Source: an optimization exercise on an open RTL-to-GDS flow (aim: a short achievable clock period and few clock cycles per item). Production flows keep margins and buffers that such runs may drop. In this exercise RTL edits were held to simulation tests only and were not proved equivalent to the original. Some runs may be left out. An edit can pass the tests and still lose a function that they never use. Power and IR drop assume default switching activity.

--- config.mk ---
export PLATFORM = sky130hd
export DESIGN_NAME = cpu
export DESIGN_NICKNAME = cpu
export VERILOG_FILES = /design/flow/design.v
export SDC_FILE = /design/flow/constraint.sdc
export NUM_CORES = 4
export LEC_CHECK = 0
export CAP_MARGIN = 20
export CORE_MARGIN = 2
export CORE_UTILIZATION = 40
export SLEW_MARGIN = 20
--- constraint.sdc ---
create_clock -name core_clock -period 10.0 [get_ports {clk}]
set_input_delay 2.0000 -clock core_clock [delete_from_list [all_inputs] [get_ports {clk}]]
set_output_delay 2.0000 -clock core_clock [all_outputs]
set_load 0.01 [all_outputs]
--- design.v ---
module memory (
    input logic clk,
    input logic [6:0] addr,
    input logic signed [10:0] data,
    input logic write_enable,
    input logic prog_we,
    input logic [6:0] prog_addr,
    input logic [10:0] prog_data,
    output logic signed [10:0] out
);
    logic signed [10:0] underlying_memory [0:99];
    assign out = (addr < 7'd100) ? underlying_memory[addr] : 11'sd0;
    always_ff @(posedge clk) begin
        if (prog_we)
            underlying_memory[prog_addr] <= prog_data;
        else if (write_enable)
            underlying_memory[addr] <= data;
    end
endmodule
module cpu (
    input logic clk,
    input logic reset,
    input logic cont,
    input logic prog_we,
    input logic [6:0] prog_addr,
    input logic [10:0] prog_data,
    output logic signed [10:0] out,
    output logic out_valid,
    output logic halted
);
    logic [6:0] mem_addr;
    logic signed [10:0] mem_data;
    logic mem_we;
    logic signed [10:0] mem_out;
    memory mem(.clk(clk),
               .addr(mem_addr),
               .data(mem_data),
               .write_enable(mem_we),
               .prog_we(prog_we),
               .prog_addr(prog_addr),
               .prog_data(prog_data),
               .out(mem_out));
    typedef enum logic [2:0] { FETCH, LATCH, EXEC, DATA, PAUSE } cpu_state;
    cpu_state state;
    logic [6:0] PC;
    logic [10:0] CIR;
    logic signed [10:0] ACC;
    logic cont_d;
    logic signed [10:0] wrapped_ACC;
    logic [6:0] operand;
    logic [3:0] opcode;
    always_comb begin
        wrapped_ACC = ((ACC + 999) % 1999) - 999;
        opcode = CIR / 100;
        operand = CIR % 100;
        halted = (state == PAUSE);
    end
    always_ff @(posedge clk or posedge reset) begin
        if (reset) begin
            PC <= 0;
            ACC <= 0;
            state <= FETCH;
            out <= 0;
            out_valid <= 0;
            cont_d <= 0;
            mem_we <= 0;
        end else begin
            mem_we <= 0;
            out_valid <= 0;
            cont_d <= cont;
            case(state)
                FETCH: begin
                    mem_addr <= PC;
                    ACC <= wrapped_ACC;
                    state <= LATCH;
                end
                LATCH: begin
                    CIR <= mem_out;
                    PC <= PC + 1;  
                    state <= EXEC;
                end
                EXEC: begin
                    state <= (opcode == 1 || opcode == 2 || opcode == 5) ? DATA : (opcode == 0 ? PAUSE : FETCH);
                    mem_addr <= operand;
                    case(opcode)
                        3: begin  
                            mem_we <= 1;
                            mem_data <= ACC;
                        end
                        6: PC <= operand;                      
                        7: PC <= (ACC == 0) ? operand : PC;  
                        8: PC <= (ACC >= 0) ? operand : PC;  
                        9: begin                               
                            out <= ACC;
                            out_valid <= 1;
                        end
                    endcase
                end
                DATA: begin
                    case(opcode)
                        1: ACC <= ACC + mem_out;  
                        2: ACC <= ACC - mem_out;  
                        5: ACC <= mem_out;  
                    endcase
                    state <= FETCH;
                end
                PAUSE: begin
                    if(cont && !cont_d)
                        state <= FETCH;
                end
                default: state <= FETCH;
            endcase
        end
    end
endmodule
--- run.sh ---
#!/bin/bash
# synth_recipe.tcl (not shown) runs the flow's synth.tcl, then flattens the netlist and writes it again
# the make line also repeats each setting of config.mk as NAME=value (left out here)
make -C /OpenROAD-flow-scripts/flow DESIGN_CONFIG=/design/flow/config.mk WORK_HOME=/design/flow/orfs CLKGATE_MAP_FILE= SYNTH_SCRIPT=/design/flow/synth_recipe.tcl finish
==> notes.md, run 1 <==
status=timing/DRC/antenna clean; Yosys top cell by area=edfxtp_1; Netlist cell types=a little over 80; LEAKAGE=17.0 nW; CTS Sinks=1171; Final clock-cell share=0.0660; total number of yosys warnings=2; share of cells above drive strength 1=0.254; highest clock rate=127 MHz; M3 GR Usage=0.0314; Worst Reg-to-Reg Cells=29; count of pins over their slew limit=0; GRT overflow=0; RSZ-0062 raised after global routing=no; MaxCap Viol Count=0; slew margin rel.=0.229; routed length on met2=around 54 mm; hold crit path type=reg2reg; Hold Fails Final Rpt=0; buffering overhead=0.0160; hold_sp=out[9]; Starting Density=0.402; Antenna Cells=0; placed insts=between 4000 and 5000; Seq cells=between 1000 and 1500; Die Width=351 µm; detailed-route DRC error count=0; Avg Vias per Cell=roughly 5.7; dpl ws=2370 ps; GRT met2 Usage=0.297; CTS tree=built; Post-CTS Setup Inserts=0; nets=2569; Final GP Congestion=0.866; WL/cell=26.4 µm; router iterations before antenna repair=5; startpoint class of the critical path=flip-flop; first-pass GRT wire length=166 mm; clkbuf count=134; Routed Wire Length=~110 mm; area delta synth->final=12.8%; slowest cell delay on critical path=810 ps; met3 WL post-DR=~6.7 mm; Worst Path Max Fanout=8; EDFF count, synth=around 1100; final number of setup-violating endpoints=0; Cell Rows=127; Worst Setup End Kind=flip-flop; critical path arrival=between 8000 and 9000 ps; met1 Track Usage GR=0.258; Num CTS Buffers=115; multi-input combinational area share=0.236; top cells by area, synth=edfxtp_1 70%, mux4_2 16%, dfrtp_1 1.8%, nor2_1 1.3%, nand2_1 1.1%; clock transition at the registers of the reported paths=~60 ps; register area=0.0349 mm²; post-synthesis mux area share=0.175; Tap Count=1612; post-synthesis simple-gate area fraction=0.0416; vias in the first global route=24400; reg2reg start=CIR[6]; CP max-delay cell=a311oi_1; post-route ant nets=0; initial antenna violation count=3; number of hold buffers added after CTS=0; count of non-CTS buffers in the layout=92; HPWL Detailed=68.5 mm; die height=351 µm; Seq cells post-synth=1171; sequential share of the synthesized area=0.726; Post-Layout Cell Count=roughly 4200; Compound-Gate Fraction of Synth Area=0.0291; reg2reg setup slack=2130 ps; Final WS setup=2130 ps
Testbench counts for the RTL of run 1, summed over its fixed seeds: cycles 241,995, programs 192.
[run 1: power breakdown]
part	internal (mW)	switching [mW]	total, mW
logic	2.89	3.66	6.55
registers	5.69	0.364	6.06
clock network	2.31	1.82	4.13
total	10.9	5.84	16.7
[run 1: synth_stat cells (all sizes together), types with 4 or more instances]
cell,n
edfxtp,1129
mux4,352
nor2,164
nand2,144
clkbuf,67
buf,58
o21ai,57
a21oi,42
dfrtp,35
xnor2,31
mux2i,27
nor3,27
xor2,24
nand3,21
inv,20
nand2b,20
ha,19
mux2,18
o31ai,15
or3,13
a31oi,11
nor2b,9
a21o,8
nand3b,8
nand4,8
a21boi,7
dfxtp,7
o211ai,7
o21a,7
and2,6
and3,6
a22o,5
nor4,5
or2,5
a211oi,4
o2111ai,4
o22ai,4
o311ai,4
[run 1: metrics by stage]
step                      hold WS, ps  utilization  instance area, µm²
after floorplan                   451            -               48100
after global placement            488        0.421               50400
after detailed placement          499        0.422               50500
after CTS                         512        0.452               54100
after global routing              523        0.454               54300
final                             511        0.454               54300
[run 1: worst max-delay path, delay by kind of cell, from the launching register on]
family                     cells  cell delay (ps)
xor gates and xnor gates       2              270
buffers and inverters          1               80
AOI/OAI and AO/OA             18             4430
adders and majority gates      2              640
DFF                            1              480
and+or+nand+nor                6             1890
[run 1: flip-flops by register name, indices dropped and copies added, names as in the netlist, named ones only]
register,cells
mem_we,1
CIR,11
cont_d,1
mem.underlying_memory,1100
out,11
mem_addr,7
PC,7
mem_data,11
out_valid,1
ACC,11
state,3
[run 1: placed cells by master (no fill, tap or decap), types with 7 or more instances in the layout]
master,netlist,layout
ha_1,19,19
nor2_2,0,42
xnor2_1,30,30
o211ai_1,7,7
clkdlybuf4s50_1,0,34
buf_4,5,50
clkbuf_16,0,115
nand2_1,144,131
clkinv_1,0,31
o21a_1,7,7
inv_1,20,20
clkinv_2,0,27
nand3b_1,8,8
mux2_2,18,18
a21oi_1,42,42
a21o_1,8,8
a31oi_1,10,10
nand2b_1,19,19
nand2_4,0,7
bufinv_16,0,8
nor2b_1,8,8
mux4_2,352,352
o21ai_0,49,49
clkbuf_1,67,19
nand4_1,8,8
or3_1,13,13
nand3_1,21,21
edfxtp_1,1129,1129
nor3_1,25,24
nor2_1,164,122
o21ai_1,8,8
dfrtp_1,35,35
mux2i_1,27,27
o31ai_1,14,14
xor2_1,24,24
run_1/clk_routes.png
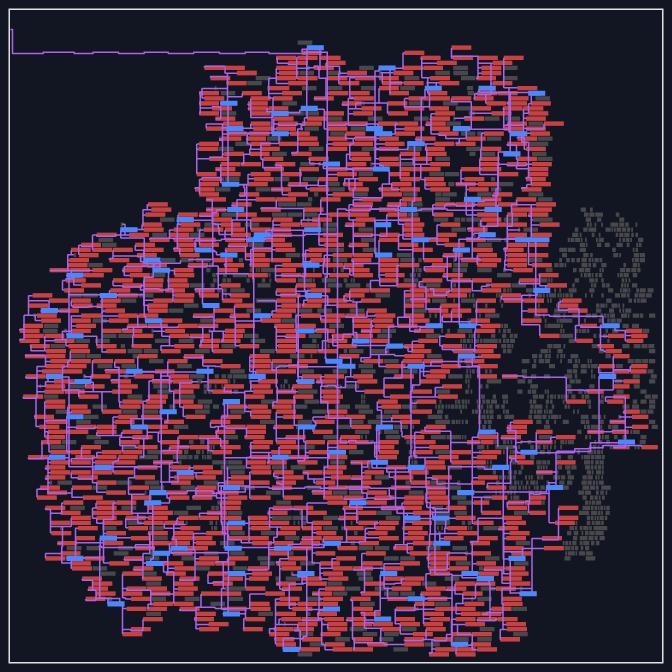
[blue] clock drivers | count: 115
[purple] clock wires | length: 13300 µm
[red] flip-flops | count: 1171
flops lie: widely spread
routed clock nets: 116

run_1/layer_met2.png
Scale bar: 100 µm. Cells faint in the background.
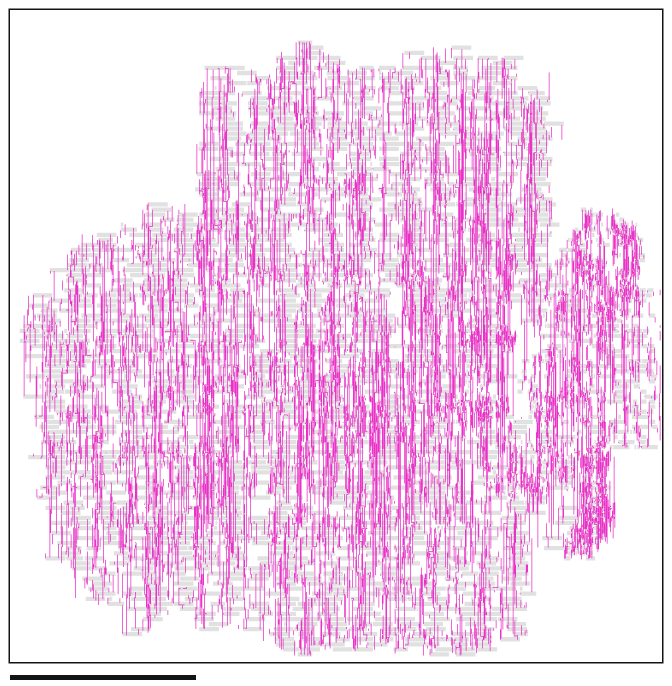
wire length on this layer: 54.3 mm
longest straight run: 125 µm
nets with wire on the layer: 2325

run_1/congestion.png
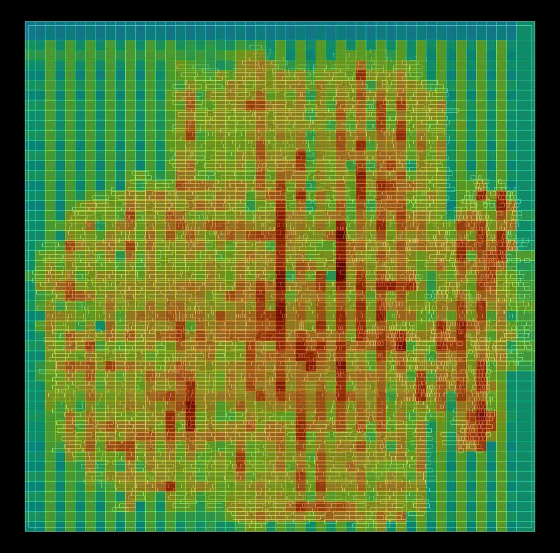
GRT Overall Usage: 0.184
GR peak layer: met2

## Run 2: files that changed since run 1, shown whole
==> design.v <==
module memory (
    input  logic        clk,
    input  logic [6:0]  faddr,
    output logic [3:0]  fop,
    output logic [6:0]  fopd,
    input  logic [6:0]  daddr,
    output logic [10:0] dout,
    input  logic        we,
    input  logic [6:0]  waddr,
    input  logic [10:0] wdata
);
    logic [10:0] raw [0:99];
    logic [3:0]  op  [0:99];
    logic [6:0]  opd [0:99];
    logic [3:0] wop;
    logic [6:0] wopd;
    always_comb begin
        wop  = 4'((wdata / 11'd100) % 11'd16);
        wopd = 7'(wdata % 11'd100);
    end
    assign fop  = (faddr < 7'd100) ? op[faddr]  : 4'd0;
    assign fopd = (faddr < 7'd100) ? opd[faddr] : 7'd0;
    assign dout = (daddr < 7'd100) ? raw[daddr] : 11'd0;
    always_ff @(posedge clk) begin
        if (we) begin
            raw[waddr] <= wdata;
            op[waddr]  <= wop;
            opd[waddr] <= wopd;
        end
    end
endmodule
module cpu (
    input logic clk,
    input logic reset,
    input logic cont,
    input logic prog_we,
    input logic [6:0] prog_addr,
    input logic [10:0] prog_data,
    output logic signed [10:0] out,
    output logic out_valid,
    output logic halted
);
    localparam logic [3:0] OP_HLT = 4'd0, OP_ADD = 4'd1, OP_SUB = 4'd2,
                           OP_STA = 4'd3, OP_LDA = 4'd5, OP_BRA = 4'd6,
                           OP_BRZ = 4'd7, OP_BRP = 4'd8, OP_OUT = 4'd9;
    logic        lw_v;
    logic [6:0]  lw_a;
    logic [10:0] lw_d;
    always_ff @(posedge clk) begin
        lw_v <= prog_we;
        lw_a <= prog_addr;
        lw_d <= prog_data;
    end
    logic [6:0]  pc_f;
    logic        v_r, pt_r;
    logic [6:0]  pc_r;
    logic [3:0]  op_r;
    logic [6:0]  opd_r;
    logic        v_e;
    logic [3:0]  op_e;
    logic [6:0]  opd_e;
    logic [10:0] m_e;
    logic [10:0] acc;
    logic [3:0]  f_op;
    logic [6:0]  f_opd;
    logic [10:0] d_out;
    logic        sta_e;
    logic        mem_we;
    logic [6:0]  mem_wa;
    logic [10:0] mem_wd;
    assign sta_e  = v_e && (op_e == OP_STA);
    assign mem_we = lw_v || sta_e;
    assign mem_wa = lw_v ? lw_a : opd_e;
    assign mem_wd = lw_v ? lw_d : acc;
    memory mem (.clk(clk),
                .faddr(pc_f), .fop(f_op), .fopd(f_opd),
                .daddr(opd_r), .dout(d_out),
                .we(mem_we), .waddr(mem_wa), .wdata(mem_wd));
    logic [10:0] sum, acc_next;
    logic        big;
    always_comb begin
        case (op_e)
            OP_ADD:  sum = acc + m_e;
            OP_SUB:  sum = acc - m_e;
            OP_LDA:  sum = m_e;
            default: sum = acc;
        endcase
        if (!v_e) sum = acc;
        big = !sum[10] && (sum[9:5] == 5'b11111) && (sum[4] || sum[3]);
        acc_next = big ? {5'b10000, 6'(sum[5:0] + 6'd49)} : sum;
    end
    logic sta_hit_r;      
    logic sta_hit_f;      
    logic cond_z, cond_p, br_taken, mispred, halt_r, rv;
    always_comb begin
        sta_hit_r = sta_e && v_r && (opd_e == pc_r);
        sta_hit_f = sta_e && (opd_e == pc_f);
        rv = v_r && !sta_hit_r;
        cond_z = (sum == 11'd0);
        cond_p = !sum[10] && !big;
        case (op_r)
            OP_BRZ:  br_taken = cond_z;
            OP_BRP:  br_taken = cond_p;
            default: br_taken = pt_r;
        endcase
        mispred = rv && (br_taken != pt_r);
        halt_r  = rv && (op_r == OP_HLT);
    end
    logic f_pt;
    logic [6:0] pc_inc;
    assign f_pt   = (f_op == OP_BRA) || (f_op == OP_BRP);
    assign pc_inc = pc_f + 7'd1;
    logic f_stall;
    assign f_stall = halted || (lw_v && lw_a == pc_f);
    always_ff @(posedge clk or posedge reset) begin
        if (reset) begin
            pc_f <= 7'd0;
            v_r <= 1'b0;
            pt_r <= 1'b0;
            pc_r <= 7'd0;
            op_r <= 4'd0;
            opd_r <= 7'd0;
            v_e <= 1'b0;
            op_e <= 4'd0;
            opd_e <= 7'd0;
            m_e <= 11'd0;
            acc <= 11'd0;
            out <= 11'sd0;
            out_valid <= 1'b0;
            halted <= 1'b0;
        end else begin
            acc <= acc_next;
            out_valid <= v_e && (op_e == OP_OUT);
            if (v_e && (op_e == OP_OUT)) out <= acc;
            v_e <= rv && !halt_r;
            op_e <= op_r;
            opd_e <= opd_r;
            m_e <= (sta_e && opd_e == opd_r) ? acc : d_out;
            pc_r <= pc_f;
            op_r <= f_op;
            opd_r <= f_opd;
            pt_r <= f_pt;
            if (halted) begin
                v_r <= 1'b0;
                if (cont) halted <= 1'b0;
            end else if (halt_r) begin
                halted <= 1'b1;
                v_r <= 1'b0;
                pc_f <= pc_r + 7'd1;
            end else if (sta_hit_r) begin
                v_r <= 1'b0;
                pc_f <= pc_r;
            end else if (mispred) begin
                v_r <= 1'b0;
                pc_f <= br_taken ? opd_r : pc_r + 7'd1;
            end else if (sta_hit_f || f_stall) begin
                v_r <= 1'b0;
            end else begin
                v_r <= 1'b1;
                pc_f <= f_pt ? f_opd : pc_inc;
            end
        end
    end
endmodule
run_2/clk_routes.png
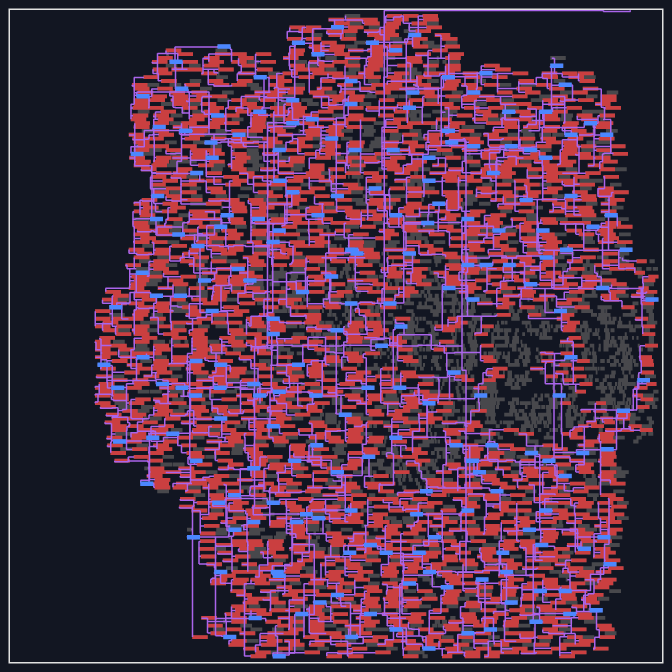
[blue] clock drivers | count: 204
[red] flip-flops | count: 2093
[purple] clock wires | length: 23.8 mm
routed clock nets: 205

==> run 2 against run 1 <==
Net effect:
- final area increased by 76%
- flip-flop and latch count increased by 922
- sequential share of layout area increased by 0.77 points
- utilization increased by 0.39 points
- clock skew increased by 4.3 ps
- critical path depth decreased by 13
- non-clock buffer count increased by 109
- fmax increased by 8.9%
- synthesized area increased by 75%
- critical path type unchanged
- largest cell class unchanged
- highest routed layer is now met5
==> notes.md, run 2 <==
status=timing/DRC/antenna clean; slew margin rel.=0.167 (-0.0613); slowest cell delay on critical path=800 ps (about the same); first-pass GRT wire length=318 mm (+91%); hold_sp=pc_f[3]; reg2reg start=lw_v; Clk network pwr share=0.244 (-0.003); top cells by area, synth=edfxtp_1 71%, mux4_2 18%, dfrtp_1 2.2%, nor2_1 0.75%, mux2i_1 0.64%; largest reg by FF count=mem.raw; # IOs=35; post-route ant nets=0 (unchanged); Seq cells post-synth=2093 (+79%); area delta synth->final=13.8%; CTS tree=built; nets=4149 (+62%); leading cell type in the layout, fill and taps excluded=edfxtp_1; sequential share of the synthesized area=0.741 (+0.0150); Num CTS Buffers=204 (+77%); share of cells above drive strength 1=0.307 (+0.0524); Routed Wire Length=224 mm (+100%); critical path arrival=7730 ps (-760 ps); HPWL Detailed=129 mm (+88%); detailed-route DRC error count=0 (unchanged); placed insts=6709 (+67%); dpl ws=2540 ps (+167 ps); hold crit path type=reg2reg; most frequent cells in the layout=2000 x edfxtp_1, 660 x mux4_2, 206 x clkbuf_16; Post-Layout Cell Count=7096 (+68%); Cell Rows=168 (+32%); Clock Skews=38.4 ps; Largest delay share family, worst path=buffers and inverters; Worst Setup End Kind=flip-flop; combinational share of power=0.355 (-0.036); final instance area=0.0957 mm² (+76%); max reg flops=900 (-18%); vias in the first global route=41800 (+72%); highest clock rate=138 MHz (+8.9%); critical path depth=16 (-45%); Final GP Congestion=0.913 (+5.4%); final number of setup-violating endpoints=0 (unchanged); Post-synth top cells=2000 x edfxtp_1, 660 x mux4_2, 169 x nor2_1, 120 x nand2_1, 115 x clkbuf_1; total number of yosys warnings=2 (unchanged); count of pins over their slew limit=0 (unchanged); Crit path buffers/inverters=4 (+3); Avg Vias per Cell=5.91 (+4.3%); Netlist cell types=92 (+12%); LEAKAGE=29.7 nW (+75%); Worst Reg-to-Reg Cells=16 (-45%); Worst Path Max Fanout=70 (+62); router iterations before antenna repair=6 (+1); most common cell in the netlist=edfxtp_1; die height=462 µm (+32%); number of hold buffers added after CTS=0 (unchanged); switching power=11.3 mW (+94%); Hold Fails Final Rpt=0 (unchanged); Switching Fraction=0.351 (+0.00193); Die Width=462 µm (+32%); CTS Sinks=2093 (+79%); Largest regs=mem.raw (900), mem.opd (700), mem.op (400); MaxCap Viol Count=0 (unchanged); Final WS setup=2780 ps (+645 ps); GRT overflow=0 (unchanged); Post-CTS Setup Inserts=0 (unchanged); clock transition at the registers of the reported paths=60 ps (about the same); Sequential Power Share=0.401 (+0.039); Starting Density=0.402 (about the same); Int Pwr=20.9 mW (+92%); RSZ-0062 raised after global routing=no; startpoint class of the critical path=flip-flop; Yosys top cell by area=edfxtp_1; EDFF count, synth=2000 (+77%); reg2reg setup slack=2780 ps (+640 ps); CP max-delay cell=mux2i_1; initial antenna violation count=9 (+6)
Testbench counts for the RTL of run 2, summed over its fixed seeds: cycles 84,141, programs 192.
run_2/congestion.png
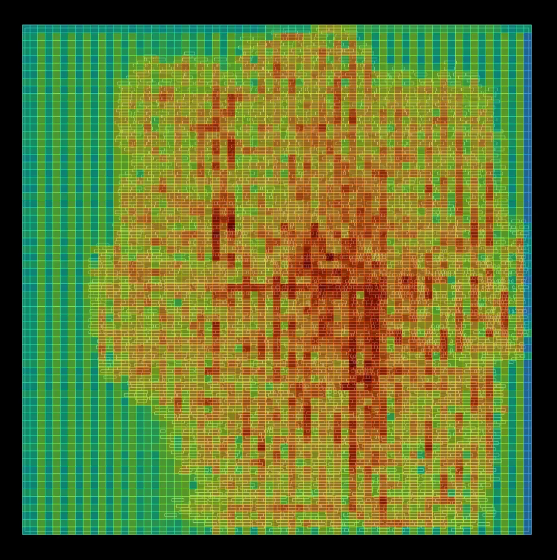
GRT Overall Usage: 0.208
M3 GR Usage: 0.0380
Final Util: 0.457
WL/cell: 31.6 µm

## run 2: cell count changes in the layout (fill, tap and decap cells not counted), sizes merged, moves of 21 or more
cell,delta
nand2,-23
dfrtp,+39
bufinv,+21
clkinv,+38
clkbuf,+109
edfxtp,+871
a22oi,+40
mux2i,+30
nand3,+23
buf,+110
mux4,+308
## run 2: routing by layer
metal / track usage / part of all wire / wire (µm) / vias up
met5: 0 / 0.000053 / 12 / -
met4: 0.0695 / 0.031 / 6920 / 2
met3: 0.0380 / 0.085 / 19200 / 330
met2: 0.322 / 0.47 / 105000 / 1931
met1: 0.298 / 0.42 / 93300 / 22700
li1: - / - / - / 17000
## run 2: worst max-delay path by stage
stage                      to  slack (ps)  startpoint
6_report       mem.opd[16][4]        2780        lw_v
5_1_grt        mem.opd[16][4]        2210        lw_v
4_1_cts        mem.opd[16][4]        2460        lw_v
3_5_place_dp   mem.opd[65][4]        2540        lw_v
3_3_place_gp   mem.opd[70][4]        2770        lw_v
2_1_floorplan   mem.opd[0][6]          30     acc[10]
## run 2: kinds of logic after synthesis
| family | Yosys count | share of synthesized area |
|---|---|---|
| DFF | 2093 | 0.741 |
| adders and majority gates | 16 | 0.00247 |
| and+or+nand+nor | 470 | 0.0262 |
| AOI/OAI and AO/OA | 281 | 0.0241 |
| muxes | 744 | 0.187 |
| buffers and inverters | 254 | 0.0128 |
| xor gates and xnor gates | 58 | 0.00613 |
## run 2: metrics by stage
| stage | util | hold WS, ps |
|---|---|---|
| after floorplan | - | 352 |
| after global placement | 0.424 | 484 |
| after detailed placement | 0.425 | 481 |
| after CTS | 0.457 | 489 |
| after global routing | 0.457 | 500 |
| final | 0.457 | 496 |
## run 2: area by class of cell
type | count | area, µm²
Fill cell | 17300 | 113000
Sequential cell | 2093 | 62300
Multi-Input combinational cell | 1569 | 21100
Clock buffer | 244 | 5300
Tap cell | 2805 | 3510
Timing Repair Buffer | 201 | 1710
Clock inverter | 140 | 1550
Inverter | 42 | 169
Antenna cell | 2 | 5.00
## run 2: power groups by stage
stage | Clock, mW | Sequential (mW) | Combinational, mW
after floorplan | 0 | 13.0 | 7.10
after global placement | 0 | 13.2 | 11.1
after detailed placement | 0 | 13.1 | 11.4
after CTS | 8.00 | 13.0 | 11.4
after global routing | 8.33 | 13.0 | 12.1
final | 7.87 | 13.0 | 11.4
## Run 3: files that changed since run 2, shown whole
==> design.v <==
module memory (
    input  logic        clk,
    input  logic        reset,
    input  logic        we,
    input  logic        w_ld,      
    input  logic [6:0]  wa,
    input  logic [10:0] wd_ld,
    input  logic [10:0] wd_st,
    input  logic        pu_v,
    input  logic [6:0]  pu_a,
    input  logic        pu_d,
    input  logic [6:0]  fpc,
    output logic [55:0] fb,
    input  logic [6:0]  da,
    output logic [10:0] ma,
    input  logic [6:0]  db,
    output logic [10:0] mb
);
    typedef struct packed {
        logic       hlt;
        logic       enA;
        logic [1:0] kA;       
        logic [6:0] da;
        logic       enB;
        logic [1:0] kB;
        logic [6:0] db;
        logic       fa_in;    
        logic       fb_in;    
        logic       fb_v1;    
        logic       enS;
        logic [1:0] sS;       
        logic [6:0] sa;
        logic       enO;
        logic [1:0] sO;       
        logic       cnd;      
        logic       brz;
        logic       pred;     
        logic [6:0] tgt;
        logic [1:0] n;        
        logic [6:0] nxt;      
    } bundle_t;
    logic [10:0] raw [0:99];
    logic [3:0]  op  [0:99];
    logic [6:0]  opd [0:99];
    logic        pb  [0:99];
    logic [99:0][55:0] bt;
    function automatic logic [10:0] dec(input logic [10:0] w);
        logic [10:0] r;
        logic [21:0] ge;
        r = '0;
        ge[0] = 1'b1;
        ge[21] = 1'b0;
        for (int k = 1; k <= 20; k++) ge[k] = (w >= 11'(100 * k));
        for (int k = 0; k <= 20; k++)
            if (ge[k] && !ge[k + 1])
                r = r | {4'(k % 16), 7'(w[6:0] - 7'((100 * k) % 128))};
        dec = r;
    endfunction
    function automatic logic [55:0] mkb(input logic [11:0] o_f, input logic [20:0] d_f,
                                        input logic [2:0] p, input logic [6:0] j);
        bundle_t b;
        logic [3:0] o [0:2];
        logic [6:0] d [0:2];
        logic [1:0] nm;
        logic ns, no, stop, inc, isH, isM, isS, isO, isB, firstlda;
        logic [1:0] k;
        for (int i = 0; i < 3; i++) begin
            o[i] = o_f[4 * i +: 4];
            d[i] = d_f[7 * i +: 7];
        end
        b = '0;
        nm = 2'd0; ns = 1'b0; no = 1'b0; stop = 1'b0; firstlda = 1'b0;
        for (int i = 0; i < 3; i++) begin
            isH = (o[i] == 4'd0);
            isM = (o[i] == 4'd1) || (o[i] == 4'd2) || (o[i] == 4'd5);
            isS = (o[i] == 4'd3);
            isO = (o[i] == 4'd9);
            isB = (o[i] == 4'd6) || (o[i] == 4'd7) || (o[i] == 4'd8);
            k = (o[i] == 4'd5) ? 2'd0 : (o[i] == 4'd1) ? 2'd1 : 2'd2;
            if (i == 0) inc = 1'b1;
            else inc = !stop && !isH && !(isS && ns) && !(isO && no) &&
                       !(isM && nm == 2'd2) &&
                       !(isM && nm == 2'd1 && !firstlda && o[i] != 4'd5);
            if (!inc) stop = 1'b1;
            else begin
                b.n = 2'(i + 1);
                if (isH) begin
                    b.hlt = 1'b1;
                    stop = 1'b1;
                end
                if (isM) begin
                    if (nm == 2'd0) begin
                        b.enA = 1'b1; b.kA = k; b.da = d[i];
                        b.fa_in = ns && (b.sa == d[i]);
                        firstlda = (o[i] == 4'd5);
                    end else begin
                        b.enB = 1'b1; b.kB = k; b.db = d[i];
                        b.fb_in = ns && (b.sa == d[i]);
                        b.fb_v1 = (b.sS == 2'd1);
                    end
                    nm = nm + 2'd1;
                end
                if (isS) begin
                    b.enS = 1'b1; b.sS = nm; b.sa = d[i]; ns = 1'b1;
                    if (7'(d[i] - j) > 7'(i) && 7'(d[i] - j) < 7'd3) stop = 1'b1;
                end
                if (isO) begin
                    b.enO = 1'b1; b.sO = nm; no = 1'b1;
                end
                if (isB) begin
                    b.cnd = (o[i] != 4'd6);
                    b.brz = (o[i] == 4'd7);
                    b.tgt = d[i];
                    b.pred = (o[i] == 4'd6) || ((o[i] == 4'd8) ^ p[i]);
                    stop = 1'b1;
                end
            end
        end
        b.nxt = b.pred ? b.tgt : 7'(j + 7'(b.n));
        mkb = b;
    endfunction
    logic [10:0] dl, ds, dw;
    assign dl = dec(wd_ld);
    assign ds = dec(wd_st);
    assign dw = w_ld ? dl : ds;
    always_ff @(posedge clk) begin
        if (we) begin
            raw[wa] <= w_ld ? wd_ld : wd_st;
            op[wa]  <= dw[10:7];
            opd[wa] <= dw[6:0];
        end
    end
    always_ff @(posedge clk or posedge reset) begin
        if (reset) begin
            for (int j = 0; j < 100; j++) pb[j] <= 1'b0;
        end else if (pu_v) begin
            pb[pu_a] <= pu_d;
        end
    end
    for (genvar j = 0; j < 100; j++) begin : g_bt
        logic [11:0] o;
        logic [20:0] d;
        logic [2:0]  p;
        for (genvar i = 0; i < 3; i++) begin : g_i
            if (j + i < 100) begin : g_in
                assign o[4 * i +: 4] = op[j + i];
                assign d[7 * i +: 7] = opd[j + i];
                assign p[i] = pb[j + i];
            end else begin : g_out
                assign o[4 * i +: 4] = 4'd0;
                assign d[7 * i +: 7] = 7'd0;
                assign p[i] = 1'b0;
            end
        end
        logic [55:0] q;
        always_ff @(posedge clk) q <= mkb(o, d, p, 7'(j));
        assign bt[j] = q;
    end
    bundle_t hb;
    always_comb begin
        hb = '0;
        hb.hlt = 1'b1;
        hb.n = 2'd1;
        hb.nxt = fpc + 7'd1;
    end
    assign fb = (fpc < 7'd100) ? bt[fpc] : hb;
    assign ma = (da < 7'd100) ? raw[da] : 11'd0;
    assign mb = (db < 7'd100) ? raw[db] : 11'd0;
endmodule
module cpu (
    input logic clk,
    input logic reset,
    input logic cont,
    input logic prog_we,
    input logic [6:0] prog_addr,
    input logic [10:0] prog_data,
    output logic signed [10:0] out,
    output logic out_valid,
    output logic halted
);
    typedef struct packed {
        logic       hlt;
        logic       enA;
        logic [1:0] kA;
        logic [6:0] da;
        logic       enB;
        logic [1:0] kB;
        logic [6:0] db;
        logic       fa_in;
        logic       fb_in;
        logic       fb_v1;
        logic       enS;
        logic [1:0] sS;
        logic [6:0] sa;
        logic       enO;
        logic [1:0] sO;
        logic       cnd;
        logic       brz;
        logic       pred;
        logic [6:0] tgt;
        logic [1:0] n;
        logic [6:0] nxt;
    } bundle_t;
    function automatic logic [10:0] wrap(input logic [10:0] x);
        if (!x[10] && x[9:5] == 5'b11111 && (x[4] || x[3]))
            wrap = {5'b10000, 6'(x[5:0] + 6'd49)};
        else
            wrap = x;
    endfunction
    function automatic logic near(input logic [6:0] a, input logic [6:0] pc);
        logic [6:0] t;
        t = a - pc;
        near = t < 7'd3;
    endfunction
    logic        lw_v;
    logic [6:0]  lw_a;
    logic [10:0] lw_d;
    always_ff @(posedge clk) begin
        lw_v <= prog_we;
        lw_a <= prog_addr;
        lw_d <= prog_data;
    end
    logic        sb_v;
    logic [6:0]  sb_a;
    logic [10:0] sb_d;
    logic        s2_v;
    logic [6:0]  s2_a;
    logic        mem_we;
    logic [6:0]  mem_wa;
    assign mem_we = lw_v || sb_v;
    assign mem_wa = lw_v ? lw_a : sb_a;
    always_ff @(posedge clk) begin
        s2_v <= mem_we;
        s2_a <= mem_wa;
    end
    logic [6:0]  pc_f;
    logic        v_r;
    logic [6:0]  pc_r;
    bundle_t     b_r;
    logic        v_e;
    logic [6:0]  pc_e;
    bundle_t     b_e;
    logic [10:0] ma_e, mb_e;
    logic        fa_e, fb_e;     
    logic        v_w, brz_w, pred_w;
    logic [6:0]  tgt_w, ft_w, bpc_w;
    logic [10:0] acc;
    logic [55:0] f_b;
    bundle_t     fb;
    logic [10:0] m_a, m_b;
    logic        pu_v, pu_d;
    assign fb = f_b;
    memory mem (.clk(clk), .reset(reset),
                .we(mem_we), .w_ld(lw_v), .wa(mem_wa), .wd_ld(lw_d), .wd_st(sb_d),
                .pu_v(pu_v), .pu_a(bpc_w), .pu_d(pu_d),
                .fpc(pc_f), .fb(f_b),
                .da(b_r.da), .ma(m_a), .db(b_r.db), .mb(m_b));
    logic cond_w, mp_w;
    always_comb begin
        cond_w = brz_w ? (acc == 11'd0) : !acc[10];
        mp_w   = v_w && (cond_w != pred_w);
        pu_v   = v_w;
        pu_d   = cond_w ^ !brz_w;
    end
    logic [10:0] a_in, wa_v, v1, sa_e, v2lda, b_alu, v2alu, v2, fin, stv, outv;
    logic        ev;      
    always_comb begin
        ev = v_e && !mp_w;
        a_in  = b_e.fa_in ? acc : (fa_e ? sb_d : ma_e);
        wa_v  = wrap(a_in);
        case (b_e.kA)
            2'd1:    sa_e = wrap(acc + a_in);
            2'd2:    sa_e = wrap(acc - a_in);
            default: sa_e = wa_v;
        endcase
        v1 = sa_e;
        if (b_e.fb_in)
            v2lda = b_e.fb_v1 ? v1 : acc;
        else
            v2lda = wrap(fb_e ? sb_d : mb_e);
        b_alu = b_e.fb_in ? (b_e.fb_v1 ? wa_v : acc) : (fb_e ? sb_d : mb_e);
        v2alu = (b_e.kB == 2'd2) ? wrap(wa_v - b_alu) : wrap(wa_v + b_alu);
        v2 = (b_e.kB == 2'd0) ? v2lda : v2alu;
        fin = b_e.enB ? v2 : (b_e.enA ? v1 : acc);
        case (b_e.sS)
            2'd0:    stv = acc;
            2'd1:    stv = v1;
            default: stv = v2;
        endcase
        case (b_e.sO)
            2'd0:    outv = acc;
            2'd1:    outv = v1;
            default: outv = v2;
        endcase
    end
    logic se_v;
    logic smc_r, stall_f, halt_e;
    always_comb begin
        se_v    = v_e && b_e.enS;
        halt_e  = ev && b_e.hlt;
        smc_r   = v_r && se_v && near(b_e.sa, pc_r);
        stall_f = halted ||
                  (se_v && near(b_e.sa, pc_f)) ||
                  (sb_v && near(sb_a, pc_f)) ||
                  (lw_v && near(lw_a, pc_f)) ||
                  (s2_v && near(s2_a, pc_f));
    end
    logic [10:0] ra, rb;
    always_comb begin
        ra = (sb_v && sb_a == b_r.da) ? sb_d : m_a;
        rb = (sb_v && sb_a == b_r.db) ? sb_d : m_b;
    end
    always_ff @(posedge clk or posedge reset) begin
        if (reset) begin
            pc_f <= 7'd0;
            v_r <= 1'b0;
            pc_r <= 7'd0;
            b_r <= '0;
            v_e <= 1'b0;
            pc_e <= 7'd0;
            b_e <= '0;
            ma_e <= 11'd0;
            mb_e <= 11'd0;
            fa_e <= 1'b0;
            fb_e <= 1'b0;
            v_w <= 1'b0;
            brz_w <= 1'b0;
            pred_w <= 1'b0;
            tgt_w <= 7'd0;
            ft_w <= 7'd0;
            bpc_w <= 7'd0;
            acc <= 11'd0;
            sb_v <= 1'b0;
            sb_a <= 7'd0;
            sb_d <= 11'd0;
            out <= 11'sd0;
            out_valid <= 1'b0;
            halted <= 1'b0;
        end else begin
            if (ev) acc <= fin;
            sb_v <= ev && b_e.enS;
            sb_a <= b_e.sa;
            sb_d <= stv;
            out_valid <= ev && b_e.enO;
            if (ev && b_e.enO) out <= outv;
            v_w <= ev && b_e.cnd;
            brz_w <= b_e.brz;
            pred_w <= b_e.pred;
            tgt_w <= b_e.tgt;
            ft_w <= pc_e + 7'(b_e.n);
            bpc_w <= pc_e + 7'(b_e.n) - 7'd1;
            pc_e <= pc_r;
            b_e <= b_r;
            ma_e <= ra;
            mb_e <= rb;
            fa_e <= se_v && (b_e.sa == b_r.da);
            fb_e <= se_v && (b_e.sa == b_r.db);
            pc_r <= pc_f;
            b_r <= fb;
            if (halted && cont) halted <= 1'b0;
            if (mp_w) begin
                v_e <= 1'b0;
                v_r <= 1'b0;
                pc_f <= cond_w ? tgt_w : ft_w;
            end else if (halt_e) begin
                halted <= 1'b1;
                v_e <= 1'b0;
                v_r <= 1'b0;
                pc_f <= pc_e + 7'd1;
            end else if (smc_r) begin
                v_e <= 1'b0;
                v_r <= 1'b0;
                pc_f <= pc_r;
            end else if (stall_f) begin
                v_e <= v_r;
                v_r <= 1'b0;
            end else begin
                v_e <= v_r;
                v_r <= 1'b1;
                pc_f <= fb.nxt;
            end
        end
    end
endmodule
==> config.mk <==
export PLATFORM = sky130hd
export DESIGN_NAME = cpu
export DESIGN_NICKNAME = cpu
export VERILOG_FILES = /design/flow/design.v
export SDC_FILE = /design/flow/constraint.sdc
export NUM_CORES = 4
export LEC_CHECK = 0
export ABC_CLOCK_PERIOD_IN_PS = 3000
export CAP_MARGIN = 20
export CORE_MARGIN = 2
export CORE_UTILIZATION = 40
export SETUP_SLACK_MARGIN = 5
export SLEW_MARGIN = 20
run_3/clk_routes.png
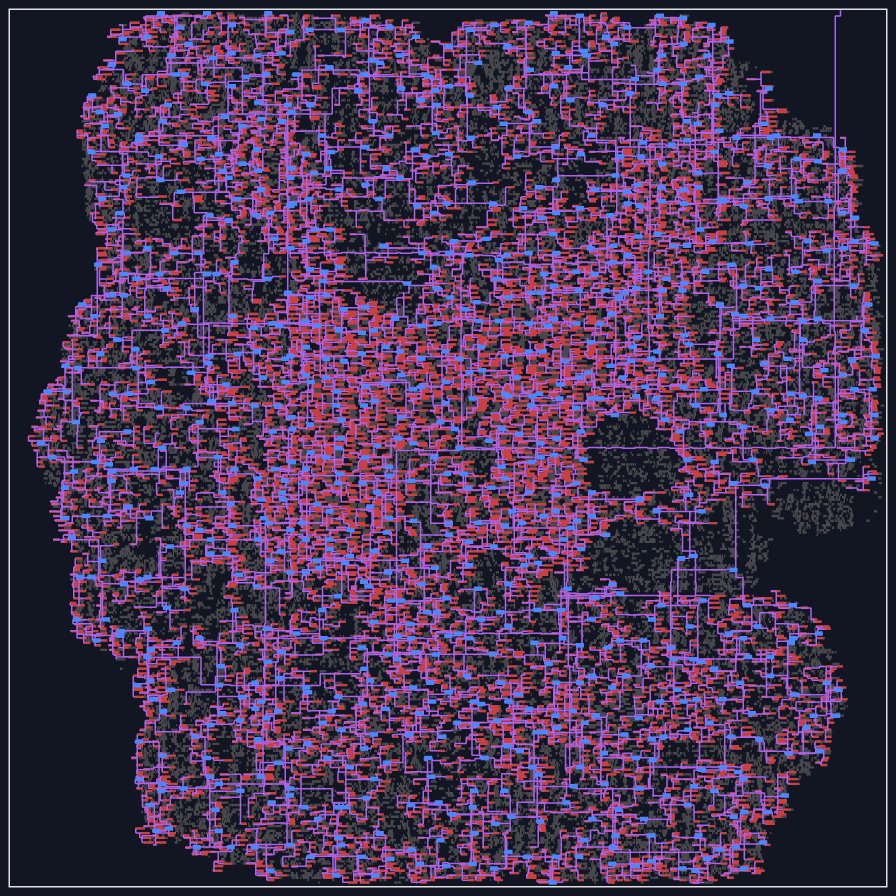
[red] flip-flops | count: 8108
[purple] clock wires | length: 109 mm
[blue] clock drivers | count: 886
flops lie: widely spread

==> run 3 against run 2 <==
Net effect:
- still clean
- non-clock buffer count is 1914 higher
- combinational power grew to 2.8 times the previous value
- clock skew is 120 ps higher
- worst setup slack better by 1900 ps
- wire length grew to 8.9 times the previous value
- final area grew to 4.9 times the previous value
- sequential power grew to 2.9 times the previous value
- sequential share of layout area is 25 points lower
- die area grew to 4.8 times the previous value
==> notes.md, run 3 <==
status=timing/DRC/antenna clean; clock buffer depth=5; die height=1.01 mm (+120%); P_seq=37.4 mW (+190%); Yosys top cell by area=dfxtp_1; Clock Skews=156 ps (+117 ps); Switching Fraction=0.364 (+0.0130); post-synthesis simple-gate area fraction=0.133 (+0.107); asr flop ratio synth=0.0368; Largest delay share family, worst path=compound AO/OA/AOI/OAI gates; Die Width=1.01 mm (+120%); WHS Path Cells=0; reg2reg setup slack=4720 ps (+1950 ps); most frequent cells in the layout=5606 x dfxtp_1, 4162 x nand2_1, 2466 x mux4_2; Final GP Congestion=1.02 (+12%); top cells by area, synth=dfxtp_1 28%, edfxtp_1 16%, mux4_2 14%, ha_1 4.0%, nand2_1 3.9%; number of hold buffers added after CTS=0 (unchanged); vias in the first global route=328000 (+680%); Yosys top cell area share=0.275; most common cell in the netlist=dfxtp_1; startpoint class of the critical path=flip-flop; Routed Wire Length=2010 mm (+790%); Int Pwr=66.3 mW (+220%); max reg flops=5583 (+520%); Clk network pwr share=0.336 (+0.092); hold crit path type=reg2reg; M3 GR Usage=0.124 (+0.0861); Largest regs=mem.g_bt.q (5583), mem.raw (1100), mem.opd (700); detailed-route DRC error count=0 (unchanged); Netlist cell types=114 (+24%); Sequential Power Share=0.359 (-0.042); CTS H-tree lvls=6; met3 WL post-DR=279 mm (+1400%); CP max-delay cell=a311o_1; Max Used Layer=met5; count of pins over their slew limit=0 (unchanged); slew margin rel.=0.103 (-0.0640); Hold Fails Final Rpt=0 (unchanged); initial antenna violation count=317 (+308); share of cells above drive strength 1=0.190 (-0.116); largest net degree at the start of global routing=143; RSZ-0062 raised after global routing=yes; GR peak layer=met2; slowest cell delay on critical path=450 ps (-350 ps); clock insertion delay at the later pin of the skew report=1320 ps; switching power=37.9 mW (+230%); drt initial violations=60000; Clk power=35.0 mW (+340%); Worst Reg-to-Reg Cells=24 (+8); CP cell instances=buf_6 -> buf_6 -> mux2_4 -> mux2i_4 -> a211o_1 -> nor2_4 -> buf_12 -> xnor2_4 -> nand2_1 -> o211ai_1 -> o21ai_1 -> ha_2 -> fa_2 -> a211oi_4 -> o21ai_2 -> a21o_1 -> a222oi_1 -> nand3_1 -> mux2i_4 -> nand2_4 -> a311o_1 -> o21bai_4 -> nand2_2 -> o21ai_2; Cell Area, Synth=0.408 mm²; Core Box Area=1.02 mm²; die area=1.03 mm²; critical path depth=24 (+8); Fill cells=94400 (+450%); Final min period=between 5000 and 6000 ps; Cell Rows=371 (+120%); Mapped Avg Cell Area=10.4 µm²; Num CTS Buffers=886 (+330%); Peak VDD IR=~0.35 mV; combinational share of power=0.305 (-0.050); clock transition at the registers of the reported paths=70 ps (about the same); Crit path buffers/inverters=3 (-1); power density cells=222 mW/mm²; Post-synth top cells=5610 x dfxtp_1, 4245 x nand2_1, 2643 x clkbuf_1, 2588 x nor2_1, 2466 x mux4_2; Worst Path Max Fanout=7 (-90%); critical path arrival=6330 ps (-1400 ps); Worst setup endpoint=sb_d[7]; WL/cell=37.3 µm (+18%); final hold slack=344 ps (-152 ps); Final period util=0.528; Top Consumer=sequential cells; CP startpoint=fa_e; post-synthesis mux area share=0.151 (-0.0366); nets=40400 (+870%); combinational cell power=31.8 mW (+180%); GRT overflow=0 (unchanged); MaxCap Viol Count=0 (unchanged); router iterations before antenna repair=14 (+8); Starting Density=0.401 (-0.00125); Seq cells post-synth=8108 (+290%); Worst Setup End Kind=flip-flop; final number of setup-violating endpoints=0 (unchanged); routed length on met2=814 mm (+670%); post-route ant nets=0 (unchanged); clock root cell=clkbuf_16; met1 WL=767 mm (+720%); FF-to-FF End=sb_d[7]; largest reg by FF count=mem.g_bt.q; Avg Vias per Cell=6.58 (+11%); # IOs=35 (unchanged); total via count in the routed design=around 350k; WS Path Type=reg2reg; EDFF count, synth=2200 (+10%); Hold Crit Endpoint=b_e[27]; Port Buffer Count=34; sequential share of the synthesized area=0.455 (-0.286); Slew @ Worst Pin=1340 ps; total number of yosys warnings=203 (+201); GRT Overall Usage=0.373 (+0.165); xor-xnor portion of the synthesized cell area=0.0348 (+0.0286); LEAKAGE=174 nW (+490%); reg2reg start=fa_e; HPWL Detailed=1470 mm (+1000%); largest family of logic cells by synthesized area=multiplexers; highest clock rate=190 MHz (+37%); area delta synth->final=14.8%; Compound-Gate Fraction of Synth Area=0.141 (+0.116); setup_tns=0 ps; CTS Sinks=8108 (+290%); hold_sp=b_r[27]; first-pass GRT wire length=2720 mm (+760%); Primary FF master, synth=dfxtp_1; Mapped Cells=between 30000 and 40000; CTS tree=built; Synth Area in Adders=0.0403 (+0.0378); leading cell type in the layout, fill and taps excluded=dfxtp_1; worst path required time=11050 ps
Testbench counts for the RTL of run 3, summed over its fixed seeds: cycles 48,492, programs 192.
run_3/congestion.png
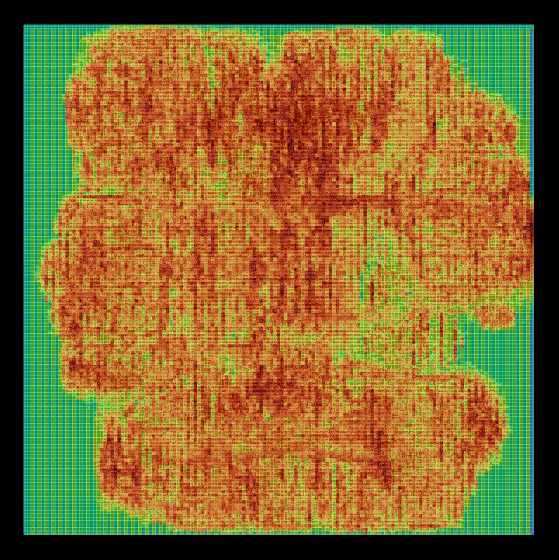
met1 Track Usage GR: 0.498
GRT met2 Usage: 0.522
Final Util: 0.460

-- run 3: cell count changes after synthesis, sizes merged, moves of 783 or more --
| cell | previous run | this run |
|---|---|---|
| nor3 | 24 | 807 |
| a21oi | 39 | 1968 |
| mux4 | 660 | 2466 |
| nand2 | 121 | 4245 |
| inv | 39 | 1628 |
| nor2 | 169 | 2590 |
| nand3 | 44 | 973 |
| xnor2 | 43 | 1142 |
| o21ai | 56 | 2267 |
| clkbuf | 115 | 2643 |
| dfxtp | 19 | 5610 |
| ha | 15 | 1298 |
-- run 3: kinds of logic after synthesis --
kind of cell / after synthesis
buffers and inverters: 4864
AND/OR/NAND/NOR: 11600
other: 1
AO/OA/AOI/OAI: 8685
multiplexers: 3044
flip-flops: 8108
adder cells (fa/ha/maj): 1308
XOR/XNOR: 1620
-- run 3: worst reg2reg max path: stages, from the launching register on --
cell and delay [ps]:
dfrtp_2 410, buf_6 140, buf_6 120, mux2_4 300
mux2i_4 160, a211o_1 210, nor2_4 60, buf_12 140
xnor2_4 190, nand2_1 80, o211ai_1 110, o21ai_1 140
ha_2 230, fa_2 380, a211oi_4 250, o21ai_2 120
a21o_1 210, a222oi_1 410, nand3_1 190, mux2i_4 310
nand2_4 130, a311o_1 450, o21bai_4 210, nand2_2 100
o21ai_2 70
-- run 3: layout make-up --
cell class | instances | area (µm²) | area share
multi-input combinational | 26300 | 210000 | 0.449
timing repair inverter | 6 | 30.0 | 0.0000641
sequential | 8108 | 186000 | 0.397
inverter | 1692 | 6610 | 0.0141
timing repair buffer | 2115 | 17300 | 0.0370
clock inverter | 395 | 4630 | 0.00988
clock buffer | 1263 | 26100 | 0.0557
antenna | 324 | 811 | 0.00173
tap | 13600 | 17000 | 0.0363
-- run 3: metrics by stage --
stage | worst slack [ps] | area (µm²) | utilization | power [mW] | cells
floorplan | 3950 | 408000 | - | 53.3 | 39300
global placement | 2610 | 426000 | 0.418 | 67.1 | 51100
detailed placement | 2680 | 426000 | 0.418 | 67.2 | 51100
CTS | 4740 | 462000 | 0.454 | 102 | 53100
global route | 4530 | 468000 | 0.460 | 106 | 53700
finish | 4720 | 469000 | 0.460 | 104 | 53800
-- run 3: timing repair --
action / 4_1_cts / 5_1_grt
cloned: 7 / 6
endpoints found under the setup margin: 4339 / 3035
gates resized for setup: 801 / 570
pin swaps: 94 / 101
setup buffers: 291 / 380
## Run 4: files that changed since run 3, shown whole
==> design.v <==
module memory #(parameter int W = 4) (
    input  logic        clk,
    input  logic        reset,
    input  logic        rwe,
    input  logic [6:0]  rwa,
    input  logic [10:0] rwd,
    input  logic        dwe,
    input  logic [6:0]  dwa,
    input  logic [10:0] dwd,
    input  logic        pu_v,
    input  logic [6:0]  pu_a,
    input  logic        pu_d,
    input  logic [6:0]  fpc,
    output logic [57:0] fb,
    input  logic [6:0]  da,
    output logic [10:0] ma,
    input  logic [6:0]  db,
    output logic [10:0] mb
);
    typedef struct packed {
        logic       hlt;
        logic       enA;
        logic [1:0] kA;       
        logic [6:0] da;
        logic       enB;
        logic [1:0] kB;
        logic [6:0] db;
        logic       enS;
        logic [6:0] sa;
        logic       enO;
        logic       cnd;      
        logic       brz;
        logic       pred;     
        logic [6:0] tgt;
        logic [2:0] n;        
        logic [1:0] pA, pB, pS, pO;   
        logic [6:0] nxt;      
    } bundle_t;
    typedef struct packed {
        logic J, P, Z, O, S, U, A, L, H;    
    } cls_t;
    logic [10:0] raw [0:99];
    logic [8:0]  cf  [0:99];
    logic [6:0]  opd [0:99];
    logic        pb  [0:99];
    logic [99:0][57:0] bt;
    function automatic logic [15:0] dec(input logic [10:0] w);
        logic [21:0] ge;
        logic [3:0]  op;
        logic [6:0]  opd;
        cls_t        c;
        op = '0;
        opd = '0;
        ge[0] = 1'b1;
        ge[21] = 1'b0;
        for (int k = 1; k <= 20; k++) ge[k] = (w >= 11'(100 * k));
        for (int k = 0; k <= 20; k++)
            if (ge[k] && !ge[k + 1]) begin
                op = op | 4'(k % 16);
                opd = opd | 7'(w[6:0] - 7'((100 * k) % 128));
            end
        c = '0;
        c.H = (op == 4'd0);
        c.A = (op == 4'd1);
        c.U = (op == 4'd2);
        c.S = (op == 4'd3);
        c.L = (op == 4'd5);
        c.J = (op == 4'd6);
        c.Z = (op == 4'd7);
        c.P = (op == 4'd8);
        c.O = (op == 4'd9);
        dec = {c, opd};
    endfunction
    function automatic logic [57:0] mkb(input logic [9*W-1:0] c_f, input logic [7*W-1:0] d_f,
                                        input logic [W-1:0] p, input logic [6:0] j);
        bundle_t b;
        logic [8:0] c [0:W-1];
        logic [6:0] d [0:W-1];
        logic [W-1:0] H, M, L, S, O, Br, ss, inc, mA, mB, sI, oI, bI;
        logic [1:0] kd [0:W-1];
        logic [1:0] nmb [0:W-1];     
        logic [W-1:0] anyS, anyO, firstL;
        logic [6:0] dd;
        logic [2:0] cnt;
        for (int i = 0; i < W; i++) begin
            c[i] = c_f[9 * i +: 9];
            d[i] = d_f[7 * i +: 7];
            H[i] = c[i][0];
            L[i] = c[i][1];
            M[i] = c[i][2] || c[i][3] || c[i][1];
            S[i] = c[i][4];
            O[i] = c[i][5];
            Br[i] = c[i][8] || c[i][6] || c[i][7];
            kd[i] = c[i][1] ? 2'd0 : c[i][2] ? 2'd1 : 2'd2;
            dd = d[i] - j;
            ss[i] = S[i] && (dd > 7'(i)) && (dd < 7'(W));
        end
        for (int i = 0; i < W; i++) begin
            anyS[i] = 1'b0; anyO[i] = 1'b0; firstL[i] = 1'b0; nmb[i] = 2'd0;
            for (int k = 0; k < i; k++) begin
                anyS[i] = anyS[i] | S[k];
                anyO[i] = anyO[i] | O[k];
            end
            for (int k = i - 1; k >= 0; k--)
                if (M[k]) firstL[i] = L[k];
            for (int k = 0; k < i; k++)
                if (M[k] && nmb[i] != 2'd2) nmb[i] = nmb[i] + 2'd1;
        end
        inc[0] = 1'b1;
        for (int i = 1; i < W; i++)
            inc[i] = inc[i - 1] && !H[i] && !Br[i - 1] && !H[i - 1] && !ss[i - 1] &&
                     !(S[i] && anyS[i]) && !(O[i] && anyO[i]) &&
                     !(M[i] && (nmb[i] == 2'd2 || (nmb[i] == 2'd1 && !firstL[i] && !L[i])));
        for (int i = 0; i < W; i++) begin
            mA[i] = inc[i] && M[i] && (nmb[i] == 2'd0);
            mB[i] = inc[i] && M[i] && (nmb[i] == 2'd1);
            sI[i] = inc[i] && S[i];
            oI[i] = inc[i] && O[i];
            bI[i] = inc[i] && Br[i];
        end
        b = '0;
        b.hlt = H[0];
        cnt = 3'd1;
        for (int i = 1; i < W; i++) if (inc[i]) begin b.n[i - 1] = 1'b1; cnt = 3'(i + 1); end
        for (int i = 0; i < W; i++) begin
            if (mA[i]) begin b.enA = 1'b1; b.kA = kd[i]; b.da = d[i]; b.pA = 2'(i); end
            if (mB[i]) begin b.enB = 1'b1; b.kB = kd[i]; b.db = d[i]; b.pB = 2'(i); end
            if (sI[i]) begin b.enS = 1'b1; b.sa = d[i]; b.pS = 2'(i); end
            if (oI[i]) begin b.enO = 1'b1; b.pO = 2'(i); end
            if (bI[i]) begin
                b.cnd = c[i][6] || c[i][7];
                b.brz = c[i][6];
                b.tgt = d[i];
                b.pred = c[i][8] || (c[i][7] && !p[i]) || (c[i][6] && p[i]);
            end
        end
        b.nxt = b.pred ? b.tgt : 7'(j + 7'(cnt));
        mkb = b;
    endfunction
    logic [15:0] dw;
    assign dw = dec(dwd);
    always_ff @(posedge clk) begin
        if (rwe) raw[rwa] <= rwd;
        if (dwe) begin
            cf[dwa]  <= dw[15:7];
            opd[dwa] <= dw[6:0];
        end
    end
    always_ff @(posedge clk or posedge reset) begin
        if (reset) begin
            for (int j = 0; j < 100; j++) pb[j] <= 1'b0;
        end else if (pu_v) begin
            pb[pu_a] <= pu_d;
        end
    end
    for (genvar j = 0; j < 100; j++) begin : g_bt
        logic [9*W-1:0] c;
        logic [7*W-1:0] d;
        logic [W-1:0]   p;
        for (genvar i = 0; i < W; i++) begin : g_i
            if (j + i < 100) begin : g_in
                assign c[9 * i +: 9] = cf[j + i];
                assign d[7 * i +: 7] = opd[j + i];
                assign p[i] = pb[j + i];
            end else begin : g_out
                assign c[9 * i +: 9] = 9'b000000001;    
                assign d[7 * i +: 7] = 7'd0;
                assign p[i] = 1'b0;
            end
        end
        logic [57:0] q;
        always_ff @(posedge clk) q <= mkb(c, d, p, 7'(j));
        assign bt[j] = q;
    end
    bundle_t hb;
    always_comb begin
        hb = '0;
        hb.hlt = 1'b1;
        hb.n = 3'd0;
        hb.nxt = fpc + 7'd1;
    end
    assign fb = (fpc < 7'd100) ? bt[fpc] : hb;
    assign ma = (da < 7'd100) ? raw[da] : 11'd0;
    assign mb = (db < 7'd100) ? raw[db] : 11'd0;
endmodule
module cpu (
    input logic clk,
    input logic reset,
    input logic cont,
    input logic prog_we,
    input logic [6:0] prog_addr,
    input logic [10:0] prog_data,
    output logic signed [10:0] out,
    output logic out_valid,
    output logic halted
);
    localparam int W = 4;    
    typedef struct packed {
        logic       hlt;
        logic       enA;
        logic [1:0] kA;       
        logic [6:0] da;
        logic       enB;
        logic [1:0] kB;
        logic [6:0] db;
        logic       enS;
        logic [6:0] sa;
        logic       enO;
        logic       cnd;      
        logic       brz;
        logic       pred;     
        logic [6:0] tgt;
        logic [2:0] n;        
        logic [1:0] pA, pB, pS, pO;   
        logic [6:0] nxt;      
    } tbl_t;
    typedef struct packed {
        logic       hlt;
        logic       enA;
        logic [1:0] kA;
        logic [6:0] da;
        logic       enB;
        logic [1:0] kB;
        logic [6:0] db;
        logic       fa_in;
        logic       fb_in;
        logic       fb_v1;
        logic       enS;
        logic [1:0] sS;
        logic [6:0] sa;
        logic       enO;
        logic [1:0] sO;
        logic       cnd;
        logic       brz;
        logic       pred;
        logic [6:0] tgt;
        logic [2:0] n;
        logic [1:0] pA, pB, pS, pO;   
        logic [6:0] nxt;
    } bundle_t;
    function automatic logic [10:0] wrap(input logic [10:0] x);
        if (!x[10] && x[9:5] == 5'b11111 && (x[4] || x[3]))
            wrap = {5'b10000, 6'(x[5:0] + 6'd49)};
        else
            wrap = x;
    endfunction
    function automatic logic [10:0] addw(input logic [10:0] a, input logic [10:0] b, input logic sub);
        addw = wrap(a + (b ^ {11{sub}}) + 11'(sub));
    endfunction
    function automatic logic [7*W-1:0] minus(input logic [6:0] a);
        for (int i = 0; i < W; i++) minus[7 * i +: 7] = a - 7'(i);
    endfunction
    function automatic logic [W-1:0] hits(input logic v, input logic [7*W-1:0] am, input logic [6:0] pc);
        for (int i = 0; i < W; i++) hits[i] = v && (am[7 * i +: 7] == pc);
    endfunction
    logic        lw_v;
    logic [6:0]  lw_a;
    logic [7*W-1:0] lw_am;
    logic [10:0] lw_d;
    always_ff @(posedge clk) begin
        lw_v <= prog_we;
        lw_a <= prog_addr;
        lw_am <= minus(prog_addr);
        lw_d <= prog_data;
    end
    logic        sb_v;
    logic [6:0]  sb_a;
    logic [7*W-1:0] sb_am;
    logic [10:0] sb_d;
    logic        w2_lv, w2_sv;
    logic [6:0]  w2_a;
    logic [7*W-1:0] w2_am;
    logic [10:0] w2_d;
    logic        t_v;
    logic [7*W-1:0] t_am;
    always_ff @(posedge clk) begin
        w2_lv <= lw_v;
        w2_a  <= lw_v ? lw_a : sb_a;
        w2_am <= lw_v ? lw_am : sb_am;
        w2_d  <= lw_v ? lw_d : sb_d;
        t_v   <= w2_lv || w2_sv;
        t_am  <= w2_am;
    end
    always_ff @(posedge clk or posedge reset) begin
        if (reset) w2_sv <= 1'b0;
        else       w2_sv <= sb_v;
    end
    logic [6:0]  pc_f;
    logic        v_r;
    logic [6:0]  pc_r;
    tbl_t        b_r;
    logic        v_e;
    logic [6:0]  pc_e;
    bundle_t     b_e;
    logic [7*W-1:0] sam_e;       
    logic [10:0] max_e, mbx_e, wma_e, wmb_e;    
    logic        v_w, brz_w, pred_w;
    logic [6:0]  tgt_w, ft_w, bpc_w;
    logic [10:0] acc;
    logic [57:0] f_b;
    tbl_t        fb;
    logic [10:0] m_a, m_b;
    logic        pu_v, pu_d;
    assign fb = f_b;
    memory #(.W(W)) mem (.clk(clk), .reset(reset),
                .rwe(lw_v || sb_v), .rwa(lw_v ? lw_a : sb_a), .rwd(lw_v ? lw_d : sb_d),
                .dwe(w2_lv || w2_sv), .dwa(w2_a), .dwd(w2_d),
                .pu_v(pu_v), .pu_a(bpc_w), .pu_d(pu_d),
                .fpc(pc_f), .fb(f_b),
                .da(b_r.da), .ma(m_a), .db(b_r.db), .mb(m_b));
    logic cond_w, mp_w;
    always_comb begin
        cond_w = brz_w ? (acc == 11'd0) : !acc[10];
        mp_w   = v_w && (cond_w != pred_w);
        pu_v   = v_w;
        pu_d   = cond_w ^ !brz_w;
    end
    localparam int NK = 19;    
    localparam logic [NK-1:0] SEL_ACC = 1;
    logic [10:0] cand [0:NK-1];
    logic [NK-1:0] fsel_e, ssel_e, osel_e;
    logic        subA_e, subB_e;
    logic [10:0] fin, stv, outv;
    logic        ev;      
    always_comb begin
        ev = v_e && !mp_w;
        cand[0] = acc;
        cand[1] = wma_e;
        cand[2] = sb_d;
        cand[3] = wmb_e;
        cand[4] = wrap(acc + max_e + 11'(subA_e));
        cand[5] = addw(acc, sb_d, subA_e);
        cand[6] = subA_e ? 11'd0 : wrap(acc + acc);
        for (int x = 0; x < 3; x++) begin
            logic [10:0] av;
            av = (x == 0) ? wma_e : (x == 1) ? sb_d : acc;
            cand[7 + 4 * x]     = wrap(av + mbx_e + 11'(subB_e));
            cand[7 + 4 * x + 1] = addw(av, sb_d, subB_e);
            cand[7 + 4 * x + 2] = addw(av, acc, subB_e);
            cand[7 + 4 * x + 3] = subB_e ? 11'd0 : wrap(av + av);
        end
        fin = '0; stv = '0; outv = '0;
        for (int k = 0; k < NK; k++) begin
            fin  = fin  | (cand[k] & {11{fsel_e[k]}});
            stv  = stv  | (cand[k] & {11{ssel_e[k]}});
            outv = outv | (cand[k] & {11{osel_e[k]}});
        end
    end
    logic se_v;
    logic smc_r, stall_f, halt_e;
    logic [W-1:0] hk;
    logic [2:0] kcut;
    logic [W-1:0] kmask;
    logic       trunc;
    tbl_t       fbt;
    always_comb begin
        se_v = v_e && b_e.enS;
        hk = hits(se_v, sam_e, pc_f) | hits(sb_v, sb_am, pc_f) | hits(lw_v, lw_am, pc_f) |
             hits(w2_lv || w2_sv, w2_am, pc_f) | hits(t_v, t_am, pc_f);
        kcut = 3'(W);
        for (int i = W - 1; i >= 1; i--)
            if (hk[i]) kcut = 3'(i);
        for (int i = 0; i < W; i++) kmask[i] = (3'(i) < kcut);
        trunc = |(hk[W-1:1] & fb.n[W-2:0]);
        fbt = fb;
        if (trunc) begin
            for (int i = 1; i < W; i++) fbt.n[i - 1] = kmask[i];
            fbt.cnd = 1'b0;
            fbt.pred = 1'b0;
            fbt.nxt = pc_f + 7'(kcut);
            fbt.enA = fb.enA && kmask[fb.pA];
            fbt.enB = fb.enB && kmask[fb.pB];
            fbt.enS = fb.enS && kmask[fb.pS];
            fbt.enO = fb.enO && kmask[fb.pO];
        end
    end
    always_comb begin
        halt_e  = ev && b_e.hlt;
        smc_r   = v_r && (|hits(se_v, sam_e, pc_r));
        stall_f = halted || hk[0];
    end
    logic [10:0] ra, rb;
    logic        hae, hbe;
    bundle_t     bx;
    always_comb begin
        bx.hlt = b_r.hlt;
        bx.enA = b_r.enA; bx.kA = b_r.kA; bx.da = b_r.da;
        bx.enB = b_r.enB; bx.kB = b_r.kB; bx.db = b_r.db;
        bx.enS = b_r.enS; bx.sa = b_r.sa;
        bx.enO = b_r.enO;
        bx.cnd = b_r.cnd; bx.brz = b_r.brz; bx.pred = b_r.pred; bx.tgt = b_r.tgt;
        bx.n = 3'd1 + 3'(b_r.n[0]) + 3'(b_r.n[1]) + 3'(b_r.n[2]); bx.nxt = b_r.nxt;
        bx.pA = b_r.pA; bx.pB = b_r.pB; bx.pS = b_r.pS; bx.pO = b_r.pO;
        bx.sS = 2'(b_r.enA && b_r.pA < b_r.pS) + 2'(b_r.enB && b_r.pB < b_r.pS);
        bx.sO = 2'(b_r.enA && b_r.pA < b_r.pO) + 2'(b_r.enB && b_r.pB < b_r.pO);
        bx.fa_in = b_r.enS && b_r.enA && b_r.pS < b_r.pA && b_r.sa == b_r.da;
        bx.fb_in = b_r.enS && b_r.enB && b_r.pS < b_r.pB && b_r.sa == b_r.db;
        bx.fb_v1 = b_r.enA && b_r.pA < b_r.pS;
    end
    logic          fa_n, fb_n;
    logic [NK-1:0] v1s, v2s, fsel_n, ssel_n, osel_n;
    always_comb begin
        logic [1:0] asrc, bsrc;
        fa_n = hae && (b_e.sS != 2'd0);
        fb_n = hbe && (b_e.sS != 2'd0);
        asrc = bx.fa_in ? 2'd2 : (fa_n ? 2'd1 : 2'd0);       
        bsrc = bx.fb_in ? (bx.fb_v1 ? 2'd3 : 2'd2) : (fb_n ? 2'd1 : 2'd0);
        v1s = '0;
        if (b_r.kA == 2'd0) v1s[(asrc == 2'd0) ? 1 : (asrc == 2'd1) ? 2 : 0] = 1'b1;
        else                v1s[4 + 32'(asrc)] = 1'b1;
        v2s = '0;
        if (b_r.kB == 2'd0) begin
            if (bsrc == 2'd3) v2s = v1s;
            else v2s[(bsrc == 2'd0) ? 3 : (bsrc == 2'd1) ? 2 : 0] = 1'b1;
        end else begin
            v2s[7 + 4 * 32'(asrc) + 32'(bsrc)] = 1'b1;
        end
        fsel_n = b_r.enB ? v2s : (b_r.enA ? v1s : SEL_ACC);
        ssel_n = (bx.sS == 2'd0) ? SEL_ACC : (bx.sS == 2'd1) ? v1s : v2s;
        osel_n = (bx.sO == 2'd0) ? SEL_ACC : (bx.sO == 2'd1) ? v1s : v2s;
    end
    always_comb begin
        hae = se_v && (b_e.sa == b_r.da);
        hbe = se_v && (b_e.sa == b_r.db);
        ra = (hae && b_e.sS == 2'd0) ? acc : ((sb_v && sb_a == b_r.da) ? sb_d : m_a);
        rb = (hbe && b_e.sS == 2'd0) ? acc : ((sb_v && sb_a == b_r.db) ? sb_d : m_b);
    end
    always_ff @(posedge clk or posedge reset) begin
        if (reset) begin
            pc_f <= 7'd0;
            v_r <= 1'b0;
            pc_r <= 7'd0;
            b_r <= '0;
            v_e <= 1'b0;
            pc_e <= 7'd0;
            b_e <= '0;
            sam_e <= '0;
            max_e <= 11'd0;
            mbx_e <= 11'd0;
            wma_e <= 11'd0;
            wmb_e <= 11'd0;
            fsel_e <= '0;
            ssel_e <= '0;
            osel_e <= '0;
            subA_e <= 1'b0;
            subB_e <= 1'b0;
            v_w <= 1'b0;
            brz_w <= 1'b0;
            pred_w <= 1'b0;
            tgt_w <= 7'd0;
            ft_w <= 7'd0;
            bpc_w <= 7'd0;
            acc <= 11'd0;
            sb_v <= 1'b0;
            sb_a <= 7'd0;
            sb_am <= '0;
            sb_d <= 11'd0;
            out <= 11'sd0;
            out_valid <= 1'b0;
            halted <= 1'b0;
        end else begin
            if (ev) acc <= fin;
            sb_v <= ev && b_e.enS;
            sb_a <= b_e.sa;
            sb_am <= sam_e;
            sb_d <= stv;
            out_valid <= ev && b_e.enO;
            if (ev && b_e.enO) out <= outv;
            v_w <= ev && b_e.cnd;
            brz_w <= b_e.brz;
            pred_w <= b_e.pred;
            tgt_w <= b_e.tgt;
            ft_w <= pc_e + 7'(b_e.n);
            bpc_w <= pc_e + 7'(b_e.n) - 7'd1;
            pc_e <= pc_r;
            b_e <= bx;
            sam_e <= minus(b_r.sa);
            max_e <= ra ^ {11{b_r.kA == 2'd2}};
            mbx_e <= rb ^ {11{b_r.kB == 2'd2}};
            wma_e <= wrap(ra);
            wmb_e <= wrap(rb);
            fsel_e <= fsel_n;
            ssel_e <= ssel_n;
            osel_e <= osel_n;
            subA_e <= (b_r.kA == 2'd2);
            subB_e <= (b_r.kB == 2'd2);
            pc_r <= pc_f;
            b_r <= fbt;
            if (halted && cont) halted <= 1'b0;
            if (mp_w) begin
                v_e <= 1'b0;
                v_r <= 1'b0;
                pc_f <= cond_w ? tgt_w : ft_w;
            end else if (halt_e) begin
                halted <= 1'b1;
                v_e <= 1'b0;
                v_r <= 1'b0;
                pc_f <= pc_e + 7'd1;
            end else if (smc_r) begin
                v_e <= 1'b0;
                v_r <= 1'b0;
                pc_f <= pc_r;
            end else if (stall_f) begin
                v_e <= v_r;
                v_r <= 1'b0;
            end else begin
                v_e <= v_r;
                v_r <= 1'b1;
                pc_f <= fbt.nxt;
            end
        end
    end
endmodule
run_4/io_fan.png
Scale bar: 200 µm.
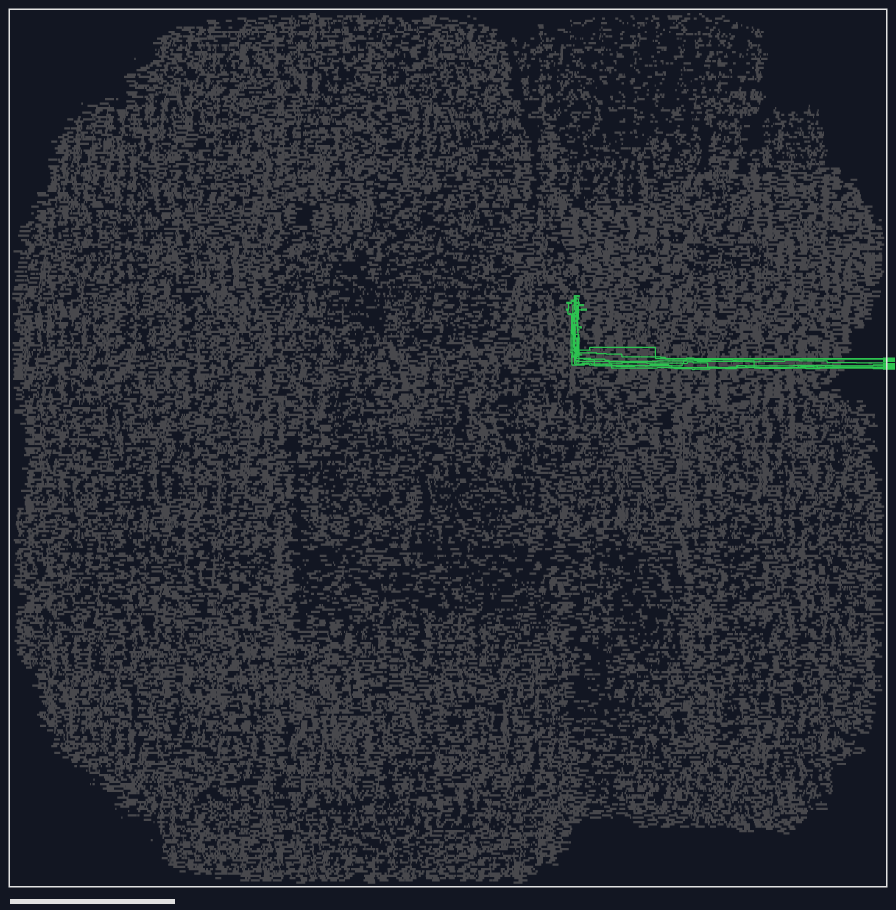
[green] `prog_addr` | direction: input | edge: east | end cells: 36 | buffers: 7 | wire: 3420 µm

==> run 4 against run 3 <==
Net effect:
- still clean on timing, DRC and antenna
- register-to-register slack improved by 50 ps
- cell count rose by 7.7%
- critical path depth fell by 14
- critical path type unchanged
- largest power group is now combinational logic
- highest routed layer unchanged
==> notes.md, run 4 <==
Mapped Cells=42900 (+9.1%); Core Box Area=1.12 mm² (+10%); slew margin rel.=0.125 (+0.0220); Routed Wire Length=2430 mm (+21%); most common cell in the netlist=dfxtp_1; power density cells=252 mW/mm² (+13%); clock insertion delay at the later pin of the skew report=1330 ps (about the same); Seq cells post-synth=8982 (+11%); Worst Path Max Fanout=50 (+43); Largest regs=mem.g_bt.q (5771), mem.raw (1100), mem.cf (900); GRT met2 Usage=0.575 (+0.0531); Final Util=0.453 (-0.00734); Num CTS Buffers=1107 (+25%); die height=1.06 mm (+4.9%); status=timing/DRC/antenna clean; GRT overflow=0 (unchanged); Max Used Layer=met5; count of pins over their slew limit=0 (unchanged); max reg flops=5771 (+3.4%); Slew @ Worst Pin=1300 ps (-40.9 ps); largest net degree at the start of global routing=122 (-15%); area delta synth->final=12.9%; Cell Area, Synth=0.450 mm² (+10%); met1 WL=899 mm (+17%); startpoint class of the critical path=flip-flop; MaxCap Viol Count=0 (unchanged); sequential share of the synthesized area=0.464 (+0.00926); leading cell type in the layout, fill and taps excluded=dfxtp_1; M3 GR Usage=0.147 (+0.0229); Mapped Avg Cell Area=10.5 µm² (+0.93%); final instance area=0.508 mm² (+8.3%); die area=1.13 mm² (+10%); WL/cell=42.0 µm (+13%); slowest cell delay on critical path=1140 ps (+690 ps); number of hold buffers added after CTS=0 (unchanged); HPWL Detailed=1740 mm (+18%); hold crit path type=reg2reg; Port Buffer Count=34 (unchanged); largest reg by FF count=mem.g_bt.q; highest clock rate=191 MHz (+0.87%); Crit path buffers/inverters=3 (unchanged); vias in the first global route=373000 (+14%); GRT Overall Usage=0.409 (+0.0367); Yosys top cell area share=0.261 (-0.0136); Post-synth top cells=5874 x dfxtp_1, 4119 x nand2_1, 3233 x clkbuf_1, 2754 x nor2_1, 2700 x edfxtp_1; first-pass GRT wire length=3240 mm (+19%); asr flop ratio synth=0.0454 (+0.00867); met1 Track Usage GR=0.528 (+0.0297); RSZ-0062 raised after global routing=yes; EDFF count, synth=2700 (+23%); initial antenna violation count=364 (+15%); Starting Density=0.401 (about the same); Netlist cell types=137 (+20%); Worst Setup End Kind=flip-flop; CTS H-tree lvls=7 (+1); top cells by area, synth=dfxtp_1 26%, edfxtp_1 18%, mux4_2 11%, nand2_1 3.4%, ha_1 3.1%; Largest delay share family, worst path=buffers and inverters; setup_tns=0 ps (unchanged); Die Width=1.06 mm (+4.9%); LEAKAGE=191 nW (+9.9%); CP cell instances=buf_12 -> buf_4 -> buf_4 -> mux4_2 -> mux2i_1 -> a211oi_1 -> nor2b_1 -> o21ai_0 -> o21ai_0 -> a221oi_1; clock transition at the registers of the reported paths=60 ps (about the same); final number of setup-violating endpoints=0 (unchanged); Final min period=5230 ps (-45.3 ps); Cell Area, Placed=0.467 mm² (+9.5%); nets=43000 (+6.2%); routed length on met2=987 mm (+21%); Final GP Congestion=1.06 (+4.1%); total via count in the routed design=406000 (+14%); Avg Vias per Cell=7.00 (+6.3%); GR peak layer=met2; # IOs=35 (unchanged); total number of yosys warnings=404 (+99%); Primary FF master, synth=dfxtp_1; WS Path Type=reg2reg; Fill cells=104000 (+10%); clock buffer depth=6 (+1); met3 WL post-DR=348 mm (+25%); worst path required time=11120 ps (+70 ps)
Testbench counts for the RTL of run 4, summed over its fixed seeds: cycles 46,007, programs 192.
run_4/layer_met2.png
Scale bar: 200 µm. Cells faint in the background.
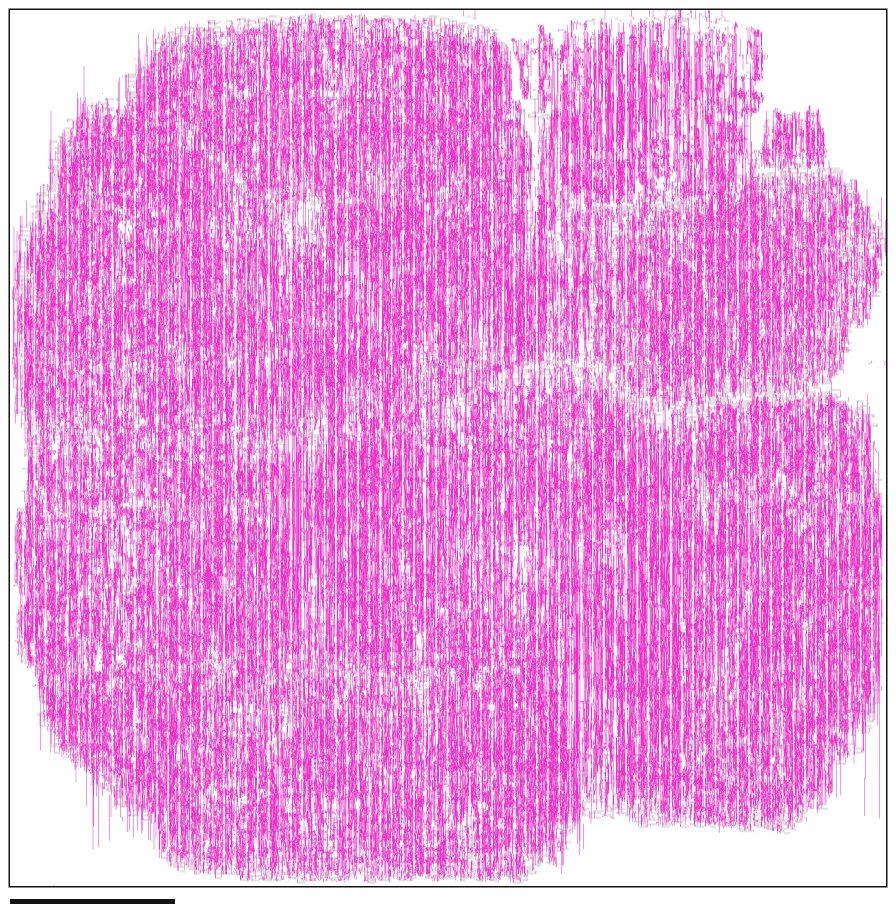
share of all routed wire: 41%
main direction: vertical
nets with wire on the layer: 36233
longest straight run: 301 µm

## run 4: changes by cell type after synthesis, sizes merged, moves of 295 or more
cell    change
mux2      +295
a222oi    +664
nand3     +298
xnor2     -724
clkbuf    +594
o211ai    +295
buf       +321
edfxtp    +500
and2      +351
a221o     +383
## run 4: cell families (layout without fill, tap and decap cells)
group / after synthesis / count (layout) / synth area share
other cells: 1 / 497 / 0.00000834
buf+inv: 5561 / 5305 / 0.0498
xor+xnor: 634 / 634 / 0.0124
flops: 8982 / 8982 / 0.464
simple gates: 12300 / 12300 / 0.131
mux: 3284 / 3284 / 0.138
fa+ha+maj: 1142 / 1142 / 0.0320
compound gates: 10900 / 10900 / 0.172
## run 4: final cells by class
type                    instances  area [µm²]  share of cell area
diodes                        494        1240             0.00243
clock buffers                1537       31800              0.0627
clock inverters               383        3910             0.00770
inverters                    1474        5640              0.0111
multi-input cells           28300      222000               0.436
flip-flops and latches       8982      209000               0.412
well taps                   14900       18600              0.0366
repair buffers               1910       15900              0.0313
repair inverters                1        5.00          0.00000986
## run 4: worst paths after layout
kind,from,to,slack (ps),cells past startpoint
worst max-delay path,pc_f[2],b_r[46],4770,10
max in group asynchronous,reset,mem.pb[38],6640,4
worst max register to register,pc_f[2],b_r[46],4770,10
worst min-delay path,w2_am[23],t_am[23],340,0
worst min register to register,w2_am[23],t_am[23],340,0
min in group asynchronous,reset,mem.pb[91],1300,2
## run 4: timing repair
item                                    in CTS  in global routing
endpoints found under the setup margin    1777               1440
resized for setup                          286                305
buffers inserted                            42                 68
gates cloned                                 6                  7
pin swaps                                   11                 20
## run 4: worst register-to-register path: stages, from the launching register on
cell,delay [ps]
dfrtp_4,690
buf_12,410
buf_4,730
buf_4,670
mux4_2,580
mux2i_1,270
a211oi_1,1150
nor2b_1,230
o21ai_0,80
o21ai_0,120
a221oi_1,130
## run 4: power by group
group / total, mW / internal [mW] / leakage, nW / switching, mW
sequential: 41.7 / 39.8 / 77.8 / 1.87
clock: 40.8 / 23.9 / 17.6 / 16.9
combinational: 45.3 / 14.1 / 95.7 / 31.2
total: 128 / 77.8 / 191 / 49.9
## run 4: through the flow
stage               hold slack, ps  cells  worst slack [ps]  total power [mW]
floorplan                      329  42900              2500              64.2
global placement               333  55400              3190              84.1
detailed placement             335  55400              3650              84.2
CTS                            333  57400              4770               125
global route                   343  57600              4930               129
finish                         342  58000              4770               128

port drivers added, routing unchanged:
Ports are ideal in the flow. The routed layouts listed here were re-timed in OpenROAD. Step 1: set_driving_cell puts a clkbuf_16 on clk and a buf_2 on each other input, an assumption about the parent block. Step 2 moves the port delays by t, midway between the first and last clock arrival at a register: inputs arrive t later, outputs are due t later. That takes back most of the time a late clock gives input paths. Slacks: ideal / step 1 / step 2; pairs: ideal / step 1.
run	shift t [ns]	slack for setup (ns)	worst slew at a driven data input, ns
run 1	0.760	2.132 / 2.132 / 2.132	0.11
run 2	0.923	2.777 / 2.777 / 2.777	0.04
run 3	1.430	4.724 / 4.724 / 4.724	0.21
run 4	1.466	4.769 / 4.769 / 4.769	0.43
After both steps setup and hold are still met in every run listed.
